This is an optimization exercise on Yosys and OpenROAD, whose aim is small area, a short achievable clock period and few clock cycles, not a production implementation. The RTL was checked by simulation tests, not by an equivalence proof against the original design. Some runs may be left out. An edit can pass the tests and still lose a function that they never use.

==> run_1/placement_by_type.png <==
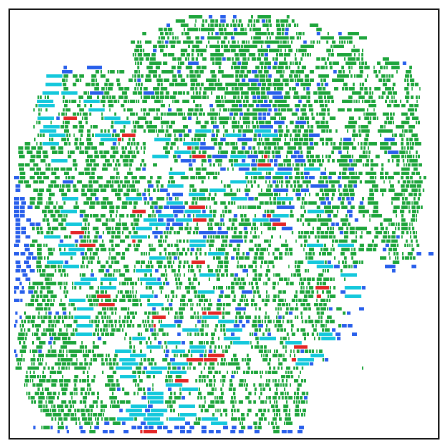
==> run_1/flops_by_reg.png <==
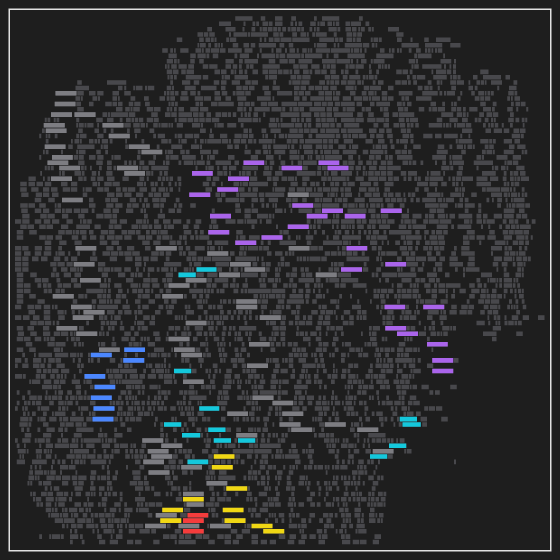
==> run_1/clk_routes.png <==
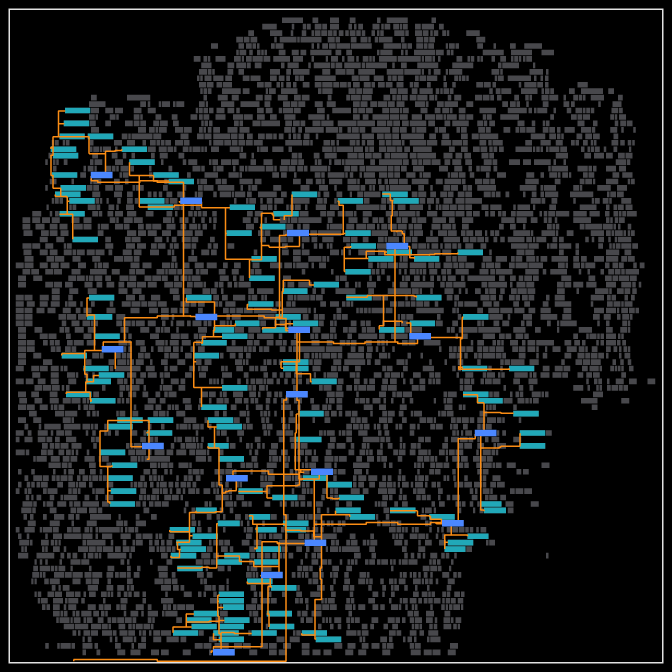
==> run_1/wires.png <==
Scale bar: 100 um. Only two layers are drawn.
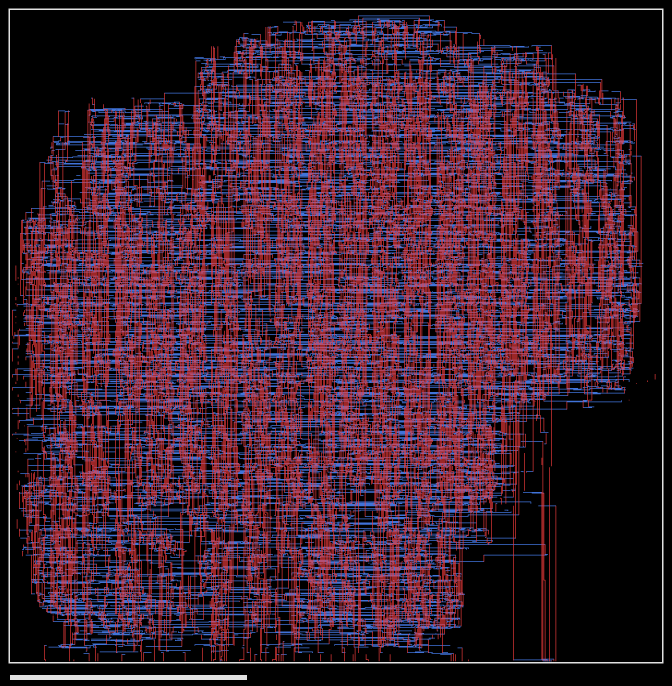
$ cat flow/run.sh
#!/bin/bash
# synth_recipe.tcl (not shown) runs the flow's synth.tcl, then flattens the netlist and writes it again
# the make line also repeats each setting of config.mk as NAME=value (left out here)
make -C /OpenROAD-flow-scripts/flow DESIGN_CONFIG=/design/flow/config.mk WORK_HOME=/design/flow/orfs CLKGATE_MAP_FILE= SYNTH_SCRIPT=/design/flow/synth_recipe.tcl finish
$ cat flow/config.mk
export PLATFORM = sky130hd
export DESIGN_NAME = fp_unit_new
export DESIGN_NICKNAME = fp_unit_new
export VERILOG_FILES = /design/flow/design.v
export SDC_FILE = /design/flow/constraint.sdc
export NUM_CORES = 4
export LEC_CHECK = 0
export CAP_MARGIN = 20
export CORE_MARGIN = 2
export CORE_UTILIZATION = 40
export SETUP_SLACK_MARGIN = 5
export SLEW_MARGIN = 20
$ cat flow/constraint.sdc
create_clock -name core_clock -period 10.0 [get_ports {clk}]
set_input_delay 2.0000 -clock core_clock [delete_from_list [all_inputs] [get_ports {clk}]]
set_output_delay 2.0000 -clock core_clock [all_outputs]
set_load 0.01 [all_outputs]
$ cat flow/design.v
`timescale 1ns / 1ps
module fp_unit_new(
    input clk,
    input nreset,
    input input_ready,
    input [31 : 0] a,
    input [31 : 0] b,
    input [2 : 0] round_mode,
    input [1 : 0] op,  
    output [31 : 0] z,
    output reg done,
    output busy,
    output reg dz,  
    output reg of,  
    output reg uf,  
    output reg nx,  
    output reg nv  
);
    localparam I_IDLE = 0, I_MUL = 1, I_MNORM = 2, I_DIVN = 3, I_DIV2 = 4, I_DIV4 = 5,
               I_SQRT = 6, I_ALIGN = 7, I_ADDS = 8, I_XFER = 9, I_NORM = 10,
               I_ROUND = 11, I_DENORM = 12, I_ROUND2 = 13;
    localparam NS = 14;
    localparam [2:0] EK_NONE = 3'd0, EK_NAN = 3'd1, EK_NANNV = 3'd2, EK_ZERO = 3'd3, EK_DZ = 3'd4;
    reg [NS-1:0] st;
    reg first;
    reg [2:0] ek;
    reg [1:0] opr;
    reg [2:0] rmr;
    reg [27:0] R;
    reg [27:0] D;
    reg [27:0] Q;
    reg signed [9:0] E;
    reg S;
    reg ST;
    reg bprev;
    reg swp;
    reg sub;
    reg [7:0] CNT;
    assign busy = !st[I_IDLE];
    assign z = {S, E[7:0], Q[24:2]};
    wire sa = a[31], sb = b[31];
    wire [7:0] ea = a[30:23], eb = b[30:23];
    wire ha = |ea, hb = |eb;
    wire [23:0] ma = {ha, a[22:0]};
    wire [23:0] mb = {hb, b[22:0]};
    wire [7:0] ea1 = ha ? ea : 8'd1;
    wire [7:0] eb1 = hb ? eb : 8'd1;
    wire a_snan = (a[30:22] == 9'h1FE) && (a[21:0] != 22'd0);
    wire b_snan = (b[30:22] == 9'h1FE) && (b[21:0] != 22'd0);
    wire a_qnan = (a[30:22] == 9'h1FF);
    wire b_qnan = (b[30:22] == 9'h1FF);
    wire az = (a[30:0] == 31'd0);
    wire bz = (b[30:0] == 31'd0);
    wire amax = (ea == 8'hFF);
    wire bmax = (eb == 8'hFF);
    reg [2:0] ek_in;
    always @(*) begin
        ek_in = EK_NONE;
        if (a_snan || b_snan) ek_in = EK_NANNV;
        else if (a_qnan || b_qnan) ek_in = EK_NAN;
        else case (op)
            2'b00: if (az || bz) ek_in = (amax || bmax) ? EK_NANNV : EK_ZERO;
            2'b01: if (amax && bmax) ek_in = EK_NANNV;
                   else if (bz) ek_in = az ? EK_NANNV : EK_DZ;
            2'b10: if (amax && bmax && (sa ^ sb)) ek_in = EK_NANNV;
            2'b11: if (sa) ek_in = EK_NANNV;
        endcase
    end
    wire swp_in = (eb > ea);
    wire both_low = (ea[7:1] == 7'd0) && (eb[7:1] == 7'd0);
    wire [7:0] dab = ea - eb;
    wire [7:0] dba = eb - ea;
    wire [7:0] dexp = both_low ? 8'd0 : (swp_in ? dba : dab);
    wire [7:0] emax = both_low ? 8'd1 : (swp_in ? eb : ea);
    wire par = a[23] || !ha;        
    wire [9:0] e_mul = {2'b0, ea1} + {2'b0, eb1} - 10'd126;
    wire [9:0] e_div = {2'b0, ea1} - {2'b0, eb1} + 10'd153;
    wire [9:0] sq_h = {2'b0, ea} + 10'd126 + {9'd0, par} + {9'd0, !ha};
    wire [9:0] e_sqrt = {1'b0, sq_h[9:1]} + (par ? 10'd1 : 10'd2);
    wire m_mul = st[I_MUL];
    wire m_sqrt = st[I_SQRT];
    wire m_add = st[I_ADDS];
    wire addp = m_add & ~sub;        
    wire [29:0] A = m_sqrt ? {2'b0, R[23:0], D[27:24]} : {2'b0, R};
    wire [29:0] T1 = {2'b0, Q[24:0], 3'b001};      
    wire [29:0] T2 = {2'b0, Q[23:0], 4'b0100};     
    wire [29:0] T2b = {2'b0, Q[23:0], 4'b1000};    
    wire [29:0] D1 = {2'b0, D};
    wire [29:0] D2 = {1'b0, D, 1'b0};
    wire [29:0] bz_op = m_sqrt ? T1 : D1;
    wire [29:0] sz = A + (addp ? bz_op : ~bz_op) + {29'd0, ~addp};
    wire [29:0] sy = A + ~(m_sqrt ? T2 : D2) + 30'd1;
    wire [2:0] bd0 = {Q[1], Q[0], bprev};
    wire [2:0] bd1 = {Q[3], Q[2], Q[1]};
    wire neg0 = bd0[2] & ~(bd0[1] & bd0[0]);
    wire zer0 = (bd0 == 3'b000) | (bd0 == 3'b111);
    wire two0 = (bd0 == 3'b100) | (bd0 == 3'b011);
    wire neg1 = bd1[2] & ~(bd1[1] & bd1[0]);
    wire zer1 = (bd1 == 3'b000) | (bd1 == 3'b111);
    wire two1 = (bd1 == 3'b100) | (bd1 == 3'b011);
    wire [29:0] Y0 = zer0 ? 30'd0 : (two0 ? {5'd0, D[23:0], 1'b0} : {6'd0, D[23:0]});
    wire [29:0] Y1 = zer1 ? 30'd0 : (two1 ? {3'd0, D[23:0], 3'b0} : {4'd0, D[23:0], 2'b0});
    wire [29:0] pp0 = neg0 ? ~Y0 : Y0;
    wire [29:0] pp1 = neg1 ? ~Y1 : Y1;    
    wire [29:0] xa = m_mul ? {{2{R[27]}}, R} : A;
    wire [29:0] xb1 = m_mul ? pp0 : ~bz_op;
    wire [29:0] xb2 = m_mul ? pp1 : ~(m_sqrt ? T2b : D2);
    wire xc0 = m_mul ? neg0 : 1'b1;
    wire xc1 = m_mul ? neg1 : 1'b1;
    wire [29:0] csa_s = xa ^ xb1 ^ xb2;
    wire [29:0] csa_c = {(xa[28:0] & xb1[28:0]) | (xa[28:0] & xb2[28:0]) | (xb1[28:0] & xb2[28:0]), xc0};
    wire [29:0] sx = csa_s + csa_c + {29'd0, xc1};
    wire cz = ~sz[29];    
    wire cy = ~sy[29];
    wire cx = ~sx[29];
    wire [1:0] qd = cx ? 2'd3 : (cy ? 2'd2 : (cz ? 2'd1 : 2'd0));
    wire [27:0] rem = cx ? sx[27:0] : (cy ? sy[27:0] : (cz ? sz[27:0] : A[27:0]));
    wire stk = ST | (opr[0] & (R != 28'd0));
    wire rg = Q[1], rr = Q[0], rl = Q[2];
    reg rinc;
    always @(*) begin
        case (rmr)
            3'b001: rinc = 1'b0;
            3'b010: rinc = S & (rg | rr);
            3'b011: rinc = ~S & (rg | rr);
            3'b100: rinc = rg;
            default: rinc = rl ? rg : (rg & rr);
        endcase
    end
    wire [23:0] rsum = {1'b0, Q[24:2]} + {23'd0, rinc};
    wire rovf = rsum[23];
    wire [22:0] rfrac = rsum[22:0];
    wire rnx = stk | rg | rr;
    wire e_ge255 = (E >= 10'sd255);
    wire e_eq254 = (E == 10'sd254);
    wire e_le0 = (E <= 10'sd0);
    wire e_eq0 = (E == 10'sd0);
    wire e_ltm23 = (E < -10'sd23);
    wire e_eqm23 = (E == -10'sd23);
    wire r_of = e_ge255 | (e_eq254 & rovf);
    wire r_den = e_le0 & ~(e_eq0 & rovf);
    wire r_ufz = e_ltm23 | (e_eqm23 & ~rovf);
    wire early = first && (ek != EK_NONE || (opr == 2'b10 && CNT >= 8'd26));
    always @(posedge clk, negedge nreset) begin
        if (!nreset) begin
            st <= {{(NS-1){1'b0}}, 1'b1};
            done <= 1'b0;
        end else begin
            done <= 1'b0;
            first <= 1'b0;
            if (st[I_IDLE]) begin
                if (input_ready) begin
                    first <= 1'b1;
                    ek <= ek_in;
                    opr <= op;
                    rmr <= round_mode;
                    nx <= 1'b0; of <= 1'b0; uf <= 1'b0; nv <= 1'b0; dz <= 1'b0;
                    ST <= 1'b0;
                    bprev <= 1'b0;
                    swp <= swp_in;
                    sub <= sa ^ sb;
                    st <= {NS{1'b0}};
                    case (op)
                        2'b00: begin
                            st[I_MUL] <= 1'b1;
                            R <= 28'd0;
                            D <= {4'b0, ma};
                            Q <= {4'b0, mb};
                            E <= e_mul;
                            S <= sa ^ sb;
                            CNT <= 8'd7;
                        end
                        2'b01: begin
                            if (ha && hb) begin
                                st[I_DIV4] <= 1'b1;
                                R <= {3'd0, ma, 1'b0};
                            end else begin
                                if (hb) st[I_DIV2] <= 1'b1; else st[I_DIVN] <= 1'b1;
                                R <= {4'd0, ma};
                            end
                            D <= {4'b0, mb};
                            Q <= 28'd0;
                            E <= e_div;
                            S <= sa ^ sb;
                            CNT <= 8'd29;
                        end
                        2'b10: begin
                            st[I_ALIGN] <= 1'b1;
                            R <= {2'b0, swp_in ? mb : ma, 2'b0};
                            D <= {2'b0, swp_in ? ma : mb, 2'b0};
                            Q <= 28'd0;
                            E <= {2'b0, emax};
                            S <= swp_in ? sb : sa;
                            CNT <= dexp;
                        end
                        default: begin
                            st[I_SQRT] <= 1'b1;
                            R <= 28'd0;
                            D <= par ? {3'b0, ma, 1'b0} : {ma, 4'b0};
                            Q <= 28'd0;
                            E <= e_sqrt;
                            S <= 1'b0;
                            CNT <= par ? 8'd13 : 8'd12;
                        end
                    endcase
                end
            end else if (early) begin
                st <= {{(NS-1){1'b0}}, 1'b1};
                done <= 1'b1;
                case (ek)
                    EK_NAN, EK_NANNV: begin
                        S <= 1'b0; E[7:0] <= 8'hFF; Q[24:2] <= 23'h400000;
                        nv <= (ek == EK_NANNV);
                    end
                    EK_ZERO: begin
                        S <= 1'b0; E[7:0] <= 8'h00; Q[24:2] <= 23'd0;
                    end
                    EK_DZ: begin
                        E[7:0] <= 8'hFF; Q[24:2] <= 23'd0; dz <= 1'b1;
                    end
                    default: begin  
                        S <= swp ? b[31] : a[31];
                        E[7:0] <= swp ? b[30:23] : a[30:23];
                        Q[24:2] <= swp ? b[22:0] : a[22:0];
                        nx <= 1'b1;
                    end
                endcase
            end else begin
                if (st[I_MUL]) begin
                    R <= {{2{sx[29]}}, sx[29:4]};
                    Q <= {sx[3:0], Q[27:4]};
                    bprev <= Q[3];
                    CNT <= CNT - 8'd1;
                    if (CNT == 8'd1) begin st[I_MUL] <= 1'b0; st[I_MNORM] <= 1'b1; end
                end
                if (st[I_MNORM]) begin
                    if (R[19]) begin
                        Q <= {2'b0, R[19:0], Q[27:22]};
                        ST <= ST | (Q[21:0] != 22'd0);
                        st[I_MNORM] <= 1'b0; st[I_ROUND] <= 1'b1;
                    end else begin
                        R <= {R[26:0], Q[27]};
                        Q <= {Q[26:0], 1'b0};
                        E <= E - 10'sd1;
                    end
                end
                if (st[I_DIVN]) begin
                    D <= {D[26:0], 1'b0};
                    E <= E + 10'sd1;
                    CNT <= CNT + 8'd1;
                    if (D[22]) begin st[I_DIVN] <= 1'b0; st[I_DIV2] <= 1'b1; end
                end
                if (st[I_DIV2]) begin
                    R <= cz ? {sz[26:0], 1'b0} : {R[26:0], 1'b0};
                    Q <= {Q[26:0], cz};
                    E <= E - 10'sd1;
                    CNT <= CNT - 8'd1;
                    if (Q[24]) begin st[I_DIV2] <= 1'b0; st[I_ROUND] <= 1'b1; end
                    else if (CNT == 8'd1) begin st[I_DIV2] <= 1'b0; st[I_NORM] <= 1'b1; end
                end
                if (st[I_DIV4]) begin
                    R <= {rem[25:0], 2'b00};
                    if (Q[24]) begin
                        Q <= {Q[26:0], qd[1]};
                        ST <= ST | qd[0];
                        E <= E - 10'sd1;
                    end else begin
                        Q <= {Q[25:0], qd};
                        E <= E - 10'sd2;
                    end
                    if (Q[24] | Q[23]) begin st[I_DIV4] <= 1'b0; st[I_ROUND] <= 1'b1; end
                end
                if (st[I_SQRT]) begin
                    R <= rem;
                    Q <= {Q[25:0], qd};
                    D <= {D[23:0], 4'b0000};
                    CNT <= CNT - 8'd1;
                    if (CNT == 8'd1) begin st[I_SQRT] <= 1'b0; st[I_NORM] <= 1'b1; end
                end
                if (st[I_ALIGN]) begin
                    if (CNT == 8'd0) begin
                        st[I_ALIGN] <= 1'b0; st[I_ADDS] <= 1'b1;
                    end else if (CNT >= 8'd4) begin
                        D <= {4'd0, D[27:4]};
                        ST <= ST | (D[3:0] != 4'd0);
                        CNT <= CNT - 8'd4;
                        if (CNT == 8'd4) begin st[I_ALIGN] <= 1'b0; st[I_ADDS] <= 1'b1; end
                    end else begin
                        D <= {1'b0, D[27:1]};
                        ST <= ST | D[0];
                        CNT <= CNT - 8'd1;
                        if (CNT == 8'd1) begin st[I_ALIGN] <= 1'b0; st[I_ADDS] <= 1'b1; end
                    end
                end
                if (st[I_ADDS]) begin
                    if (sub && !cz) begin
                        R <= {2'b0, swp ? ma : mb, 2'b0};
                        D <= {2'b0, swp ? mb : ma, 2'b0};
                        swp <= !swp;
                        S <= !S;
                    end else begin
                        R <= sz[27:0];
                        ST <= ST | D[1] | D[0];
                        st[I_ADDS] <= 1'b0; st[I_XFER] <= 1'b1;
                    end
                end
                if (st[I_XFER]) begin
                    if (R[26]) begin
                        Q <= {2'b0, R[26:1]};
                        ST <= ST | R[0];
                        E <= E + 10'sd1;
                    end else begin
                        Q <= {2'b0, R[25:0]};
                    end
                    st[I_XFER] <= 1'b0;
                    if (R[26] | R[25]) st[I_ROUND] <= 1'b1; else st[I_NORM] <= 1'b1;
                end
                if (st[I_NORM]) begin
                    if (Q[25:0] == 26'd0) begin
                        E <= E - 10'sd26;
                        if (opr == 2'b10) S <= 1'b0;
                        st[I_NORM] <= 1'b0; st[I_ROUND] <= 1'b1;
                    end else if (Q[25]) begin
                        st[I_NORM] <= 1'b0; st[I_ROUND] <= 1'b1;
                    end else if (Q[24]) begin
                        Q <= {Q[26:0], 1'b0};
                        E <= E - 10'sd1;
                        st[I_NORM] <= 1'b0; st[I_ROUND] <= 1'b1;
                    end else begin
                        Q <= {Q[25:0], 2'b00};
                        E <= E - 10'sd2;
                        if (Q[23]) begin st[I_NORM] <= 1'b0; st[I_ROUND] <= 1'b1; end
                    end
                end
                if (st[I_ROUND]) begin
                    st[I_ROUND] <= 1'b0;
                    if (r_of) begin
                        of <= 1'b1; nx <= 1'b1;
                        done <= 1'b1; st[I_IDLE] <= 1'b1;
                        if (rmr == 3'b001 || (rmr == 3'b010 && !S) || (rmr == 3'b011 && S)) begin
                            E[7:0] <= 8'hFE; Q[24:2] <= 23'h7FFFFF;
                        end else begin
                            E[7:0] <= 8'hFF; Q[24:2] <= 23'd0;
                        end
                    end else if (r_den) begin
                        if (r_ufz) begin
                            uf <= 1'b1; nx <= 1'b1;
                            S <= 1'b0; E <= 10'sd0; Q[24:2] <= 23'd0;
                            done <= 1'b1; st[I_IDLE] <= 1'b1;
                        end else begin
                            if (rovf) E <= E + 10'sd1;
                            st[I_DENORM] <= 1'b1;
                        end
                    end else begin
                        E[7:0] <= rovf ? E[7:0] + 8'd1 : E[7:0];
                        Q[24:2] <= rfrac;
                        nx <= rnx;
                        done <= 1'b1; st[I_IDLE] <= 1'b1;
                    end
                end
                if (st[I_DENORM]) begin
                    Q <= {1'b0, Q[27:1]};
                    ST <= ST | Q[0];
                    E <= E + 10'sd1;
                    if (E == 10'sd0) begin st[I_DENORM] <= 1'b0; st[I_ROUND2] <= 1'b1; end
                end
                if (st[I_ROUND2]) begin
                    E <= 10'sd0;
                    Q[24:2] <= rfrac;
                    nx <= rnx;
                    uf <= rnx;
                    done <= 1'b1;
                    st[I_ROUND2] <= 1'b0; st[I_IDLE] <= 1'b1;
                end
            end
        end
    end
endmodule
==> results by group, run 1 <==
Synthesis
  – Post-Synthesis Cells: 3990
  – Area leader, netlist: edfxtp_1
  – Synthesized area: 29400 um^2
  – Synth Area in Compound Gates: 31.6%
  – Synth Area in Adders: 8.82%
  – Yosys reg bits: 136
  – Syn Area/Cell: 7.36 um^2
  – Post-synth top flop: edfxtp_1
  – Most common cell in the synthesized netlist: nand2_1
  – Fraction of registers with async set or reset after synthesis: 11.0%
  – Largest family of logic cells by synthesized area: compound AO/OA/AOI/OAI gates
  – Fraction of synthesized cell area in xor and xnor cells: 7.13%
  – Post-synth EDFFs: 121
  – Distinct cells, synth: 104
  – Synth area leaders: edfxtp_1 (12%), mux2i_1 (8.6%), ha_1 (6.3%)
  – Multiplexer area fraction after synthesis: 14.0%
  – Synth top area share: 12.4%
  – Post-Synth Simple-Gate Area: 16.4%
  – Synth warnings: 1
  – Syn Nets: 4246
  – Sequential area share after synthesis: 13.7%
  – Top cells by count, synth: nand2_1 (345), clkbuf_1 (317), a21oi_1 (302), o21ai_0 (291), nor2_1 (283)

CTS
  – H-tree levels: 4
  – Cts repair resizes: 241
  – Worst-path clk slew: 0.07 ns
  – Clk Tree Root Cell: clkbuf_16
  – Longest Clk Path Bufs: 2
  – Setup Fix Bufs, Post-CTS: 92
  – TritonCTS clock tree: done
  – Total clock buffers created by CTS: 17
  – CTS Hold Bufs: 0
  – Clk sink count: 136

STA
  – Worst hold slack: 0.593 ns
  – Fin crit share: 52.6%
  – Worst-Margin Slew: 1.16 ns
  – RSZ-0062 raised after global routing: yes
  – Post-layout min period: 5.26 ns
  – Final Worst Setup Slack: 4.74 ns
  – Slew headroom: 22.2%
  – Final Hold Fails: 0
  – Maximum clock rate: 0.190 GHz
  – Max Slew Vio Count: 0
  – Setup TNS: 0 ns
  – Setup violators final: 0

Die
  – Core area: 72800 um^2
  – Die width: 275 um
  – Die span in y: 275 um
  – IO Pins: 111
  – Initial Util: 40.3%
  – Die area: 75600 um^2
  – Row count: 99

Detailed routing
  – First-pass DRT Iterations: 10
  – Antenna Violating Nets Remaining: 0
  – 1st-iter DRT viols: 6335
  – Via-to-Cell Ratio: 7.13
  – Met2 routed WL: 62.5 mm
  – Drt drc: 0
  – Top Metal Used: met5
  – Routed met3 length: 23.8 mm
  – DRT met1 WL: 59.5 mm

GRT
  – First-pass GRT wire length: 220 mm
  – Largest net degree at the start of global routing: 67
  – Total grt overflow: 0
  – Gr busiest metal: met2
  – Met2 GRT Util: 56.0%
  – Met1 usage: 51.4%
  – Antenna violations before repair: 10
  – M3 GR Usage: 14.8%
  – Vias in the first global route: 31.0k

Placed design
  – PortBufs: 110
  – Dpl ws: 3.24 ns
  – Dpl hpwl: 109 mm
  – RePlAce Congestion: 1.07

Setup path
  – Max FO, Critical Path: 6
  – CP cell instances: buf_6, buf_12, nor2_4, buf_12, nand2_8, o21ai_2, o22ai_2, fa_1, inv_2, ha_4, nand4_1, nor4_4, o211ai_4, and3_4, a211o_4, a21oi_4, nor2_4, or3_4, and4_1, or3_1
  – CP arrival: 5.50 ns
  – Crit path launch type: register
  – Critical Path Slowest Stage Cell: fa_1
  – Capturing element type of the critical path: register
  – Slowest stage delay, CP: 0.58 ns
  – Crit path kind: register to register
  – Worst Path Required: 10.25 ns

Status
  – Status: complete, no violations

Final layout
  – Fraction of layout cells with a size suffix above 1: 18.8%
  – Filler Cell Count: 7171
  – Area Overhead vs Synth: 19.5%
  – Final nets: 4208

Worst hold path
  – Hold WC Path Type: register to register

Run
  – Max_cap viols: 0
Testbench counts for the RTL of run 1, summed over its fixed seeds: cycles 41,415.
About placement_by_type.png:
sequential cells -> cyan  # cells 136
combinational and other logic -> green  # cells 3426
remaining buffers and delay cells -> blue  # cells 371
clock drivers and dummy loads -> red  # cells 32
fin util: 48.2%
design area: 35100 um^2

About flops_by_reg.png:
R -> purple  # placed flops 28
rmr -> red  # placed flops 3
E -> yellow  # placed flops 10, where bottom centre
CNT -> blue  # placed flops 8
st -> cyan  # placed flops 14
not coloured = 73
sequential cell area share: 11.5%
sequential cell area: 4020 um^2

About clk_routes.png:
clock wires -> orange  # length 2660 um
clock drivers -> blue  # count 17
flip-flops -> cyan  # count 136
routed clock nets = 18
Post-Route Skew: 0.0157 ns
worst-skew pair later-pin latency: 0.51 ns

About wires.png:
metal 2 -> red  # wire length 62.5 mm
metal 1 -> blue  # wire length 59.5 mm
WL/cell: 31.8 um
detailed-route via count: 35.2k
Post-Route WL: 157 mm
GRT Total Usage: 39.3%

run 1: layout by cell type (no fill, tap or decap), types with 31 or more instances in the layout:
cell type	instances
nor3_1	51
fa_1	34
nand2_1	330
buf_4	188
ha_1	120
nand3_1	96
xnor2_1	118
a22o_1	47
mux2i_1	221
o211ai_1	69
clkdlybuf4s50_1	94
inv_1	162
a211oi_1	103
edfxtp_1	121
a22oi_1	56
nor2_1	273
a21o_1	38
nor4_1	31
o21ai_0	261
a31oi_1	42
nand4_1	39
a21oi_1	285
o22ai_1	86
mux2_2	135
xor2_1	100
run 1: critical path: cells and delay by family, from the launching register on:
family | cells | cell delay [ns]
AND/OR/NAND/NOR | 9 | 1.97
AO/OA/AOI/OAI | 5 | 1.13
adder cells (fa/ha/maj) | 2 | 0.89
buffers and inverters | 4 | 0.52
flip-flops | 1 | 0.45
run 1: logic make-up after synthesis:
| logic type | after synthesis |
|---|---|
| xor gates and xnor gates | 239 |
| and+or+nand+nor | 1035 |
| DFF | 136 |
| AOI/OAI and AO/OA | 1398 |
| adders and majority gates | 185 |
| muxes | 392 |
| buffers and inverters | 605 |
run 1: per-stage QoR:
stage	cell area (um^2)	util (%)	std cells
floorplan	29800	-	3990
global placement	30800	42.3	4711
detailed placement	30800	42.3	4711
CTS	33500	46.0	4847
global route	35100	48.2	4925
finish	35100	48.2	4929
run 1: path summary, 6_finish.rpt:
kind,start,endpoint,slack (ns),depth (start not counted)
min in group asynchronous,nreset,st[4],1.86,2
max,Q[1],R[17],4.74,20
min,st[7],st[7],0.59,2
max reg2reg,Q[1],R[17],4.74,20
max in group asynchronous,nreset,st[0],7.85,2
min reg2reg,st[7],st[7],0.59,2
run 1: registers in the layout (all words and copies together) (netlist names), 2 cells and up:
register  cells
CNT           8
ek            3
D            28
Q            28
E            10
opr           2
R            28
rmr           3
st           14
run 1: area by class of cell:
type / count / area (um^2) / share of cell area (%)
inverter: 169 / 653 / 1.86
clock inverter: 14 / 221 / 0.631
timing repair inverter: 1 / 8.76 / 0.0250
tap: 959 / 1200 / 3.42
sequential: 136 / 4020 / 11.5
timing repair buffer: 371 / 3740 / 10.7
multi-input combinational: 3256 / 24800 / 70.7
clock buffer: 18 / 429 / 1.22
antenna: 5 / 12.5 / 0.0357
==> run_1/worst_path.png <==
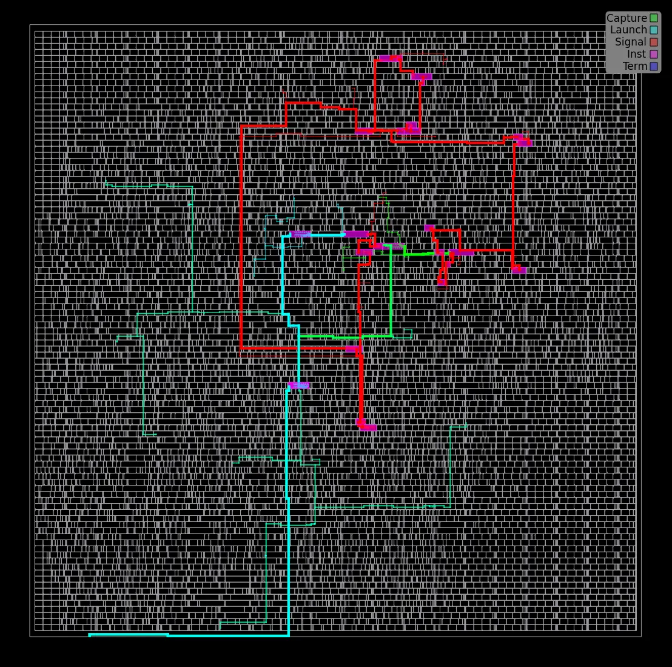

--- run 2 (changed files replaced; the others as in run 1) ---
==> flow/design.v <==
`timescale 1ns / 1ps
module fp_unit_new(
    input clk,
    input nreset,
    input input_ready,
    input [31 : 0] a,
    input [31 : 0] b,
    input [2 : 0] round_mode,
    input [1 : 0] op,  
    output [31 : 0] z,
    output reg done,
    output busy,
    output reg dz,  
    output reg of,  
    output reg uf,  
    output reg nx,  
    output reg nv  
);
    localparam I_MUL = 0, I_MNORM = 1, I_DIVN = 2, I_DIV2 = 3, I_DIV4 = 4,
               I_SQRT = 5, I_ASET = 6, I_ALIGN = 7, I_ADDS = 8, I_XFER = 9, I_NORM = 10,
               I_ROUND = 11, I_DENORM = 12, I_ROUND2 = 13;
    localparam NS = 14;
    localparam [2:0] EK_NONE = 3'd0, EK_NAN = 3'd1, EK_NANNV = 3'd2, EK_ZERO = 3'd3, EK_DZ = 3'd4;
    reg [NS-1:0] st;
    reg busy_r;
    reg first;       
    reg [2:0] ek;
    reg [1:0] opr;
    reg [2:0] rmr;
    reg [29:0] R;
    reg [27:0] D;
    reg [27:0] Q;
    reg signed [9:0] E;
    reg [7:0] EB;
    reg S;
    reg ST;
    reg swp;
    reg sqp;
    reg sub;
    reg [7:0] CNT;
    reg bneg0, btwo0, bone0, bneg1, btwo1, bone1;   
    assign busy = busy_r;
    assign z = {S, E[7:0], Q[24:2]};
    wire sa = a[31], sb = b[31];
    wire [7:0] ea = a[30:23], eb = b[30:23];
    wire ha = |ea, hb = |eb;
    wire [23:0] ma = {ha, a[22:0]};
    wire [23:0] mb = {hb, b[22:0]};
    wire a_snan = (a[30:22] == 9'h1FE) && (a[21:0] != 22'd0);
    wire b_snan = (b[30:22] == 9'h1FE) && (b[21:0] != 22'd0);
    wire a_qnan = (a[30:22] == 9'h1FF);
    wire b_qnan = (b[30:22] == 9'h1FF);
    wire az = (a[30:0] == 31'd0);
    wire bz = (b[30:0] == 31'd0);
    wire amax = (ea == 8'hFF);
    wire bmax = (eb == 8'hFF);
    reg [2:0] ek_in;
    always @(*) begin
        ek_in = EK_NONE;
        if (a_snan || b_snan) ek_in = EK_NANNV;
        else if (a_qnan || b_qnan) ek_in = EK_NAN;
        else case (op)
            2'b00: if (az || bz) ek_in = (amax || bmax) ? EK_NANNV : EK_ZERO;
            2'b01: if (amax && bmax) ek_in = EK_NANNV;
                   else if (bz) ek_in = az ? EK_NANNV : EK_DZ;
            2'b10: if (amax && bmax && (sa ^ sb)) ek_in = EK_NANNV;
            2'b11: if (sa) ek_in = EK_NANNV;
        endcase
    end
    wire par = a[23] || !ha;        
    wire swp_in = (eb > ea);
    wire both_low = (ea[7:1] == 7'd0) && (eb[7:1] == 7'd0);
    wire [7:0] dexp_in = both_low ? 8'd0 : (swp_in ? eb - ea : ea - eb);
    wire [7:0] xa = E[7:0], xb = EB;
    wire xha = |xa, xhb = |xb;
    wire [7:0] xa1 = xha ? xa : 8'd1;
    wire [7:0] xb1 = xhb ? xb : 8'd1;
    wire xswp = (xb > xa);
    wire xlow = (xa[7:1] == 7'd0) && (xb[7:1] == 7'd0);
    wire [7:0] xdab = xa - xb;
    wire [7:0] xdba = xb - xa;
    wire [7:0] xd = xswp ? xdba : xdab;
    wire [7:0] xdexp = xlow ? 8'd0 : xd;
    wire xfar = !xlow && (xd >= 8'd26);
    wire [7:0] xemax = xlow ? 8'd1 : (xswp ? xb : xa);
    wire xpar = xa[0] || !xha;
    wire [9:0] xsq = {2'b0, xa} + 10'd126 + {9'd0, xpar} + {9'd0, !xha};
    reg [9:0] e_init;
    always @(*) begin
        case (opr)
            2'b00: e_init = {2'b0, xa1} + {2'b0, xb1} - 10'd126;
            2'b01: e_init = {2'b0, xa1} - {2'b0, xb1} + 10'd153;
            2'b10: e_init = {2'b0, xemax};
            default: e_init = {1'b0, xsq[9:1]} + (xpar ? 10'd1 : 10'd2);
        endcase
    end
    wire m_mul = st[I_MUL];
    wire m_sqrt = st[I_SQRT];
    wire m_div4 = st[I_DIV4];
    wire m_div2 = st[I_DIV2];
    wire m_add = st[I_ADDS];
    wire addp = m_add & ~sub;        
    wire [29:0] A = R;
    wire [29:0] T1 = {2'b0, Q[24:0], 3'b001};      
    wire [29:0] T2 = {2'b0, Q[23:0], 4'b0100};     
    wire [29:0] D1 = {2'b0, D};
    wire [29:0] D2 = {1'b0, D, 1'b0};
    wire [29:0] bz_op = m_sqrt ? T1 : D1;
    wire [29:0] sz = A + (addp ? bz_op : ~bz_op) + {29'd0, ~addp};
    wire [29:0] sy = A + ~(m_sqrt ? T2 : D2) + 30'd1;
    wire [29:0] X = m_sqrt ? {2'b0, Q[24:0], 3'b011} : {2'b0, D};
    wire [29:0] X1 = {X[28:0], 1'b0};
    wire [29:0] X4 = {X[27:0], 2'b0};
    wire [29:0] X8 = {X[26:0], 3'b0};
    wire [29:0] xb1o = {30{bneg0}} ^ (({30{bone0}} & X) | ({30{btwo0}} & X1));
    wire [29:0] xb2o = {30{bneg1}} ^ (({30{bone1}} & X4) | ({30{btwo1}} & X8));    
    wire xc0 = bneg0;
    wire xc1 = bneg1;
    wire [29:0] csa_s = A ^ xb1o ^ xb2o;
    wire [29:0] csa_c = {(A[28:0] & xb1o[28:0]) | (A[28:0] & xb2o[28:0]) | (xb1o[28:0] & xb2o[28:0]), xc0};
    wire [29:0] sx = csa_s + csa_c + {29'd0, xc1};
    wire cz = ~sz[29];    
    wire cy = ~sy[29];
    wire cx = ~sx[29];
    wire m_r4 = m_div4 | m_sqrt;
    wire [1:0] qd = cx ? 2'd3 : (cy ? 2'd2 : (cz ? 2'd1 : 2'd0));
    wire [2:0] nd0 = Q[5:3];
    wire [2:0] nd1 = Q[7:5];
    function [2:0] bdec(input [2:0] d);  
        bdec = {d[2] & ~(d[1] & d[0]),
                (d == 3'b100) | (d == 3'b011),
                d[1] ^ d[0]};
    endfunction
    wire [2:0] bn0 = bdec(nd0);
    wire [2:0] bn1 = bdec(nd1);
    wire [2:0] bi0 = bdec({b[1], b[0], 1'b0});
    wire [2:0] bi1 = bdec({b[3], b[2], b[1]});
    wire selx = m_mul | (m_r4 & cx);
    wire sely = m_r4 & ~cx & cy;
    wire selz = m_add | ((m_r4 | m_div2) & ~cx & ~cy & cz);
    wire rfast = m_mul | m_r4 | m_div2;
    wire [29:0] rsel = ({30{selx}} & sx) | ({30{sely}} & sy) | ({30{selz}} & sz) |
                       ({30{~selx & ~sely & ~selz}} & A);
    wire [29:0] r_adder = ({30{m_mul}} & {{4{rsel[29]}}, rsel[29:4]}) |
                          ({30{m_div4}} & {rsel[27:0], 2'b00}) |
                          ({30{m_div2}} & {rsel[28:0], 1'b0}) |
                          ({30{m_sqrt}} & {rsel[25:0], D[27:24]}) |
                          ({30{m_add}} & rsel);
    wire stk = ST | (opr[0] & (R != 30'd0));
    wire rg = Q[1], rr = Q[0], rl = Q[2];
    reg rinc;
    always @(*) begin
        case (rmr)
            3'b001: rinc = 1'b0;
            3'b010: rinc = S & (rg | rr);
            3'b011: rinc = ~S & (rg | rr);
            3'b100: rinc = rg;
            default: rinc = rl ? rg : (rg & rr);
        endcase
    end
    wire [23:0] rsum = {1'b0, Q[24:2]} + {23'd0, rinc};
    wire rovf = rsum[23];
    wire [22:0] rfrac = rsum[22:0];
    wire rnx = stk | rg | rr;
    wire e_ge255 = (E >= 10'sd255);
    wire e_eq254 = (E == 10'sd254);
    wire e_le0 = (E <= 10'sd0);
    wire e_eq0 = (E == 10'sd0);
    wire e_ltm23 = (E < -10'sd23);
    wire e_eqm23 = (E == -10'sd23);
    wire r_of = e_ge255 | (e_eq254 & rovf);
    wire r_den = e_le0 & ~(e_eq0 & rovf);
    wire r_ufz = e_ltm23 | (e_eqm23 & ~rovf);
    wire early = first && (ek != EK_NONE || (opr == 2'b10 && xfar));
    wire signed [9:0] ebase = first ? e_init : E;
    reg signed [9:0] edelta;
    always @(*) begin
        edelta = 10'sd0;
        if (st[I_MNORM] & ~R[19]) edelta = -10'sd1;
        if (st[I_SQRT] & (CNT == 8'd1)) edelta = sqp ? -10'sd1 : -10'sd2;
        if (st[I_DIVN]) edelta = 10'sd1;
        if (st[I_DIV2]) edelta = -10'sd1;
        if (st[I_DIV4]) edelta = Q[24] ? -10'sd1 : -10'sd2;
        if (st[I_NORM]) edelta = (Q[25:0] == 26'd0) ? ((opr == 2'b11) ? -10'sd25 : -10'sd26) : (Q[25] ? 10'sd0 : (Q[24] ? -10'sd1 : -10'sd2));
        if (st[I_ROUND] & rovf) edelta = 10'sd1;
        if (st[I_DENORM]) edelta = 10'sd1;
    end
    wire signed [9:0] enext = ebase + edelta;
    wire signed [9:0] ebase1 = ebase + 10'sd1;
    always @(posedge clk, negedge nreset) begin
        if (!nreset) begin
            busy_r <= 1'b0;
            done <= 1'b0;
        end else begin
            done <= 1'b0;
            first <= 1'b0;
            if (!busy_r) begin
                if (input_ready) begin
                    busy_r <= 1'b1;
                    first <= 1'b1;
                    ek <= ek_in;
                    opr <= op;
                    rmr <= round_mode;
                    nx <= 1'b0; of <= 1'b0; uf <= 1'b0; nv <= 1'b0; dz <= 1'b0;
                    ST <= 1'b0;
                    sub <= sa ^ sb;
                    E <= {2'b0, ea};
                    EB <= eb;
                    if (op == 2'b00) begin
                        {bneg0, btwo0, bone0} <= bi0;
                        {bneg1, btwo1, bone1} <= bi1;
                    end else begin
                        {bneg0, btwo0, bone0} <= 3'b001;
                        {bneg1, btwo1, bone1} <= 3'b101;
                    end
                    st <= {NS{1'b0}};
                    case (op)
                        2'b00: begin
                            st[I_MUL] <= 1'b1;
                            R <= 30'd0;
                            D <= {4'b0, ma};
                            Q <= {4'b0, mb};
                            S <= sa ^ sb;
                            CNT <= 8'd7;
                        end
                        2'b01: begin
                            if (ha && hb) begin
                                st[I_DIV4] <= 1'b1;
                                R <= {5'd0, ma, 1'b0};
                            end else begin
                                if (hb) st[I_DIV2] <= 1'b1; else st[I_DIVN] <= 1'b1;
                                R <= {6'd0, ma};
                            end
                            D <= {4'b0, mb};
                            Q <= 28'd0;
                            S <= sa ^ sb;
                            CNT <= 8'd29;
                        end
                        2'b10: begin
                            if (dexp_in == 8'd0) st[I_ADDS] <= 1'b1; else st[I_ALIGN] <= 1'b1;
                            R <= {4'b0, swp_in ? mb : ma, 2'b0};
                            D <= {2'b0, swp_in ? ma : mb, 2'b0};
                            S <= swp_in ? sb : sa;
                            swp <= swp_in;
                            CNT <= dexp_in;
                            Q <= 28'd0;
                        end
                        default: begin
                            st[I_SQRT] <= 1'b1;
                            R <= par ? {29'd0, ma[23]} : {26'd0, ma[23:20]};
                            D <= par ? {ma[22:0], 5'b0} : {ma[19:0], 8'b0};
                            Q <= 28'd0;
                            S <= 1'b0;
                            sqp <= par;
                            CNT <= par ? 8'd13 : 8'd12;
                        end
                    endcase
                end
            end else if (early) begin
                st <= {NS{1'b0}};
                busy_r <= 1'b0;
                done <= 1'b1;
                case (ek)
                    EK_NAN, EK_NANNV: begin
                        S <= 1'b0; E[7:0] <= 8'hFF; Q[24:2] <= 23'h400000;
                        nv <= (ek == EK_NANNV);
                    end
                    EK_ZERO: begin
                        S <= 1'b0; E[7:0] <= 8'h00; Q[24:2] <= 23'd0;
                    end
                    EK_DZ: begin
                        E[7:0] <= 8'hFF; Q[24:2] <= 23'd0; dz <= 1'b1;
                    end
                    default: begin  
                        S <= xswp ? b[31] : a[31];
                        E[7:0] <= xswp ? b[30:23] : a[30:23];
                        Q[24:2] <= xswp ? b[22:0] : a[22:0];
                        nx <= 1'b1;
                    end
                endcase
            end else begin
                E <= enext;
                if (rfast) R <= r_adder;
                if (st[I_MUL]) begin
                    Q <= {sx[3:0], Q[27:4]};
                    {bneg0, btwo0, bone0} <= bn0;
                    {bneg1, btwo1, bone1} <= bn1;
                    CNT <= CNT - 8'd1;
                    if (CNT == 8'd1) begin st[I_MUL] <= 1'b0; st[I_MNORM] <= 1'b1; end
                end
                if (st[I_MNORM]) begin
                    if (R[19]) begin
                        Q <= {2'b0, R[19:0], Q[27:22]};
                        ST <= ST | (Q[21:0] != 22'd0);
                        st[I_MNORM] <= 1'b0; st[I_ROUND] <= 1'b1;
                    end else if (R[18]) begin
                        Q <= {2'b0, R[18:0], Q[27:21]};
                        ST <= ST | (Q[20:0] != 21'd0);
                        st[I_MNORM] <= 1'b0; st[I_ROUND] <= 1'b1;
                    end else begin
                        R <= {R[28:0], Q[27]};
                        Q <= {Q[26:0], 1'b0};
                    end
                end
                if (st[I_DIVN]) begin
                    D <= {D[26:0], 1'b0};
                    CNT <= CNT + 8'd1;
                    if (D[22]) begin st[I_DIVN] <= 1'b0; st[I_DIV2] <= 1'b1; end
                end
                if (st[I_DIV2]) begin
                    Q <= {Q[26:0], cz};
                    CNT <= CNT - 8'd1;
                    if (Q[24]) begin st[I_DIV2] <= 1'b0; st[I_ROUND] <= 1'b1; end
                    else if (CNT == 8'd1) begin st[I_DIV2] <= 1'b0; st[I_NORM] <= 1'b1; end
                end
                if (st[I_DIV4]) begin
                    if (Q[24]) begin
                        Q <= {Q[26:0], qd[1]};
                        ST <= ST | qd[0];
                    end else begin
                        Q <= {Q[25:0], qd};
                    end
                    if (Q[24] | Q[23]) begin st[I_DIV4] <= 1'b0; st[I_ROUND] <= 1'b1; end
                end
                if (st[I_SQRT]) begin
                    D <= {D[23:0], 4'b0000};
                    CNT <= CNT - 8'd1;
                    if (CNT == 8'd1) begin
                        st[I_SQRT] <= 1'b0;
                        if (sqp) begin
                            Q <= {Q[24:0], qd, 1'b0};
                            if (Q[22]) st[I_ROUND] <= 1'b1; else st[I_NORM] <= 1'b1;
                        end else begin
                            Q <= {Q[23:0], qd, 2'b00};
                            if (Q[21]) st[I_ROUND] <= 1'b1; else st[I_NORM] <= 1'b1;
                        end
                    end else begin
                        Q <= {Q[25:0], qd};
                    end
                end
                if (st[I_ALIGN]) begin
                    if (CNT >= 8'd4) begin
                        D <= {4'd0, D[27:4]};
                        ST <= ST | (D[3:0] != 4'd0);
                        CNT <= CNT - 8'd4;
                        if (CNT == 8'd4) begin st[I_ALIGN] <= 1'b0; st[I_ADDS] <= 1'b1; end
                    end else begin
                        D <= {1'b0, D[27:1]};
                        ST <= ST | D[0];
                        CNT <= CNT - 8'd1;
                        if (CNT == 8'd1) begin st[I_ALIGN] <= 1'b0; st[I_ADDS] <= 1'b1; end
                    end
                end
                if (st[I_ADDS]) begin
                    if (sub && !cz) begin
                        R <= {4'b0, swp ? ma : mb, 2'b0};
                        D <= {2'b0, swp ? mb : ma, 2'b0};
                        swp <= !swp;
                        S <= !S;
                    end else begin
                        if (sz[26]) begin
                            Q <= {2'b0, sz[26:1]};
                            E <= ebase1;
                        end else begin
                            Q <= {2'b0, sz[25:0]};
                            E <= ebase;
                        end
                        ST <= ST | D[1] | D[0] | (sz[26] & sz[0]);
                        st[I_ADDS] <= 1'b0;
                        if (sz[26] | sz[25]) st[I_ROUND] <= 1'b1; else st[I_NORM] <= 1'b1;
                    end
                end
                if (st[I_NORM]) begin
                    if (Q[25:0] == 26'd0) begin
                        if (opr == 2'b10) S <= 1'b0;
                        st[I_NORM] <= 1'b0; st[I_ROUND] <= 1'b1;
                    end else if (Q[25]) begin
                        st[I_NORM] <= 1'b0; st[I_ROUND] <= 1'b1;
                    end else if (Q[24]) begin
                        Q <= {Q[26:0], 1'b0};
                        st[I_NORM] <= 1'b0; st[I_ROUND] <= 1'b1;
                    end else begin
                        Q <= {Q[25:0], 2'b00};
                        if (Q[23]) begin st[I_NORM] <= 1'b0; st[I_ROUND] <= 1'b1; end
                    end
                end
                if (st[I_ROUND]) begin
                    st[I_ROUND] <= 1'b0;
                    if (r_of) begin
                        of <= 1'b1; nx <= 1'b1;
                        done <= 1'b1; busy_r <= 1'b0;
                        if (rmr == 3'b001 || (rmr == 3'b010 && !S) || (rmr == 3'b011 && S)) begin
                            E[7:0] <= 8'hFE; Q[24:2] <= 23'h7FFFFF;
                        end else begin
                            E[7:0] <= 8'hFF; Q[24:2] <= 23'd0;
                        end
                    end else if (r_den) begin
                        if (r_ufz) begin
                            uf <= 1'b1; nx <= 1'b1;
                            S <= 1'b0; E <= 10'sd0; Q[24:2] <= 23'd0;
                            done <= 1'b1; busy_r <= 1'b0;
                        end else begin
                            st[I_DENORM] <= 1'b1;
                        end
                    end else begin
                        Q[24:2] <= rfrac;
                        nx <= rnx;
                        done <= 1'b1; busy_r <= 1'b0;
                    end
                end
                if (st[I_DENORM]) begin
                    Q <= {1'b0, Q[27:1]};
                    ST <= ST | Q[0];
                    if (E == 10'sd0) begin st[I_DENORM] <= 1'b0; st[I_ROUND2] <= 1'b1; end
                end
                if (st[I_ROUND2]) begin
                    E <= 10'sd0;
                    Q[24:2] <= rfrac;
                    nx <= rnx;
                    uf <= rnx;
                    done <= 1'b1; busy_r <= 1'b0;
                    st[I_ROUND2] <= 1'b0;
                end
            end
        end
    end
endmodule
==> flow/config.mk <==
export PLATFORM = sky130hd
export DESIGN_NAME = fp_unit_new
export DESIGN_NICKNAME = fp_unit_new
export VERILOG_FILES = /design/flow/design.v
export SDC_FILE = /design/flow/constraint.sdc
export NUM_CORES = 4
export LEC_CHECK = 0
export ABC_AREA = 1
export CAP_MARGIN = 20
export CORE_MARGIN = 2
export CORE_UTILIZATION = 40
export SETUP_SLACK_MARGIN = 5
export SLEW_MARGIN = 20
==> run_2/worst_path.png <==
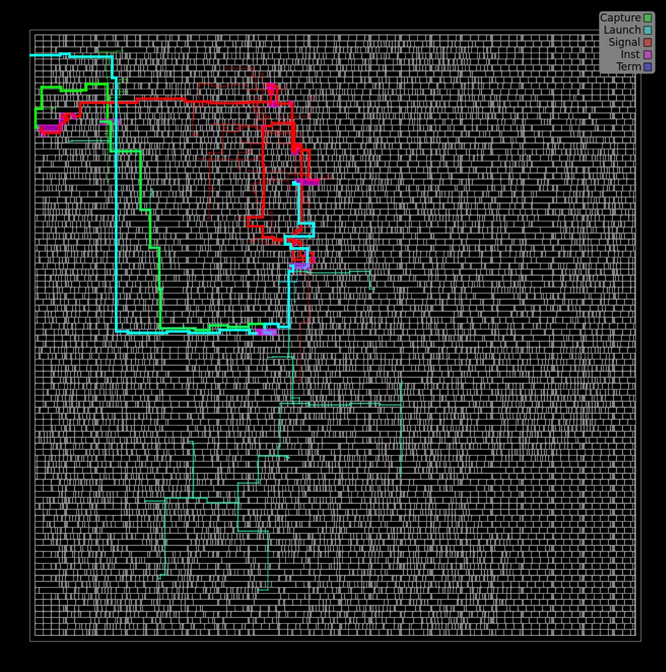
setup TNS: 0 ns
fin util: 48.0%
post-layout min period: 5.02 ns
Final Worst Setup Slack: 4.98 ns

==> run_2/flops_by_reg.png <==
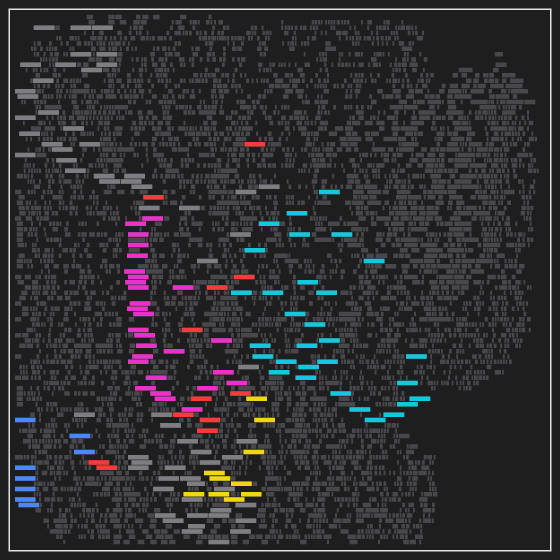
st -> red  # placed flops 12
D -> magenta  # placed flops 28, where middle left
E -> yellow  # placed flops 10, where bottom centre
R -> cyan  # placed flops 30
CNT -> blue  # placed flops 8, where lower left
sequential cell area share: 12.7%
sequential cell area: 4530 um^2

==> run 2 against run 1 <==
  * Non-clock buffer count decreased by 19
  * Via count rose by 9.1%
  * Final area grew 1.2%
  * Synthesized cell count is 22% higher
  * Critical path type unchanged
  * Critical endpoint is now Q[20]
  * Highest routed layer unchanged
==> results by group, run 2 <==
Status
  – Status: complete, no violations

GRT
  – Met2 GRT Util: 60.3% (+4.3 points)
  – Met1 usage: 52.3% (+0.88 points)
  – M3 GR Usage: 11.2% (-3.6 points)
  – Antenna violations before repair: 7 (-3)
  – First-pass GRT wire length: 234 mm (+6.4%)
  – Largest net degree at the start of global routing: 94 (+40%)
  – Vias in the first global route: 34.4k (+11%)
  – Total grt overflow: 0 (unchanged)
  – Gr busiest metal: met2

Die
  – Initial Util: 40.2% (-0.083 points)
  – Core area: 74100 um^2 (+1.7%)
  – Die width: 277 um (+0.73%)
  – IO Pins: 111 (unchanged)
  – Die area: 76700 um^2 (+1.5%)
  – Die span in y: 277 um (+0.73%)
  – Row count: 100 (+1.0%)

STA
  – Fin crit share: 50.2% (-2.4 points)
  – RSZ-0062 raised after global routing: yes
  – Max Slew Vio Count: 0 (unchanged)
  – Post-Route Skew: 0.0218 ns (+0.00611 ns)
  – Maximum clock rate: 0.199 GHz (+4.7%)
  – Final Hold Fails: 0 (unchanged)
  – Slew headroom: 14.8% (-7.4 points)
  – Worst-Margin Slew: 1.27 ns (+0.104 ns)
  – Setup violators final: 0 (unchanged)

Synthesis
  – Fraction of registers with async set or reset after synthesis: 1.32% (-9.7 points)
  – Synth Area in Adders: 9.70% (+0.88 points)
  – Syn Area/Cell: 6.10 um^2 (-17%)
  – Top cells by count, synth: nand2_1 (1169), inv_1 (508), o21ai_0 (460), a21oi_1 (422), nor2_1 (384)
  – Synth area leaders: edfxtp_1 (15%), nand2_1 (15%), o21ai_0 (7.7%)
  – Largest family of logic cells by synthesized area: simple AND/OR/NAND/NOR gates
  – Yosys reg bits: 151 (+11%)
  – Most common cell in the synthesized netlist: nand2_1
  – Area leader, netlist: edfxtp_1
  – Synthesized area: 29800 um^2 (+1.5%)
  – Distinct cells, synth: 70 (-33%)
  – Post-Synthesis Cells: 4884 (+22%)
  – Post-Synth Simple-Gate Area: 29.7% (+13 points)
  – Multiplexer area fraction after synthesis: 0% (-14 points)
  – Syn Nets: 5163 (+22%)
  – Post-synth top flop: edfxtp_1
  – Synth warnings: 1 (unchanged)
  – Synth top area share: 15.0% (+2.6 points)
  – Sequential area share after synthesis: 15.2% (+1.5 points)
  – Fraction of synthesized cell area in xor and xnor cells: 5.91% (-1.2 points)
  – Post-synth EDFFs: 149 (+23%)
  – Synth Area in Compound Gates: 27.7% (-3.9 points)

Placed design
  – Dpl hpwl: 120 mm (+10%)
  – PortBufs: 110 (unchanged)
  – Placed cell count: 5731 (+22%)
  – Area of placed instances: 31200 um^2 (+1.3%)
  – RePlAce Congestion: 1.08 (+0.48%)

Setup path
  – Worst Path Required: 10.38 ns (+0.13 ns)
  – Cell mode on critical path: nand2_1
  – Critical Path Slowest Stage Cell: edfxtp_1
  – WP buf/inv: 2 (-2)
  – Slowest stage delay, CP: 1.05 ns (+0.47 ns)
  – Crit path launch type: register
  – CP arrival: 5.40 ns (-0.10 ns)
  – CP cell instances: inv_1, nor2_1, nand2_1, nand2_1, inv_1, o211ai_1, nand2_1, o211ai_1, o21ai_0, o21ai_0, nand3_1, o21ai_1, a21oi_1, o21ai_0, o211ai_1, nand2_1
  – Max FO, Critical Path: 26 (+20)
  – Capturing element type of the critical path: register
  – Crit path kind: register to register
  – R2r setup slk: 4.98 ns (+0.24 ns)
  – CP delay by family, top: compound AO/OA/AOI/OAI gates

Final layout
  – Fraction of layout cells with a size suffix above 1: 13.4% (-5.4 points)
  – Non-filler instance count after layout: 5952 (+21%)
  – Area Overhead vs Synth: 19.2%
  – Design area: 35500 um^2 (+1.2%)
  – Most flops, register: R
  – Most common cell after layout, fill and taps aside: nand2_1
  – Max reg flops: 30
  – Final nets: 5246 (+25%)
  – Largest registers: R: 30 flops, D: 28 flops, Q: 28 flops
  – Most frequent cells in the layout: nand2_1 (1123), inv_1 (483), o21ai_0 (449), a21oi_1 (399), nor2_1 (372)
  – Filler Cell Count: 7769 (+8.3%)

CTS
  – Total clock buffers created by CTS: 17 (unchanged)
  – Clk sink count: 151 (+11%)
  – CTS Hold Bufs: 0 (unchanged)
  – Worst-skew pair later-pin latency: 0.51 ns (about the same)
  – Clk Tree Root Cell: clkbuf_16
  – Longest Clk Path Bufs: 2 (unchanged)
  – H-tree levels: 4 (unchanged)
  – Worst-path clk slew: 0.09 ns (+0.02 ns)
  – TritonCTS clock tree: done

Worst hold path
  – Hold WC Path Type: register to register

Detailed routing
  – Drt drc: 0 (unchanged)
  – Via-to-Cell Ratio: 6.45 (-9.6%)
  – First-pass DRT Iterations: 10 (unchanged)
  – 1st-iter DRT viols: 6480 (+2.3%)
  – Antenna Violating Nets Remaining: 0 (unchanged)

Run
  – Max_cap viols: 0 (unchanged)
Testbench counts for the RTL of run 2, summed over its fixed seeds: cycles 39,773.
==> run_2/wires.png <==
Scale bar: 100 um. Only two layers are drawn.
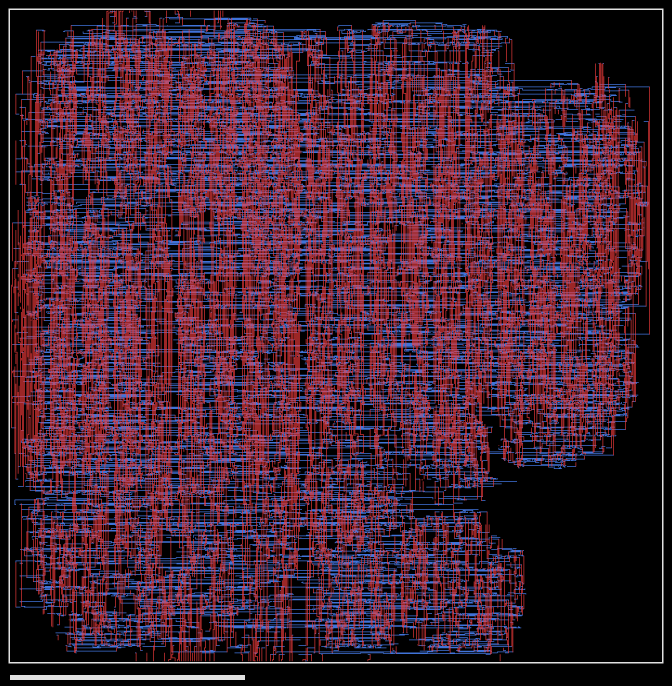
Post-Route WL: 166 mm
GRT Total Usage: 40.7%
detailed-route via count: 38.4k
WL/cell: 27.9 um

==> run_2/clk_routes.png <==
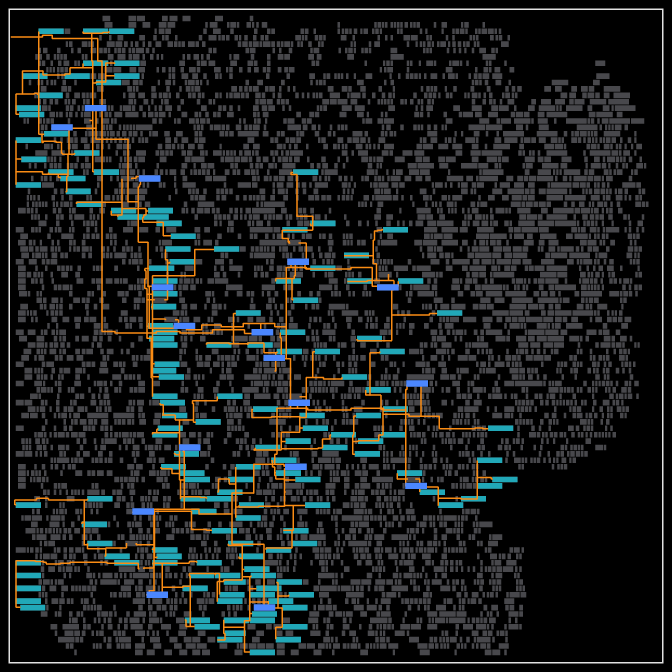
clock wires -> orange  # length 2930 um
flip-flops -> cyan  # count 151
clock drivers -> blue  # count 17
routed clock nets = 18

-- run 2: metal layers --
layer  part of all wire (%)  wire length (um)  vias to the layer above
li1                       -                 -                    16900
met1                     37             62200                    17700
met2                     41             68700                     3023
met3                     13             21900                      720
met4                    8.0             13200                        4
met5                  0.017                29                        -
-- run 2: worst paths after layout --
| path | cells past startpoint | to | start |
|---|---|---|---|
| worst max-delay path | 16 | Q[20] | st[1] |
| worst min-delay path | 1 | nv | ek[0] |
| worst max register to register | 16 | Q[20] | st[1] |
| worst min register to register | 1 | nv | ek[0] |
| max in group asynchronous | 1 | busy_r | nreset |
| min in group asynchronous | 1 | done | nreset |
-- run 2: final cells by class --
type / count / area (um^2) / area share (%)
Antenna cell: 3 / 7.51 / 0.0211
Clock buffer: 17 / 425 / 1.20
Clock inverter: 15 / 214 / 0.602
Inverter: 552 / 2170 / 6.10
Multi-Input combinational cell: 3892 / 23500 / 66.2
Sequential cell: 151 / 4530 / 12.7
Tap cell: 969 / 1210 / 3.41
Timing Repair Buffer: 352 / 3460 / 9.75
Timing Repair inverter: 1 / 7.51 / 0.0211
-- run 2: what timing repair did --
action,4_1_cts,5_1_grt
pin swaps,23,86
setup endpoints to repair,182,169
gates resized for setup,134,249
setup buffers,70,94
hold endpoints to repair,0,0
gates cloned,13,9
-- run 2: worst register-to-register path, cell delays in order, from the launching register on --
cell and delay, ns:
edfxtp_1 1.05, inv_1 0.63, nor2_1 0.32, nand2_1 0.12, nand2_1 0.59, inv_1 0.51, o211ai_1 0.35, nand2_1 0.09
o211ai_1 0.09, o21ai_0 0.10, o21ai_0 0.15, nand3_1 0.09, o21ai_1 0.28, a21oi_1 0.13, o21ai_0 0.17, o211ai_1 0.14
nand2_1 0.09
-- run 2: stage by stage --
step	worst slack [ns]	hold WS, ns
after floorplan	5.41	0.523
after global placement	3.80	0.579
after detailed placement	3.82	0.586
after CTS	4.94	0.596
after global routing	4.85	0.621
final	4.98	0.598
==> run_2/placement_by_type.png <==
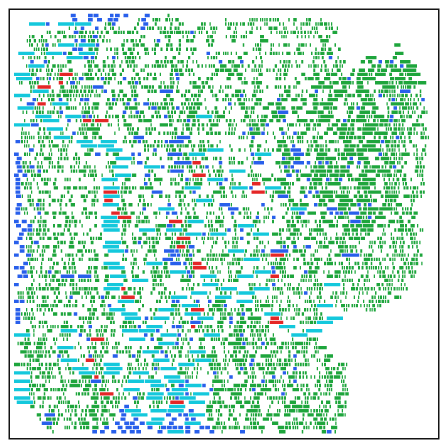

## Run 3: what changed since run 2
--- a/flow/config.mk
+++ b/flow/config.mk
@@ -9,5 +9,5 @@
 export CAP_MARGIN = 20
 export CORE_MARGIN = 2
-export CORE_UTILIZATION = 40
+export CORE_UTILIZATION = 50
 export SETUP_SLACK_MARGIN = 5
 export SLEW_MARGIN = 20
==> run_3/placement_by_type.png <==
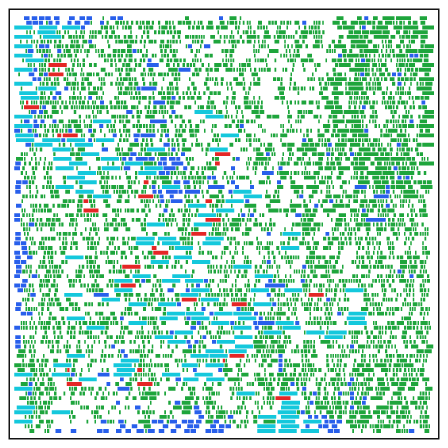
remaining buffers and delay cells -> blue  # cells 318
clock drivers and dummy loads -> red  # cells 29
sequential cells -> cyan  # cells 151
combinational and other logic -> green  # cells 4445
sequential cell area share: 13.1%
fin util: 58.5%
row count: 89
design area: 34500 um^2

==> run_3/wires.png <==
Scale bar: 50 um. Only two layers are drawn.
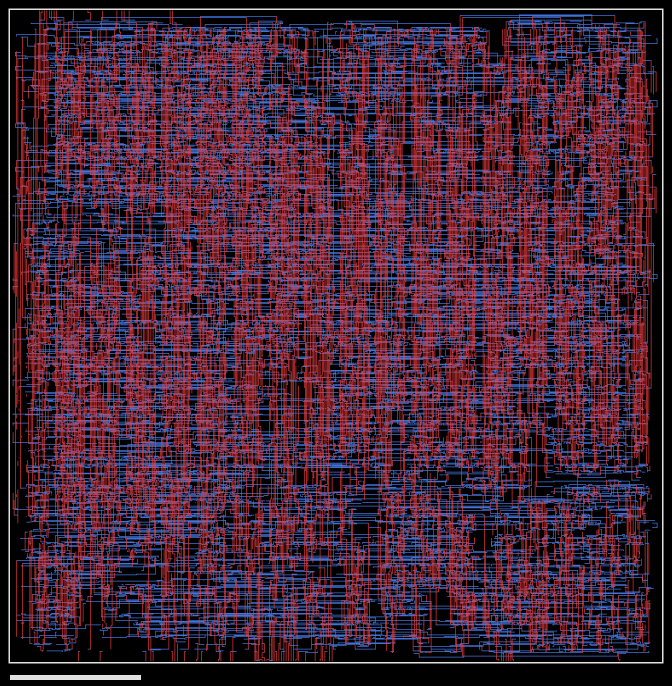
metal 1 -> blue  # wire length 57.5 mm
metal 2 -> red  # wire length 62.1 mm

==> run_3/worst_path.png <==
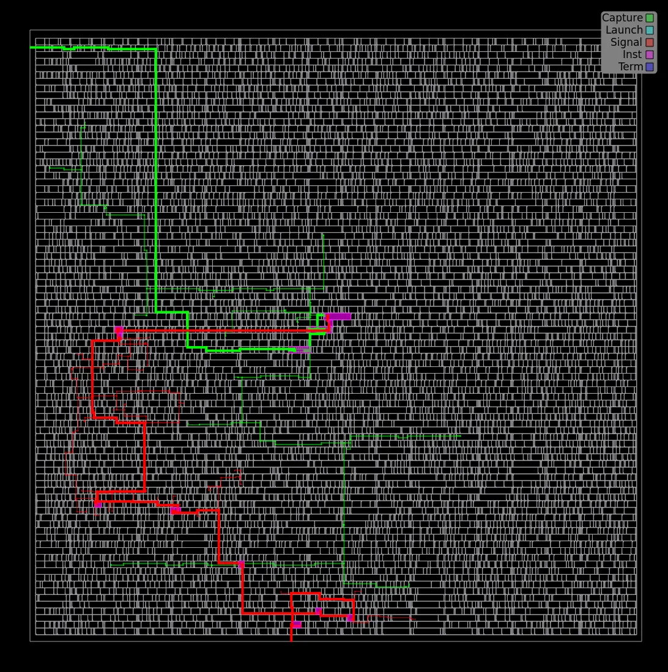
Final Worst Setup Slack: 4.96 ns
post-layout min period: 5.04 ns
non-filler instance count after layout: 5720

==> run_3/flops_by_reg.png <==
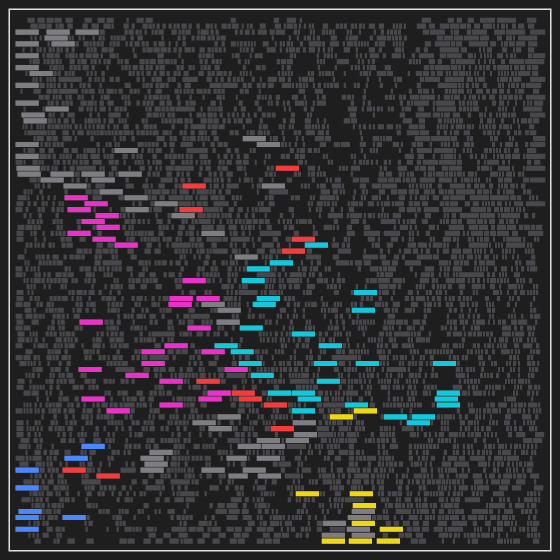
R -> cyan  # placed flops 30
CNT -> blue  # placed flops 8, where lower left
D -> magenta  # placed flops 28
st -> red  # placed flops 12
E -> yellow  # placed flops 10
not coloured = 63

==> run 3 against run 2 <==
  * Still clean on timing, DRC and antenna
  * Synthesized cell count unchanged
  * Die area decreased by 20%
  * Sequential cell count stayed put
  * Routed wire length down 5.3%
  * Worst hold slack got worse by 0.0015 ns
  * Maximum frequency decreased by 0.34%
  * Non-clock buffer count decreased by 34
  * Clock-buffer cell count rose by 2
  * Final cell count fell by 3.9%
  * Area after synthesis unchanged
  * Largest cell class unchanged
==> results by group, run 3 <==
Die
  – IO Pins: 111 (unchanged)
  – Initial Util: 50.5% (+10 points)
  – Die span in y: 248 um (-10%)
  – Die area: 61600 um^2 (-20%)
  – Die width: 248 um (-10%)
  – Core area: 59000 um^2 (-20%)

Detailed routing
  – Detailed-route via count: 37.9k (-1.3%)
  – Antenna Violating Nets Remaining: 0 (unchanged)
  – Drt drc: 0 (unchanged)
  – Via-to-Cell Ratio: 6.62 (+2.8%)
  – First-pass DRT Iterations: 13 (+3)
  – 1st-iter DRT viols: 5956 (-8.1%)
  – Post-Route WL: 157 mm (-5.3%)
  – WL/cell: 27.5 um (-1.5%)

Synthesis
  – Post-Synthesis Cells: 4884 (unchanged)
  – Fraction of registers with async set or reset after synthesis: 1.32% (unchanged)
  – Synth area leaders: edfxtp_1 (15%), nand2_1 (15%), o21ai_0 (7.7%)
  – Synth top area share: 15.0% (unchanged)
  – Syn Area/Cell: 6.10 um^2 (unchanged)
  – Sequential area share after synthesis: 15.2% (unchanged)
  – Yosys reg bits: 151 (unchanged)
  – Synthesized area: 29800 um^2 (unchanged)
  – Distinct cells, synth: 70 (unchanged)
  – Synth warnings: 1 (unchanged)
  – Most common cell in the synthesized netlist: nand2_1
  – Area leader, netlist: edfxtp_1
  – Top cells by count, synth: nand2_1 (1169), inv_1 (508), o21ai_0 (460), a21oi_1 (422), nor2_1 (384)
  – Syn Nets: 5163 (unchanged)
  – Post-synth top flop: edfxtp_1
  – Post-synth EDFFs: 149 (unchanged)

CTS
  – Clk Tree Root Cell: clkbuf_16
  – H-tree levels: 4 (unchanged)
  – Total clock buffers created by CTS: 17 (unchanged)
  – TritonCTS clock tree: done
  – Worst-path clk slew: 0.06 ns (-0.03 ns)
  – Clk sink count: 151 (unchanged)
  – Longest Clk Path Bufs: 2 (unchanged)
  – Worst-skew pair later-pin latency: 0.50 ns (about the same)
  – CTS Hold Bufs: 0 (unchanged)

Final layout
  – Most frequent cells in the layout: nand2_1 (1132), inv_1 (492), o21ai_0 (451), a21oi_1 (399), nor2_1 (370)
  – Most flops, register: R
  – Fraction of layout cells with a size suffix above 1: 12.0% (-1.5 points)
  – Max reg flops: 30 (unchanged)
  – Final nets: 5212 (-0.65%)
  – Area Overhead vs Synth: 15.9%
  – Most common cell after layout, fill and taps aside: nand2_1
  – Largest registers: R: 30 flops, D: 28 flops, Q: 28 flops

STA
  – RSZ-0062 raised after global routing: yes
  – Setup violators final: 0 (unchanged)
  – Fin crit share: 50.4% (+0.17 points)
  – Final Hold Fails: 0 (unchanged)
  – Max Slew Vio Count: 0 (unchanged)
  – Setup TNS: 0 ns (unchanged)
  – Post-Route Skew: 0.0201 ns (-0.00167 ns)
  – Worst-Margin Slew: 1.09 ns (-0.174 ns)
  – Worst hold slack: 0.597 ns (-0.00152 ns)
  – Maximum clock rate: 0.199 GHz (-0.34%)
  – Slew headroom: 26.6% (+12 points)

GRT
  – Largest net degree at the start of global routing: 94 (unchanged)
  – Total grt overflow: 0 (unchanged)
  – First-pass GRT wire length: 220 mm (-5.8%)
  – GRT Total Usage: 48.3% (+7.6 points)
  – Vias in the first global route: 33.5k (-2.4%)
  – Met1 usage: 61.3% (+9.0 points)
  – Antenna violations before repair: 7 (unchanged)
  – M3 GR Usage: 15.9% (+4.7 points)
  – Gr busiest metal: met2
  – Met2 GRT Util: 69.1% (+8.7 points)

Setup path
  – Slowest stage delay, CP: 0.74 ns (-0.31 ns)
  – Worst Path Required: 10.20 ns (-0.18 ns)
  – CP arrival: 5.23 ns (-0.17 ns)
  – Worst Setup SP: b[28]
  – Max FO, Critical Path: 24 (-7.7%)
  – RR Startpoint: st[5]
  – Crit path launch type: primary input
  – CP cell instances: clkdlybuf4s50_1, nor4_1, nand4_1, nor2_2, nor2_1, buf_4, clkinvlp_4, a21oi_1, a221oi_1, a21oi_1
  – Critical Path Slowest Stage Cell: a221oi_1
  – Crit path kind: primary input to register
  – CP delay by family, top: simple AND/OR/NAND/NOR gates
  – Cell mode on critical path: a21oi_1
  – Capturing element type of the critical path: register
  – WP buf/inv: 3 (+1)

Placed design
  – Dpl ws: 4.05 ns (+0.223 ns)
  – PortBufs: 110 (unchanged)
  – RePlAce Congestion: 1.07 (-1.1%)
  – Placed cell count: 5542 (-3.3%)
  – Dpl hpwl: 113 mm (-5.5%)

Worst hold path
  – Hold WC Path Type: register to register
  – Start point of the worst hold path: ek[0]

Status
  – Status: complete, no violations

Run
  – Max_cap viols: 0 (unchanged)
==> run 3: logic make-up (layout without fill, tap and decap cells) <==
family	Yosys count	count (layout)	synth area share (%)
AO/OA/AOI/OAI	1403	1405	27.7
buffers and inverters	852	901	11.7
AND/OR/NAND/NOR	2070	2078	29.7
other	0	4	0
XOR/XNOR	201	201	5.91
flip-flops	151	151	15.2
adder cells (fa/ha/maj)	207	207	9.70
==> run 3: what timing repair did <==
action | CTS | global route
gates cloned | 9 | 12
endpoints found under the hold margin | 0 | 0
pin swaps | 13 | 75
resized for setup | 107 | 230
buffers inserted | 52 | 72
endpoints found under the setup margin | 162 | 146
==> run 3: final timing paths <==
path / to / slack, ns / cells after the start
min: nv / 0.60 / 1
min in group asynchronous: done / 1.71 / 1
max: R[10] / 4.96 / 10
min reg2reg: nv / 0.60 / 1
max reg2reg: R[11] / 5.03 / 30
max in group asynchronous: busy_r / 8.11 / 1
==> run 3: worst reg2reg max path: cells and delay by family, from the launching register on <==
family                   cells  cell delay, ns
buffers and inverters        5            0.78
flip-flops                   1            0.37
AO/OA/AOI/OAI                4            0.43
XOR/XNOR                     1            0.18
adder cells (fa/ha/maj)      2            0.88
AND/OR/NAND/NOR             18            2.07
==> run 3: final cells by class <==
cell class	count	area, um^2
multi-input cells	3891	23200
repair buffers	318	3080
clock inverters	10	126
fillers	5963	24500
clock buffers	19	433
inverters	552	2160
well taps	773	967
diodes	4	10.0
flip-flops and latches	151	4530
repair inverters	2	15.0
==> run 3: routing by layer <==
| layer | wire [um] | up-vias |
|---|---|---|
| met5 | 45 | - |
| met4 | 14100 | 6 |
| met3 | 23500 | 821 |
| met2 | 62100 | 3103 |
| met1 | 57500 | 17100 |
| li1 | - | 16800 |
==> run 3: stage by stage <==
| stage | cell area, um^2 | utilization, % |
|---|---|---|
| after floorplan | 29800 | - |
| after global placement | 31000 | 52.6 |
| after detailed placement | 31000 | 52.6 |
| after CTS | 32700 | 55.3 |
| after global routing | 34500 | 58.5 |
| final | 34500 | 58.5 |
==> run_3/clk_routes.png <==
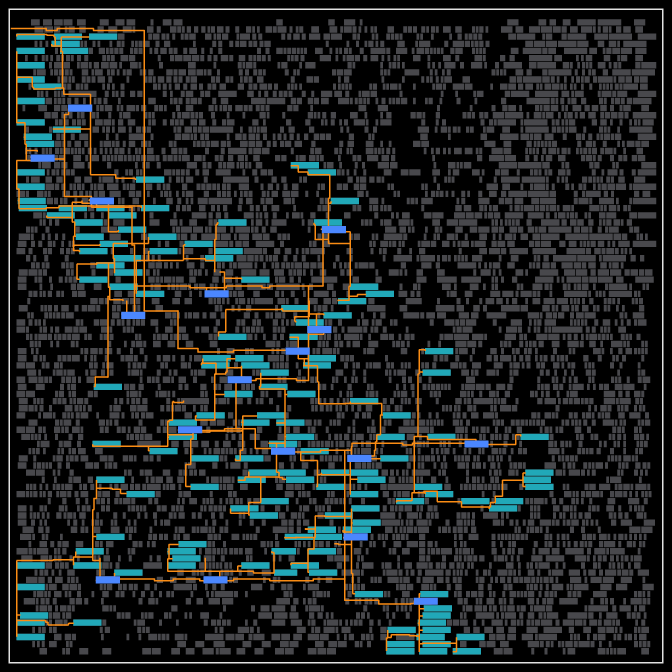

## Run 4: what changed since run 3
--- a/flow/design.v
+++ b/flow/design.v
@@ -69,4 +69,7 @@
     end
     wire par = a[23] || !ha;        
+    wire [3:0] sqn = par ? {3'b000, ma[23]} : ma[23:20];
+    wire [1:0] sqd = (sqn >= 4'd9) ? 2'd3 : (sqn >= 4'd4) ? 2'd2 : (sqn != 4'd0) ? 2'd1 : 2'd0;
+    wire [3:0] sqr = sqn - {sqd[1] & sqd[0], sqd[1] & ~sqd[0], 1'b0, sqd[0]};  
     wire swp_in = (eb > ea);
     wire both_low = (ea[7:1] == 7'd0) && (eb[7:1] == 7'd0);
@@ -248,10 +251,10 @@
                         default: begin
                             st[I_SQRT] <= 1'b1;
-                            R <= par ? {29'd0, ma[23]} : {26'd0, ma[23:20]};
-                            D <= par ? {ma[22:0], 5'b0} : {ma[19:0], 8'b0};
-                            Q <= 28'd0;
+                            R <= {23'd0, sqr[2:0], par ? ma[22:19] : ma[19:16]};
+                            D <= par ? {ma[18:0], 9'b0} : {ma[15:0], 12'b0};
+                            Q <= {26'd0, sqd};
                             S <= 1'b0;
                             sqp <= par;
-                            CNT <= par ? 8'd13 : 8'd12;
+                            CNT <= par ? 8'd12 : 8'd11;
                         end
                     endcase
--- a/flow/config.mk
+++ b/flow/config.mk
@@ -9,5 +9,5 @@
 export CAP_MARGIN = 20
 export CORE_MARGIN = 2
-export CORE_UTILIZATION = 50
+export CORE_UTILIZATION = 40
 export SETUP_SLACK_MARGIN = 5
 export SLEW_MARGIN = 20
==> run_4/clk_routes.png <==
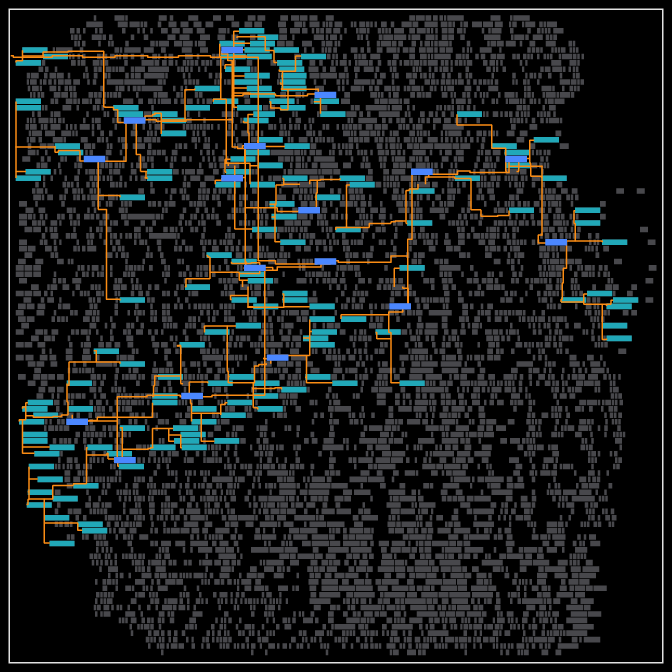
flip-flops -> cyan  # count 151
clock wires -> orange  # length 2830 um
clock drivers -> blue  # count 17
routed clock nets = 18

==> run_4/flops_by_reg.png <==
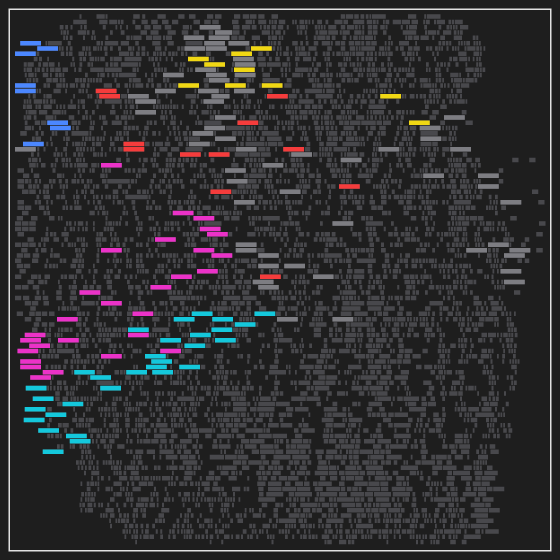
R -> cyan  # placed flops 30
CNT -> blue  # placed flops 8, where upper left
E -> yellow  # placed flops 10
D -> magenta  # placed flops 28, where middle left
st -> red  # placed flops 12
not coloured = 63
fin util: 50.0%
sequential cell area share: 12.2%

==> run 4 against run 3 <==
  * Area after synthesis down 0.16%
  * Register-to-register slack got worse by 0.15 ns
  * Non-clock buffer count is 109 higher
  * Via count is 3.5% higher
  * Critical path depth is 19 higher
  * Clock-buffer cell count fell by 2
  * Maximum frequency decreased by 1.6%
  * Worst hold slack got worse by 0.010 ns
  * Worst setup slack worse by 0.084 ns
  * First-iteration DRC count increased by 11%
  * Highest routed layer unchanged
==> results by group, run 4 <==
Status
  – Status: complete, no violations

Die
  – Die span in y: 277 um (+12%)
  – Die area: 76600 um^2 (+24%)
  – Initial Util: 40.2% (-10 points)
  – Die width: 277 um (+12%)

Detailed routing
  – Via-to-Cell Ratio: 6.46 (-2.4%)
  – Detailed-route via count: 39.2k (+3.5%)
  – 1st-iter DRT viols: 6609 (+11%)
  – Post-Route WL: 168 mm (+7.0%)
  – Antenna Violating Nets Remaining: 0 (unchanged)
  – WL/cell: 27.7 um (+0.83%)
  – Drt drc: 0 (unchanged)

CTS
  – CTS Hold Bufs: 0 (unchanged)
  – Clk Tree Root Cell: clkbuf_16
  – TritonCTS clock tree: done
  – Cts repair resizes: 216 (+100%)
  – Clk sink count: 151 (unchanged)
  – Worst-path clk slew: 0.08 ns (+0.02 ns)
  – Total clock buffers created by CTS: 17 (unchanged)
  – Worst-skew pair later-pin latency: 0.51 ns (about the same)
  – Setup Fix Bufs, Post-CTS: 107 (+110%)
  – Longest Clk Path Bufs: 2 (unchanged)
  – H-tree levels: 4 (unchanged)

STA
  – Post-Route Skew: 0.0213 ns (+0.00112 ns)
  – Final Hold Fails: 0 (unchanged)
  – Setup TNS: 0 ns (unchanged)
  – Worst-Margin Slew: 1.30 ns (+0.212 ns)
  – Slew headroom: 12.7% (-14 points)
  – Max Slew Vio Count: 0 (unchanged)
  – Fin crit share: 51.2% (+0.84 points)
  – Maximum clock rate: 0.195 GHz (-1.6%)

Final layout
  – Most flops, register: R
  – Largest registers: R: 30 flops, D: 28 flops, Q: 28 flops
  – Area Overhead vs Synth: 24.3%
  – Fraction of layout cells with a size suffix above 1: 16.6% (+4.7 points)
  – Most frequent cells in the layout: nand2_1 (1119), o21ai_0 (510), inv_1 (506), a21oi_1 (409), nor2_1 (340)
  – Most common cell after layout, fill and taps aside: nand2_1
  – Filler Cell Count: 7647 (+28%)
  – Final nets: 5365 (+2.9%)

Setup path
  – Slowest stage delay, CP: 0.51 ns (-0.23 ns)
  – CP arrival: 5.48 ns (+0.25 ns)
  – Cell mode on critical path: nand3_4
  – Worst Path Required: 10.36 ns (+0.16 ns)
  – Max FO, Critical Path: 7 (-71%)
  – Crit path kind: register to register
  – Crit path launch type: register
  – Reg2reg path depth: 29 (-3.3%)
  – Capturing element type of the critical path: register

Synthesis
  – Synth area leaders: nand2_1 (15%), edfxtp_1 (15%), o21ai_0 (8.9%)
  – Post-synth EDFFs: 149 (unchanged)
  – Distinct cells, synth: 71 (+1.4%)
  – Post-Synthesis Cells: 4931 (+0.96%)
  – Synth warnings: 1 (unchanged)
  – Syn Nets: 5212 (+0.95%)
  – Most common cell in the synthesized netlist: nand2_1
  – Post-synth top flop: edfxtp_1
  – Area leader, netlist: nand2_1
  – Top cells by count, synth: nand2_1 (1219), o21ai_0 (531), inv_1 (530), a21oi_1 (451), nor2_1 (370)
  – Fraction of registers with async set or reset after synthesis: 1.32% (unchanged)

Worst hold path
  – Hold WC Path Type: register to register
  – Hold Path Stages: 1 (unchanged)

Placed design
  – PortBufs: 110 (unchanged)
  – Placed cell count: 5787 (+4.4%)
  – RePlAce Congestion: 1.07 (+0.73%)
  – Dpl hpwl: 121 mm (+6.7%)

GRT
  – Met1 usage: 56.1% (-5.1 points)
  – Total grt overflow: 0 (unchanged)
  – GRT Total Usage: 41.3% (-7.0 points)
  – First-pass GRT wire length: 237 mm (+7.6%)
  – M3 GR Usage: 16.1% (+0.21 points)
  – Antenna violations before repair: 6 (-1)
  – Vias in the first global route: 34.5k (+3.0%)
  – Gr busiest metal: met1

Run
  – Max_cap viols: 0 (unchanged)
Testbench counts for the RTL of run 4, summed over its fixed seeds: cycles 38,954.
==> run_4/placement_by_type.png <==
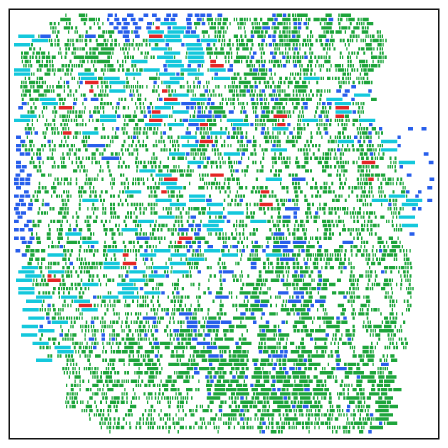
combinational and other logic -> green  # cells 4487
sequential cells -> cyan  # cells 151
remaining buffers and delay cells -> blue  # cells 427
clock drivers and dummy loads -> red  # cells 32
design area: 37000 um^2
core area: 74100 um^2

==> run_4/worst_path.png <==
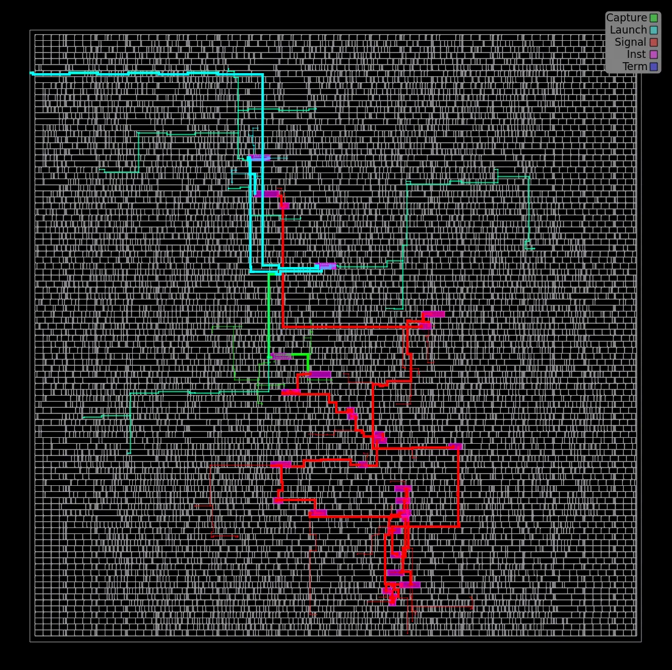
Final Worst Setup Slack: 4.88 ns
non-filler instance count after layout: 6069
post-layout min period: 5.12 ns

run 4: cell types whose count changed after synthesis, sizes merged, moves of 15 or more:
cell,change
a21oi,+21
a22oi,-26
inv,+15
nand2,+41
nand3,-70
nand4,+23
o21ai,+66
o221ai,-36
o22ai,-15
run 4: worst paths after layout:
check,from,to,slack (ns)
min in group asynchronous,nreset,done,1.72
max,st[5],R[2],4.88
min reg2reg,ek[0],nv,0.59
max reg2reg,st[5],R[2],4.88
max in group asynchronous,nreset,busy_r,8.06
min,ek[0],nv,0.59
run 4: layout make-up:
type                    count  area [um^2]  area share (%)
clock inverters            15          189           0.511
well taps                 969         1210            3.28
repair buffers            427         4190            11.3
multi-input cells        3922        24300            65.6
diodes                      3         7.51          0.0203
flip-flops and latches    151         4530            12.2
repair inverters            1         5.00          0.0135
clock buffers              17          425            1.15
inverters                 564         2190            5.92
run 4: kinds of logic after synthesis:
kind of cell	synth area share [%]
DFF	15.2
adders and majority gates	9.80
buffers and inverters	11.7
and+or+nand+nor	29.1
AOI/OAI and AO/OA	28.4
xor gates and xnor gates	5.64
muxes	0.105
run 4: worst max-delay path, delay by kind of cell, from the launching register on:
family | cells | cell delay (ns)
AOI/OAI and AO/OA | 6 | 0.99
xor gates and xnor gates | 1 | 0.27
and+or+nand+nor | 13 | 1.43
buffers and inverters | 7 | 1.01
adders and majority gates | 2 | 0.80
DFF | 1 | 0.42
run 4: metrics by stage:
step	setup WS [ns]	utilization (%)	hold WS [ns]	instance area, um^2
2_1_floorplan	5.02	-	0.560	29800
3_3_place_gp	3.44	42.3	0.584	31300
3_5_place_dp	3.49	42.3	0.577	31300
4_1_cts	4.93	45.9	0.585	34000
5_1_grt	4.75	49.9	0.649	37000
6_report	4.88	50.0	0.587	37000
run 4: layer usage:
layer / wire, um / vias to the layer above
met2: 65000 / 3020
met3: 26000 / 668
met4: 10900 / 4
met5: 26 / -
li1: - / 17200
met1: 66300 / 18400
==> run_4/wires.png <==
Scale bar: 100 um. Only two layers are drawn.
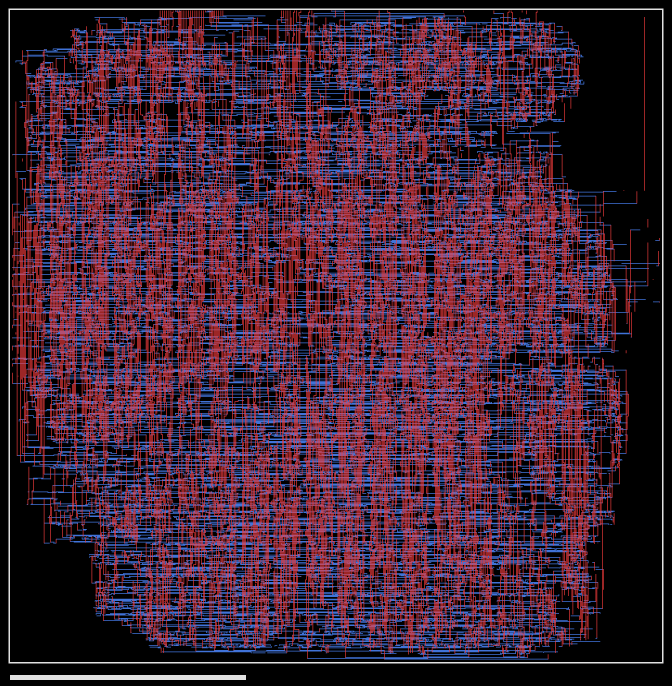

## Run 5: what changed since run 4
--- a/flow/config.mk
+++ b/flow/config.mk
@@ -9,5 +9,5 @@
 export CAP_MARGIN = 20
 export CORE_MARGIN = 2
-export CORE_UTILIZATION = 40
+export CORE_UTILIZATION = 50
 export SETUP_SLACK_MARGIN = 5
 export SLEW_MARGIN = 20
==> run_5/wires.png <==
Scale bar: 50 um. Only two layers are drawn.
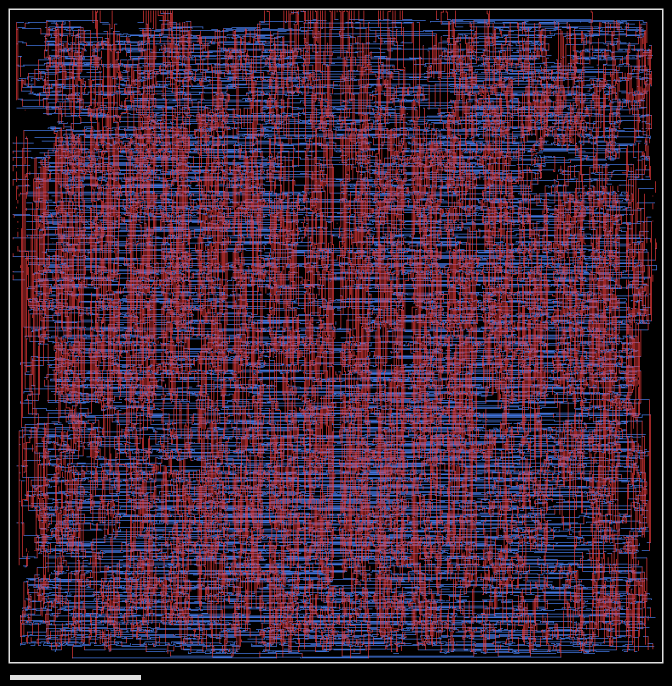
WL/cell: 27.7 um
Post-Route WL: 161 mm
GRT Total Usage: 49.7%
detailed-route via count: 38.9k

==> run_5/clk_routes.png <==
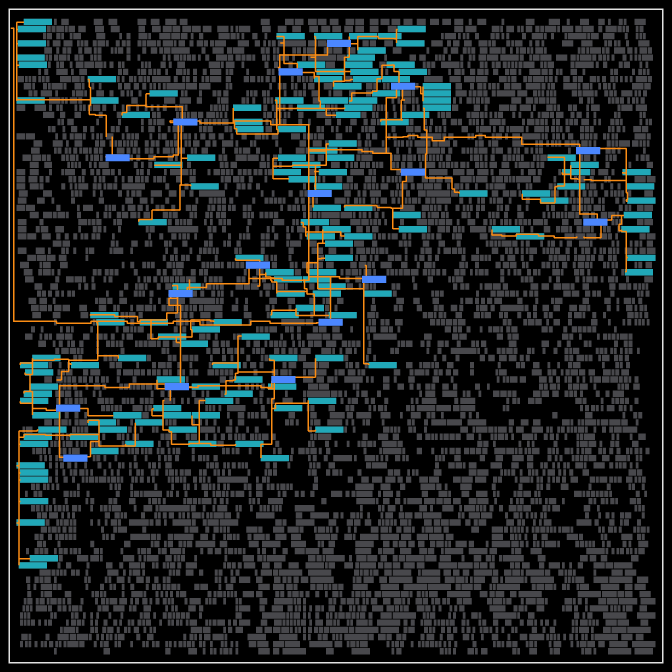
flip-flops -> cyan  # count 151
clock drivers -> blue  # count 17
clock wires -> orange  # length 2650 um
routed clock nets = 18
worst-skew pair later-pin latency: 0.50 ns
Post-Route Skew: 0.0143 ns

==> run_5/placement_by_type.png <==
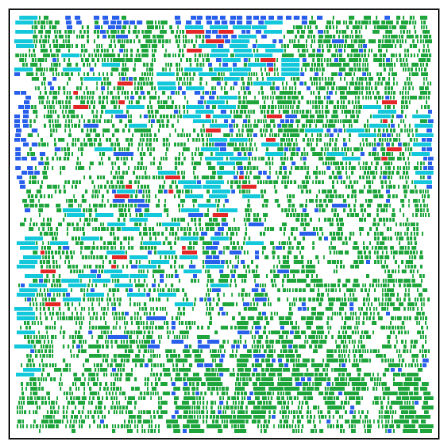
remaining buffers and delay cells -> blue  # cells 357
sequential cells -> cyan  # cells 151
combinational and other logic -> green  # cells 4491
clock drivers and dummy loads -> red  # cells 32

==> run_5/worst_path.png <==
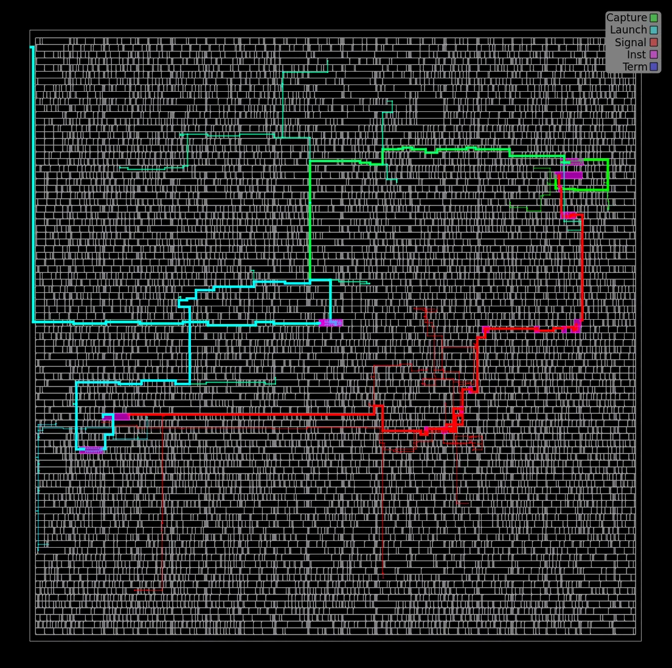
Final Worst Setup Slack: 4.93 ns
fin util: 60.0%
post-layout min period: 5.07 ns

==> run 5 against run 4 <==
  * Final cell count decreased by 4.3%
  * Core utilization increased by 10 points
  * Clock skew decreased by 0.0070 ns
  * Sequential cell count unchanged
  * Critical path depth decreased by 14
  * Critical endpoint is now Q[19]
  * Largest cell class unchanged
==> results by group, run 5 <==
Synthesis
  – Synth top area share: 15.4%
  – Yosys reg bits: 151
  – Syn Nets: 5212 (unchanged)
  – Area leader, netlist: nand2_1
  – Synth area leaders: nand2_1 (15%), edfxtp_1 (15%), o21ai_0 (8.9%)
  – Post-Synthesis Cells: 4931 (unchanged)
  – Post-synth top flop: edfxtp_1
  – Fraction of registers with async set or reset after synthesis: 1.32% (unchanged)
  – Synthesized area: 29800 um^2
  – Post-synth EDFFs: 149 (unchanged)
  – Top cells by count, synth: nand2_1 (1219), o21ai_0 (531), inv_1 (530), a21oi_1 (451), nor2_1 (370)
  – Sequential area share after synthesis: 15.2%
  – Distinct cells, synth: 71 (unchanged)
  – Most common cell in the synthesized netlist: nand2_1
  – Synth warnings: 1 (unchanged)
  – Syn Area/Cell: 6.03 um^2

STA
  – Final Hold Fails: 0 (unchanged)
  – Worst-Margin Slew: 1.30 ns (-0.00690 ns)
  – Max Slew Vio Count: 0 (unchanged)
  – Setup TNS: 0 ns (unchanged)
  – Slew headroom: 12.8% (+0.13 points)
  – Maximum clock rate: 0.197 GHz (+1.0%)
  – Fin crit share: 50.7% (-0.53 points)
  – Setup violators final: 0
  – RSZ-0062 raised after global routing: yes

Final layout
  – Area Overhead vs Synth: 18.7%
  – Final nets: 5299 (-1.2%)
  – Multi-input logic area: 23500 um^2 (-3.0%)
  – Most common cell after layout, fill and taps aside: nand2_1
  – Sequential cell area: 4530 um^2 (unchanged)
  – Filler Cell Count: 5846 (-24%)
  – Most flops, register: R
  – Max reg flops: 30
  – Largest registers: R: 30 flops, D: 28 flops, Q: 28 flops
  – Fraction of layout cells with a size suffix above 1: 13.3% (-3.3 points)
  – Non-filler instance count after layout: 5808 (-4.3%)
  – Most frequent cells in the layout: nand2_1 (1164), o21ai_0 (516), inv_1 (509), a21oi_1 (425), nor2_1 (341)

CTS
  – Worst-path clk slew: 0.07 ns (about the same)
  – H-tree levels: 4 (unchanged)
  – Longest Clk Path Bufs: 2 (unchanged)
  – Clk sink count: 151 (unchanged)
  – Total clock buffers created by CTS: 17 (unchanged)
  – CTS Hold Bufs: 0 (unchanged)
  – TritonCTS clock tree: done
  – Clk Tree Root Cell: clkbuf_16

GRT
  – M3 GR Usage: 23.3% (+7.2 points)
  – Gr busiest metal: met1
  – Total grt overflow: 0 (unchanged)
  – Antenna violations before repair: 10 (+4)
  – First-pass GRT wire length: 225 mm (-5.3%)
  – Vias in the first global route: 33.7k (-2.3%)
  – Met2 GRT Util: 65.7%
  – Met1 usage: 66.4% (+10 points)
  – Largest net degree at the start of global routing: 80

Run
  – Max_cap viols: 0 (unchanged)

Setup path
  – Worst Path Required: 10.24 ns (-0.12 ns)
  – Max FO, Critical Path: 26 (+19)
  – WP buf/inv: 1 (-6)
  – Crit path launch type: register
  – Critical Path Stages: 15 (-48%)
  – Cell mode on critical path: nand2_1
  – CP delay by family, top: simple AND/OR/NAND/NOR gates
  – Capturing element type of the critical path: register
  – CP cell instances: clkinv_1, nand2_1, o22ai_1, nand2_1, o211ai_1, a21oi_1, a21oi_1, o21ai_0, a21oi_1, a211oi_1, o21ai_1, nand2_1, nand2_1, nand2_1, nand2_1
  – Critical Path Slowest Stage Cell: clkinv_1
  – Crit path kind: register to register
  – Slowest stage delay, CP: 1.10 ns (+0.59 ns)
  – Reg2reg path depth: 15 (-48%)
  – CP arrival: 5.31 ns (-0.17 ns)

Die
  – IO Pins: 111
  – Core area: 58900 um^2 (-20%)
  – Die span in y: 248 um (-10%)
  – Initial Util: 50.5% (+10 points)
  – Die width: 248 um (-10%)
  – Die area: 61500 um^2 (-20%)
  – Row count: 89

Worst hold path
  – Hold Path Stages: 1 (unchanged)
  – Hold WC Path Type: register to register

Placed design
  – Placed cell count: 5594 (-3.3%)
  – PortBufs: 110 (unchanged)
  – RePlAce Congestion: 1.12 (+4.1%)
  – Dpl ws: 3.63 ns (+0.137 ns)
  – Dpl hpwl: 117 mm (-3.0%)

Status
  – Status: complete, no violations

Detailed routing
  – First-pass DRT Iterations: 12
  – Via-to-Cell Ratio: 6.70 (+3.7%)
  – Drt drc: 0 (unchanged)
  – 1st-iter DRT viols: 7075 (+7.1%)
  – Antenna Violating Nets Remaining: 0 (unchanged)
[run 5: changes by cell type in the layout (fill, tap and decap cells not counted), sizes merged, moves of 2 or more]
cell | previous run | this run
buf | 304 | 239
clkbuf | 30 | 22
clkinvlp | 7 | 14
clkdlybuf4s50 | 101 | 107
clkinv | 24 | 18
dlymetal6s2s | 6 | 2
bufinv | 0 | 2
nor2 | 391 | 393
[run 5: through the flow]
step                util (%)  hold slack, ns  area (um^2)
finish                  60.0           0.604        35300
detailed placement      52.8           0.582        31100
floorplan                  -           0.560        29800
global route            60.0           0.607        35300
global placement        52.8           0.581        31100
CTS                     56.3           0.591        33200
[run 5: final timing paths]
kind	start	to	slack (ns)
setup / recovery	R[19]	Q[19]	4.93
hold / removal	ek[0]	nv	0.60
setup reg to reg	R[19]	Q[19]	4.93
hold reg to reg	ek[0]	nv	0.60
max in group asynchronous	nreset	busy_r	8.07
min in group asynchronous	nreset	busy_r	1.72
[run 5: cell families (layout without fill, tap and decap cells)]
family	count (synthesis)	after routing	synth area share, %
compound gates	1469	1470	28.4
xor+xnor	190	190	5.64
fa+ha+maj	209	209	9.80
buf+inv	864	956	11.7
flops	151	151	15.2
mux	3	3	0.105
other cells	0	4	0
simple gates	2045	2052	29.1
[run 5: what timing repair did]
action | 4_1_cts | 5_1_grt
pin swaps | 33 | 97
resized for setup | 159 | 284
gates cloned | 11 | 10
endpoints found under the setup margin | 170 | 150
setup buffers | 76 | 81
[run 5: layer usage]
layer  share of wire [%]  wire, um
met5                0.22       355
met1                  38     61100
met3                  18     28700
met4                 6.5     10500
met2                  38     60400
[run 5: area by class of cell]
type	count	area share (%)
repair buffers	357	9.83
flip-flops and latches	151	12.8
clock inverters	15	0.528
inverters	564	6.21
diodes	4	0.0283
multi-input cells	3924	66.6
clock buffers	17	1.20
repair inverters	3	0.0425
well taps	773	2.74
[run 5: worst register-to-register path: cells and delay by family (launching register included)]
kind            cells  cell delay [ns]
flops               1             0.98
simple gates        6             1.43
buf+inv             1             1.12
compound gates      8             1.29
==> run_5/flops_by_reg.png <==
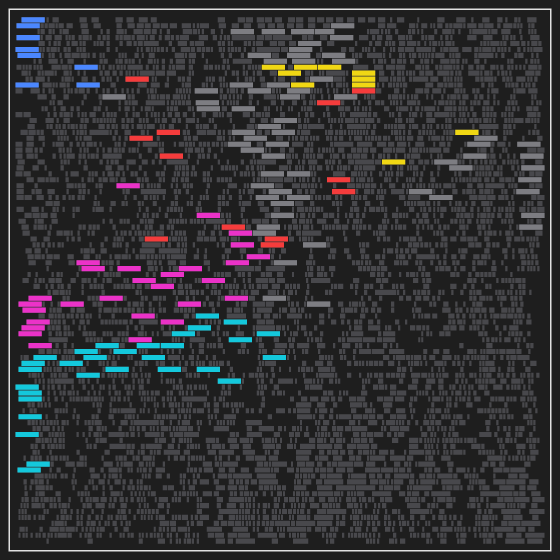

## Run 6: what changed since run 5
--- a/flow/design.v
+++ b/flow/design.v
@@ -150,6 +150,11 @@
                           ({30{m_sqrt}} & {rsel[25:0], D[27:24]}) |
                           ({30{m_add}} & rsel);
-    wire stk = ST | (opr[0] & (R != 30'd0));
-    wire rg = Q[1], rr = Q[0], rl = Q[2];
+    wire mulsrc = st[I_ROUND] & (opr == 2'b00);
+    wire mshift = mulsrc & ~R[19] & ~R[18];      
+    wire mlow = mulsrc & ~R[19];                 
+    wire [25:0] W = mulsrc ? (R[19] ? {R[19:0], Q[27:22]} : {R[18:0], Q[27:21]}) : Q[25:0];
+    wire wst = mulsrc & (R[19] ? (Q[21:0] != 22'd0) : (Q[20:0] != 21'd0));
+    wire stk = ST | wst | (opr[0] & (R != 30'd0));
+    wire rg = W[1], rr = W[0], rl = W[2];
     reg rinc;
     always @(*) begin
@@ -162,14 +167,15 @@
         endcase
     end
-    wire [23:0] rsum = {1'b0, Q[24:2]} + {23'd0, rinc};
+    wire [23:0] rsum = {1'b0, W[24:2]} + {23'd0, rinc};
     wire rovf = rsum[23];
     wire [22:0] rfrac = rsum[22:0];
     wire rnx = stk | rg | rr;
-    wire e_ge255 = (E >= 10'sd255);
-    wire e_eq254 = (E == 10'sd254);
-    wire e_le0 = (E <= 10'sd0);
-    wire e_eq0 = (E == 10'sd0);
-    wire e_ltm23 = (E < -10'sd23);
-    wire e_eqm23 = (E == -10'sd23);
+    wire signed [9:0] Ew = mlow ? E - 10'sd1 : E;
+    wire e_ge255 = (Ew >= 10'sd255);
+    wire e_eq254 = (Ew == 10'sd254);
+    wire e_le0 = (Ew <= 10'sd0);
+    wire e_eq0 = (Ew == 10'sd0);
+    wire e_ltm23 = (Ew < -10'sd23);
+    wire e_eqm23 = (Ew == -10'sd23);
     wire r_of = e_ge255 | (e_eq254 & rovf);
     wire r_den = e_le0 & ~(e_eq0 & rovf);
@@ -180,5 +186,5 @@
     always @(*) begin
         edelta = 10'sd0;
-        if (st[I_MNORM] & ~R[19]) edelta = -10'sd1;
+        if (st[I_MNORM]) edelta = -10'sd1;
         if (st[I_SQRT] & (CNT == 8'd1)) edelta = sqp ? -10'sd1 : -10'sd2;
         if (st[I_DIVN]) edelta = 10'sd1;
@@ -186,5 +192,5 @@
         if (st[I_DIV4]) edelta = Q[24] ? -10'sd1 : -10'sd2;
         if (st[I_NORM]) edelta = (Q[25:0] == 26'd0) ? ((opr == 2'b11) ? -10'sd25 : -10'sd26) : (Q[25] ? 10'sd0 : (Q[24] ? -10'sd1 : -10'sd2));
-        if (st[I_ROUND] & rovf) edelta = 10'sd1;
+        if (st[I_ROUND] & ~mshift) edelta = (rovf & ~mlow) ? 10'sd1 : ((mlow & ~rovf) ? -10'sd1 : 10'sd0);
         if (st[I_DENORM]) edelta = 10'sd1;
     end
@@ -290,19 +296,10 @@
                     {bneg1, btwo1, bone1} <= bn1;
                     CNT <= CNT - 8'd1;
-                    if (CNT == 8'd1) begin st[I_MUL] <= 1'b0; st[I_MNORM] <= 1'b1; end
+                    if (CNT == 8'd1) begin st[I_MUL] <= 1'b0; st[I_ROUND] <= 1'b1; end
                 end
                 if (st[I_MNORM]) begin
-                    if (R[19]) begin
-                        Q <= {2'b0, R[19:0], Q[27:22]};
-                        ST <= ST | (Q[21:0] != 22'd0);
-                        st[I_MNORM] <= 1'b0; st[I_ROUND] <= 1'b1;
-                    end else if (R[18]) begin
-                        Q <= {2'b0, R[18:0], Q[27:21]};
-                        ST <= ST | (Q[20:0] != 21'd0);
-                        st[I_MNORM] <= 1'b0; st[I_ROUND] <= 1'b1;
-                    end else begin
-                        R <= {R[28:0], Q[27]};
-                        Q <= {Q[26:0], 1'b0};
-                    end
+                    R <= {R[28:0], Q[27]};
+                    Q <= {Q[26:0], 1'b0};
+                    if (R[17]) begin st[I_MNORM] <= 1'b0; st[I_ROUND] <= 1'b1; end
                 end
                 if (st[I_DIVN]) begin
@@ -343,5 +340,10 @@
                 end
                 if (st[I_ALIGN]) begin
-                    if (CNT >= 8'd4) begin
+                    if (CNT >= 8'd16) begin
+                        D <= {16'd0, D[27:16]};
+                        ST <= ST | (D[15:0] != 16'd0);
+                        CNT <= CNT - 8'd16;
+                        if (CNT == 8'd16) begin st[I_ALIGN] <= 1'b0; st[I_ADDS] <= 1'b1; end
+                    end else if (CNT >= 8'd4) begin
                         D <= {4'd0, D[27:4]};
                         ST <= ST | (D[3:0] != 4'd0);
@@ -390,5 +392,7 @@
                 if (st[I_ROUND]) begin
                     st[I_ROUND] <= 1'b0;
-                    if (r_of) begin
+                    if (mshift) begin
+                        st[I_MNORM] <= 1'b1;
+                    end else if (r_of) begin
                         of <= 1'b1; nx <= 1'b1;
                         done <= 1'b1; busy_r <= 1'b0;
@@ -404,4 +408,6 @@
                             done <= 1'b1; busy_r <= 1'b0;
                         end else begin
+                            Q <= {2'b0, W};
+                            ST <= ST | wst;
                             st[I_DENORM] <= 1'b1;
                         end
--- a/flow/config.mk
+++ b/flow/config.mk
@@ -9,5 +9,5 @@
 export CAP_MARGIN = 20
 export CORE_MARGIN = 2
-export CORE_UTILIZATION = 50
+export CORE_UTILIZATION = 40
 export SETUP_SLACK_MARGIN = 5
 export SLEW_MARGIN = 20
==> run_6/flops_by_reg.png <==
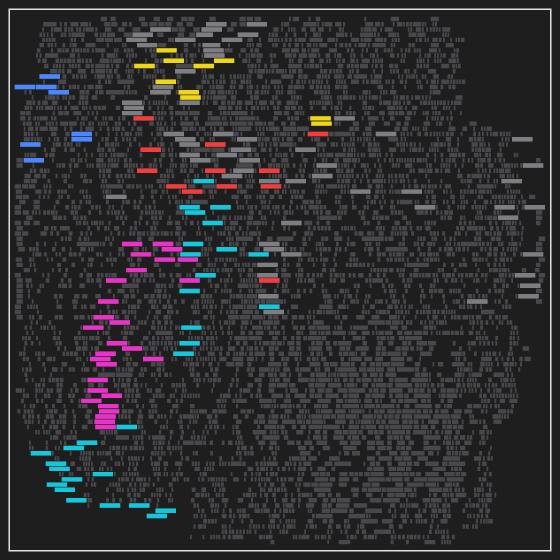
E -> yellow  # placed flops 10
st -> red  # placed flops 12
D -> magenta  # placed flops 28
R -> cyan  # placed flops 30
CNT -> blue  # placed flops 8, where upper left
not coloured = 63
fin util: 49.4%
sequential cell area share: 12.1%

==> run_6/placement_by_type.png <==
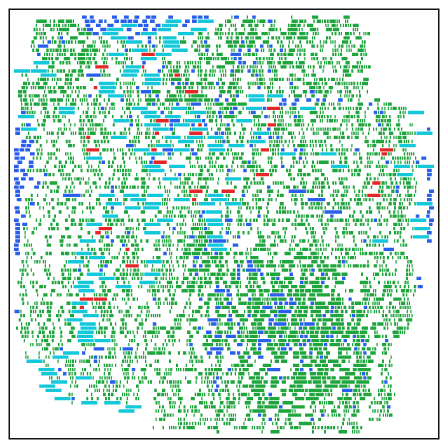
clock drivers and dummy loads -> red  # cells 32
sequential cells -> cyan  # cells 151
remaining buffers and delay cells -> blue  # cells 392
combinational and other logic -> green  # cells 4718
row count: 101
design area: 37500 um^2
core area: 75800 um^2

==> run 6 against run 5 <==
  * Clock-buffer cell count unchanged
  * Maximum frequency down 7.7%
  * Final cell count up 8.0%
  * Critical endpoint is now E[7]
  * Clock skew up 0.010 ns
  * Synthesized cell count up 4.5%
==> results by group, run 6 <==
GRT
  – GRT Total Usage: 41.8% (-7.9 points)
  – Antenna violations before repair: 8 (-2)
  – Vias in the first global route: 35.0k (+3.7%)
  – Largest net degree at the start of global routing: 67 (-16%)
  – First-pass GRT wire length: 244 mm (+8.4%)
  – Total grt overflow: 0 (unchanged)

Synthesis
  – Synth warnings: 1 (unchanged)
  – Distinct cells, synth: 69 (-2.8%)
  – Top cells by count, synth: nand2_1 (1369), o21ai_0 (591), inv_1 (536), nor2_1 (470), a21oi_1 (370)
  – Synth area leaders: nand2_1 (17%), edfxtp_1 (15%), o21ai_0 (9.7%)
  – Post-Synthesis Cells: 5152 (+4.5%)
  – Yosys reg bits: 151 (unchanged)
  – Fraction of registers with async set or reset after synthesis: 1.32% (unchanged)
  – Most common cell in the synthesized netlist: nand2_1
  – Synthesized area: 30600 um^2 (+2.9%)
  – Sequential area share after synthesis: 14.8% (-0.44 points)
  – Syn Area/Cell: 5.95 um^2 (-1.5%)
  – Area leader, netlist: nand2_1
  – Post-synth EDFFs: 149 (unchanged)
  – Synth top area share: 16.8% (+1.4 points)
  – Syn Nets: 5441 (+4.4%)
  – Post-synth top flop: edfxtp_1

STA
  – Worst hold slack: 0.591 ns (-0.0124 ns)
  – Setup violators final: 0 (unchanged)
  – Final Hold Fails: 0 (unchanged)
  – Slew headroom: 24.0% (+11 points)
  – Max Slew Vio Count: 0 (unchanged)
  – Post-Route Skew: 0.0244 ns (+0.0101 ns)
  – RSZ-0062 raised after global routing: yes
  – Maximum clock rate: 0.182 GHz (-7.7%)
  – Setup TNS: 0 ns (unchanged)
  – Worst-Margin Slew: 1.13 ns (-0.169 ns)
  – Fin crit share: 54.9% (+4.2 points)

CTS
  – CTS Hold Bufs: 0 (unchanged)
  – Clk sink count: 151 (unchanged)
  – Longest Clk Path Bufs: 2 (unchanged)
  – Total clock buffers created by CTS: 17 (unchanged)
  – Worst-path clk slew: 0.07 ns (about the same)
  – Clk Tree Root Cell: clkbuf_16
  – TritonCTS clock tree: done
  – H-tree levels: 4 (unchanged)
  – Worst-skew pair later-pin latency: 0.50 ns (about the same)

Placed design
  – PortBufs: 110 (unchanged)
  – Dpl ws: 3.19 ns (-0.439 ns)
  – Dpl hpwl: 126 mm (+7.7%)
  – Placed cell count: 6007 (+7.4%)
  – Area of placed instances: 32200 um^2 (+3.4%)
  – RePlAce Congestion: 1.10 (-1.6%)

Setup path
  – Worst Path Required: 10.25 ns (about the same)
  – Cell mode on critical path: nand2_1
  – Slowest stage delay, CP: 0.85 ns (-0.25 ns)
  – Crit path launch type: register
  – Critical Path Slowest Stage Cell: o21ai_0
  – CP arrival: 5.74 ns (+0.43 ns)
  – Capturing element type of the critical path: register
  – Crit path kind: register to register
  – Max FO, Critical Path: 7 (-73%)

Die
  – Die width: 281 um (+13%)
  – Die area: 78800 um^2 (+28%)
  – Initial Util: 40.4% (-10 points)
  – Die span in y: 281 um (+13%)
  – IO Pins: 111 (unchanged)

Final layout
  – Most common cell after layout, fill and taps aside: nand2_1
  – Filler Cell Count: 7948 (+36%)
  – Largest registers: R: 30 flops, D: 28 flops, Q: 28 flops
  – Most flops, register: R
  – Most frequent cells in the layout: nand2_1 (1268), o21ai_0 (550), inv_1 (499), nor2_1 (440), a21oi_1 (326)
  – Fraction of layout cells with a size suffix above 1: 15.7% (+2.4 points)
  – Max reg flops: 30 (unchanged)
  – Final nets: 5569 (+5.1%)
  – Area Overhead vs Synth: 22.3%

Status
  – Status: complete, no violations

Detailed routing
  – 1st-iter DRT viols: 6804 (-3.8%)
  – Via-to-Cell Ratio: 6.40 (-4.5%)
  – First-pass DRT Iterations: 7 (-5)
  – Detailed-route via count: 40.2k (+3.1%)
  – WL/cell: 27.7 um (about the same)
  – Post-Route WL: 174 mm (+7.9%)
  – Antenna Violating Nets Remaining: 0 (unchanged)
  – Drt drc: 0 (unchanged)

Run
  – Max_cap viols: 0 (unchanged)

Worst hold path
  – Hold WC Path Type: register to register
Testbench counts for the RTL of run 6, summed over its fixed seeds: cycles 37,658.
==> run_6/wires.png <==
Scale bar: 100 um. Only two layers are drawn.
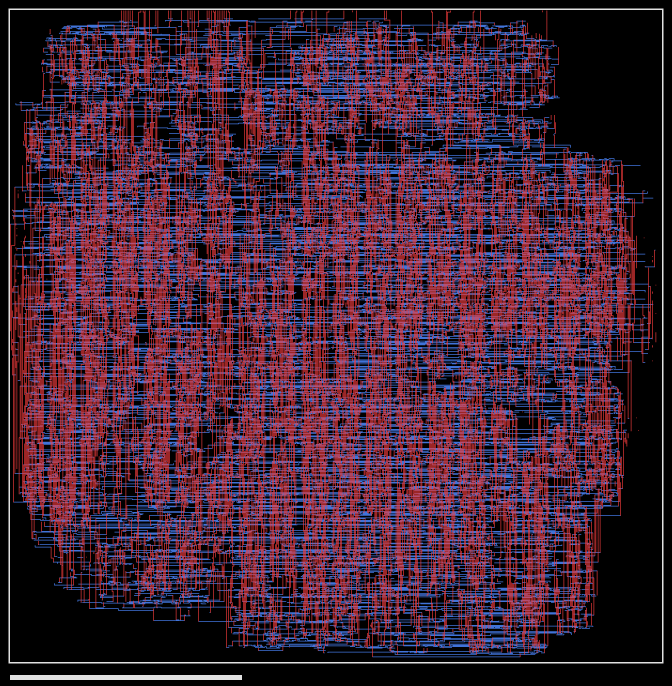
metal 1 -> blue  # wire length 68.1 mm
metal 2 -> red  # wire length 67.5 mm

==> run_6/worst_path.png <==
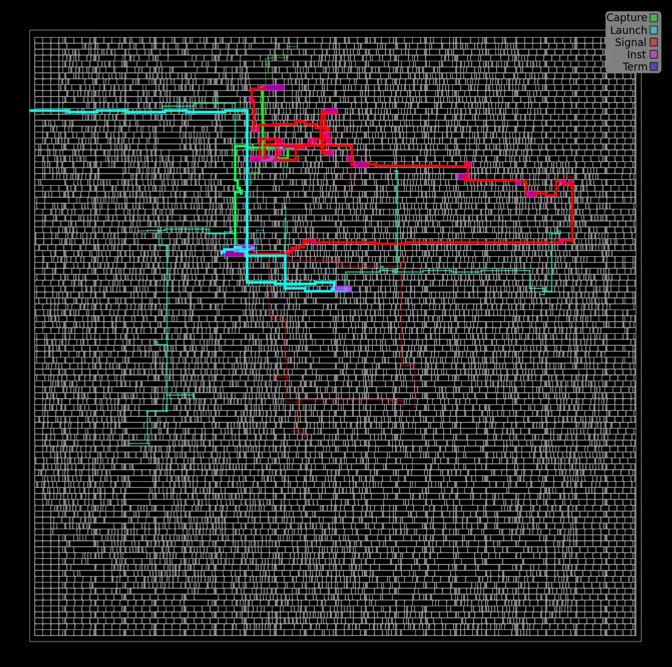
post-layout min period: 5.49 ns
Final Worst Setup Slack: 4.51 ns
non-filler instance count after layout: 6272

==> run 6: what timing repair did <==
action	in CTS	in global routing
endpoints found under the setup margin	195	168
pin swaps	57	151
gates cloned	15	12
setup buffers	111	94
resized for setup	259	372
==> run 6: cells by family after synthesis <==
kind of cell | Yosys count | share of synthesized area [%]
buf+inv | 864 | 11.5
fa+ha+maj | 217 | 9.84
flops | 151 | 14.8
simple gates | 2289 | 31.0
xor+xnor | 222 | 6.37
mux | 1 | 0.0327
compound gates | 1408 | 26.5
==> run 6: area by class of cell <==
| type | instances | area (um^2) | area share, % |
|---|---|---|---|
| repair inverters | 3 | 20.0 | 0.0534 |
| flip-flops and latches | 151 | 4530 | 12.1 |
| clock buffers | 17 | 425 | 1.14 |
| clock inverters | 15 | 158 | 0.421 |
| inverters | 570 | 2280 | 6.08 |
| well taps | 978 | 1220 | 3.27 |
| repair buffers | 392 | 3780 | 10.1 |
| multi-input cells | 4145 | 25000 | 66.9 |
| diodes | 1 | 2.50 | 0.00668 |
==> run 6: path summary, 6_finish.rpt <==
| path | start | endpoint | slack [ns] | cells after the start |
|---|---|---|---|---|
| setup / recovery | R[2] | E[7] | 4.51 | 27 |
| hold / removal | ek[0] | nv | 0.59 | 1 |
| max in group asynchronous | nreset | busy_r | 8.07 | 1 |
| hold reg to reg | ek[0] | nv | 0.59 | 1 |
| min in group asynchronous | nreset | done | 1.73 | 1 |
| setup reg to reg | R[2] | E[7] | 4.51 | 27 |
==> run 6: worst max-delay path, delay by kind of cell (launching register included) <==
family / cells / cell delay [ns]
AOI/OAI and AO/OA: 6 / 1.63
xor gates and xnor gates: 1 / 0.13
adders and majority gates: 2 / 0.45
buffers and inverters: 5 / 0.86
DFF: 1 / 0.76
and+or+nand+nor: 13 / 1.43
==> run 6: routing by layer <==
layer / share of wire (%) / track usage [%]
met1: 39 / 56.7
met2: 39 / 57.8
met3: 15 / 15.0
met4: 6.6 / 20.7
met5: 0.077 / 0
==> run_6/clk_routes.png <==
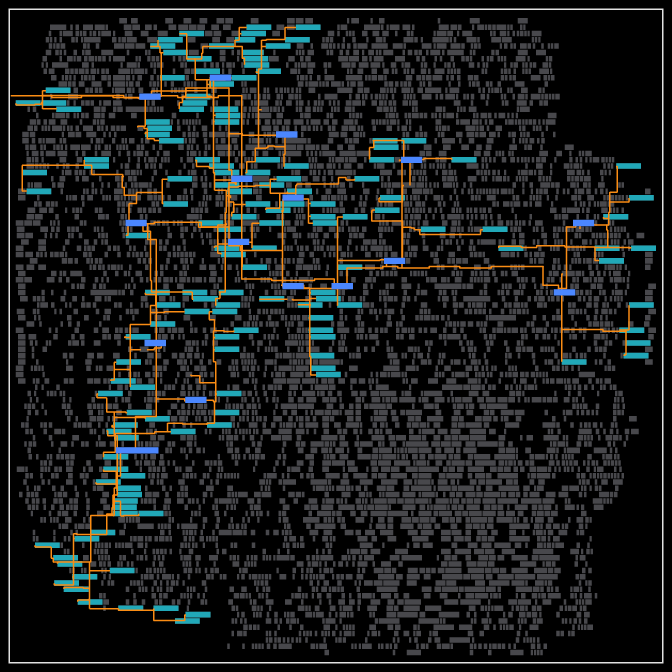

## Run 7: what changed since run 6
--- a/flow/config.mk
+++ b/flow/config.mk
@@ -6,5 +6,4 @@
 export NUM_CORES = 4
 export LEC_CHECK = 0
-export ABC_AREA = 1
 export CAP_MARGIN = 20
 export CORE_MARGIN = 2
==> run_7/clk_routes.png <==
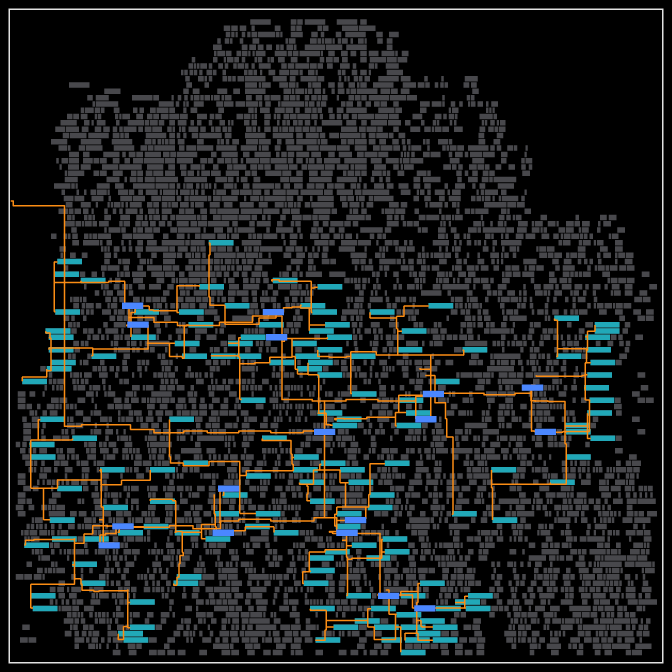
flip-flops -> cyan  # count 151
clock wires -> orange  # length 2940 um
clock drivers -> blue  # count 17
routed clock nets = 18
worst-skew pair later-pin latency: 0.48 ns
Post-Route Skew: 0.0164 ns

==> run_7/worst_path.png <==
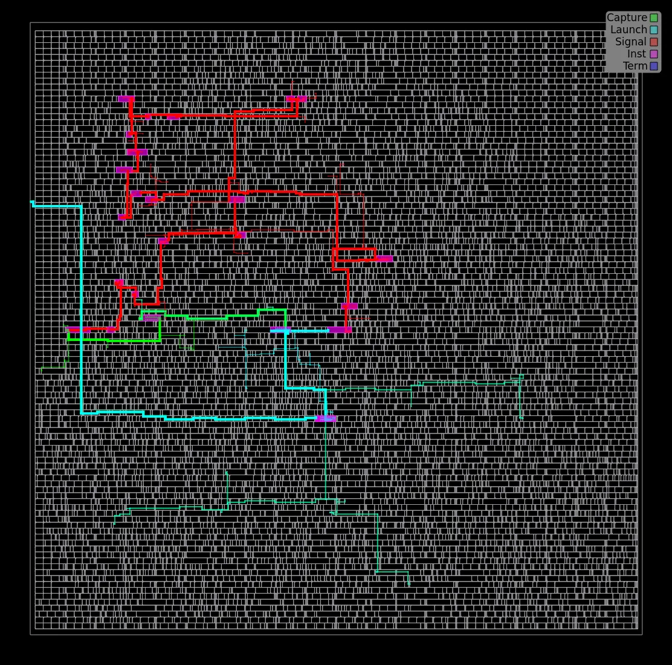
Final Worst Setup Slack: 4.60 ns
non-filler instance count after layout: 5407
fin util: 51.5%

==> run_7/flops_by_reg.png <==
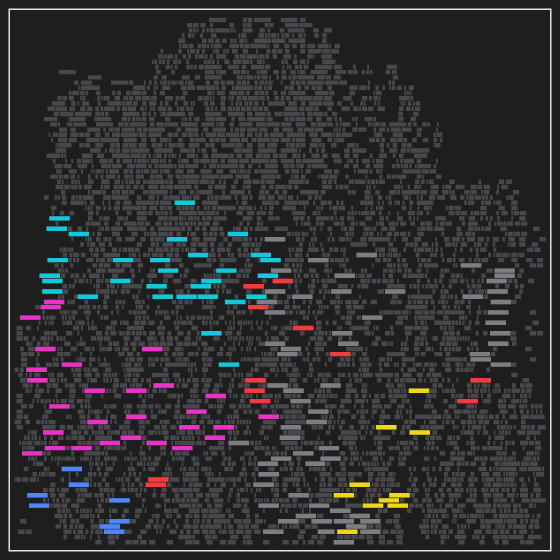
st -> red  # placed flops 12
CNT -> blue  # placed flops 8, where lower left
D -> magenta  # placed flops 28, where lower left
E -> yellow  # placed flops 10
R -> cyan  # placed flops 30
not coloured = 63
sequential cell area share: 11.6%
sequential cell area: 4530 um^2

==> run_7/placement_by_type.png <==
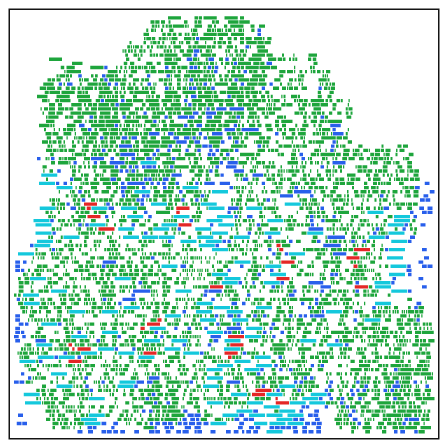
remaining buffers and delay cells -> blue  # cells 524
combinational and other logic -> green  # cells 3666
sequential cells -> cyan  # cells 151
clock drivers and dummy loads -> red  # cells 32

==> run 7 against run 6 <==
  * Core utilization rose by 2.1 points
  * Die area rose by 0.36%
  * Synthesized cell count shrank 18%
  * Via count shrank 5.6%
  * Largest cell class unchanged
==> results by group, run 7 <==
Status
  – Status: complete, no violations

Detailed routing
  – Drt drc: 0 (unchanged)
  – Met2 routed WL: 67.3 mm (-0.35%)
  – Via-to-Cell Ratio: 7.01 (+9.5%)
  – Post-Route WL: 171 mm (-1.4%)
  – DRT met1 WL: 63.1 mm (-7.2%)
  – First-pass DRT Iterations: 15 (+8)
  – Antenna Violating Nets Remaining: 0 (unchanged)
  – Top Metal Used: met5
  – Routed met3 length: 26.9 mm (+0.72%)
  – WL/cell: 31.7 um (+14%)

Synthesis
  – Syn Area/Cell: 7.29 um^2 (+23%)
  – Distinct cells, synth: 99 (+43%)
  – Sequential area share after synthesis: 14.7% (-0.053 points)
  – Synth warnings: 1 (unchanged)
  – Fraction of registers with async set or reset after synthesis: 1.32% (unchanged)
  – Syn Nets: 4504 (-17%)
  – Top cells by count, synth: nand2_1 (438), a21oi_1 (364), nor2_1 (364), clkbuf_1 (298), mux2i_1 (260)
  – Area leader, netlist: edfxtp_1
  – Synthesized area: 30700 um^2 (+0.36%)
  – Post-synth top flop: edfxtp_1
  – Post-synth EDFFs: 149 (unchanged)
  – Post-Synthesis Cells: 4215 (-18%)

STA
  – Slew headroom: 10.7% (-13 points)
  – Setup TNS: 0 ns (unchanged)
  – Worst-Margin Slew: 1.33 ns (+0.202 ns)
  – Fin crit share: 54.0% (-0.85 points)
  – Final Hold Fails: 0 (unchanged)
  – RSZ-0062 raised after global routing: yes
  – Post-layout min period: 5.40 ns (-0.0847 ns)
  – Max Slew Vio Count: 0 (unchanged)

Die
  – Row count: 101 (unchanged)
  – Die span in y: 281 um (+0.18%)
  – Core area: 76100 um^2 (+0.33%)
  – Die width: 281 um (+0.18%)
  – Initial Util: 40.4% (about the same)
  – IO Pins: 111 (unchanged)

CTS
  – Longest Clk Path Bufs: 2 (unchanged)
  – Clk Tree Root Cell: clkbuf_16
  – H-tree levels: 4 (unchanged)
  – TritonCTS clock tree: done
  – Total clock buffers created by CTS: 17 (unchanged)
  – Clk sink count: 151 (unchanged)
  – CTS Hold Bufs: 0 (unchanged)

Final layout
  – Most flops, register: R
  – Filler Cell Count: 7312 (-8.0%)
  – Fraction of layout cells with a size suffix above 1: 21.8% (+6.1 points)
  – Max reg flops: 30 (unchanged)
  – Most common cell after layout, fill and taps aside: nand2_1
  – Area Overhead vs Synth: 27.5%

GRT
  – GRT Total Usage: 41.2% (-0.63 points)
  – Met1 usage: 52.1% (-4.7 points)
  – First-pass GRT wire length: 240 mm (-1.4%)
  – Largest net degree at the start of global routing: 68 (+1.5%)
  – M3 GR Usage: 16.8% (+1.8 points)
  – Vias in the first global route: 34.3k (-2.0%)
  – Gr busiest metal: met2

Run
  – Max_cap viols: 0 (unchanged)

Setup path
  – Crit path kind: register to register
  – Max FO, Critical Path: 8 (+1)
  – Cell mode on critical path: buf_12
  – Slowest stage delay, CP: 0.51 ns (-0.34 ns)
  – Worst Path Required: 10.23 ns (-0.02 ns)
  – Critical Path Slowest Stage Cell: fa_1

Placed design
  – Dpl hpwl: 117 mm (-7.7%)
  – Area of placed instances: 32900 um^2 (+2.2%)
  – Dpl ws: 2.98 ns (-0.209 ns)
  – Placed cell count: 5080 (-15%)

Worst hold path
  – Hold WC Path Type: register to register
[run 7: changes by cell type in the layout (fill, tap and decap cells not counted), moves of 114 or more]
| cell | delta |
|---|---|
| o21ai_0 | -330 |
| xnor2_1 | +118 |
| mux2i_1 | +256 |
| nand3_1 | -114 |
| nand2_1 | -858 |
| inv_1 | -343 |
[run 7: final cells by class]
type | instances | area (um^2) | share of cell area, %
Tap cell | 1030 | 1290 | 3.29
Sequential cell | 151 | 4530 | 11.6
Multi-Input combinational cell | 3494 | 27000 | 69.0
Antenna cell | 4 | 10.0 | 0.0255
Inverter | 172 | 656 | 1.67
Timing Repair Buffer | 524 | 5050 | 12.9
Clock buffer | 18 | 429 | 1.10
Clock inverter | 14 | 200 | 0.511
[run 7: critical path: cells and delay by family, from the launching register on]
| family | cells | cell delay [ns] |
|---|---|---|
| simple gates | 5 | 0.79 |
| xor+xnor | 1 | 0.19 |
| compound gates | 7 | 1.82 |
| mux | 1 | 0.37 |
| flops | 1 | 0.43 |
| buf+inv | 4 | 0.72 |
| fa+ha+maj | 2 | 0.84 |
[run 7: kinds of logic (layout without fill, tap and decap cells)]
logic type / Yosys count / in the layout / synth area share [%]
buffers and inverters: 578 / 728 / 7.55
multiplexers: 325 / 325 / 10.9
XOR/XNOR: 256 / 256 / 7.41
other: 0 / 4 / 0
adder cells (fa/ha/maj): 217 / 217 / 9.81
flip-flops: 151 / 151 / 14.7
AND/OR/NAND/NOR: 1284 / 1288 / 19.4
AO/OA/AOI/OAI: 1404 / 1408 / 30.3
[run 7: timing repair]
action / 4_1_cts / 5_1_grt
gates resized for setup: 410 / 193
pin swaps: 149 / 129
endpoints found under the setup margin: 203 / 114
setup buffers: 194 / 67
gates cloned: 18 / 11
[run 7: path summary, 6_finish.rpt]
| path | depth (start not counted) | from | end | slack (ns) |
|---|---|---|---|---|
| min in group asynchronous | 1 | nreset | done | 1.77 |
| max in group asynchronous | 1 | nreset | busy_r | 7.96 |
| worst min register to register | 0 | busy_r | of | 0.63 |
| worst max-delay path | 20 | st[5] | R[4] | 4.60 |
| worst min-delay path | 0 | busy_r | of | 0.63 |
| worst max register to register | 20 | st[5] | R[4] | 4.60 |

## afterwards: timing with drivers on the ports
The flow's constraints put no driver on any port. The routed layouts listed below were extracted and timed again, unchanged, in two steps. Step 1, drivers: a clkbuf_16 drives clk and a buf_2 each remaining input, both assumed. Step 2 moves the port delays by t, midway between the first and last clock arrival at a register: inputs arrive t later, outputs are due t later. That takes back most of the time a late clock gives input paths. Slacks: ideal / step 1 / step 2; pairs: ideal / step 1.
run	t (ns)	slack for setup (ns)	clock arrival spread, ns	worst register clock-pin slew, ns	worst data-port slew with drivers (ns)
run 1	0.552	4.745 / 4.745 / 4.533	0.016 / 0.016	0.07 / 0.07	0.05
run 2	0.560	4.981 / 4.981 / 4.623	0.023 / 0.023	0.09 / 0.09	0.08
run 3	0.556	4.964 / 5.011 / 4.455	0.020 / 0.020	0.08 / 0.08	0.05
run 4	0.561	4.880 / 4.880 / 4.468	0.021 / 0.021	0.09 / 0.09	0.05
run 5	0.560	4.933 / 4.933 / 4.585	0.014 / 0.014	0.08 / 0.08	0.05
run 6	0.555	4.512 / 4.512 / 4.471	0.025 / 0.024	0.09 / 0.09	0.07
run 7	0.546	4.597 / 4.597 / 4.439	0.016 / 0.017	0.08 / 0.08	0.07
After both steps every run listed still meets setup and hold. For run 3, which loses most, drivers alone change the setup slack by +0.047 ns; drivers and shift together by -0.509 ns.
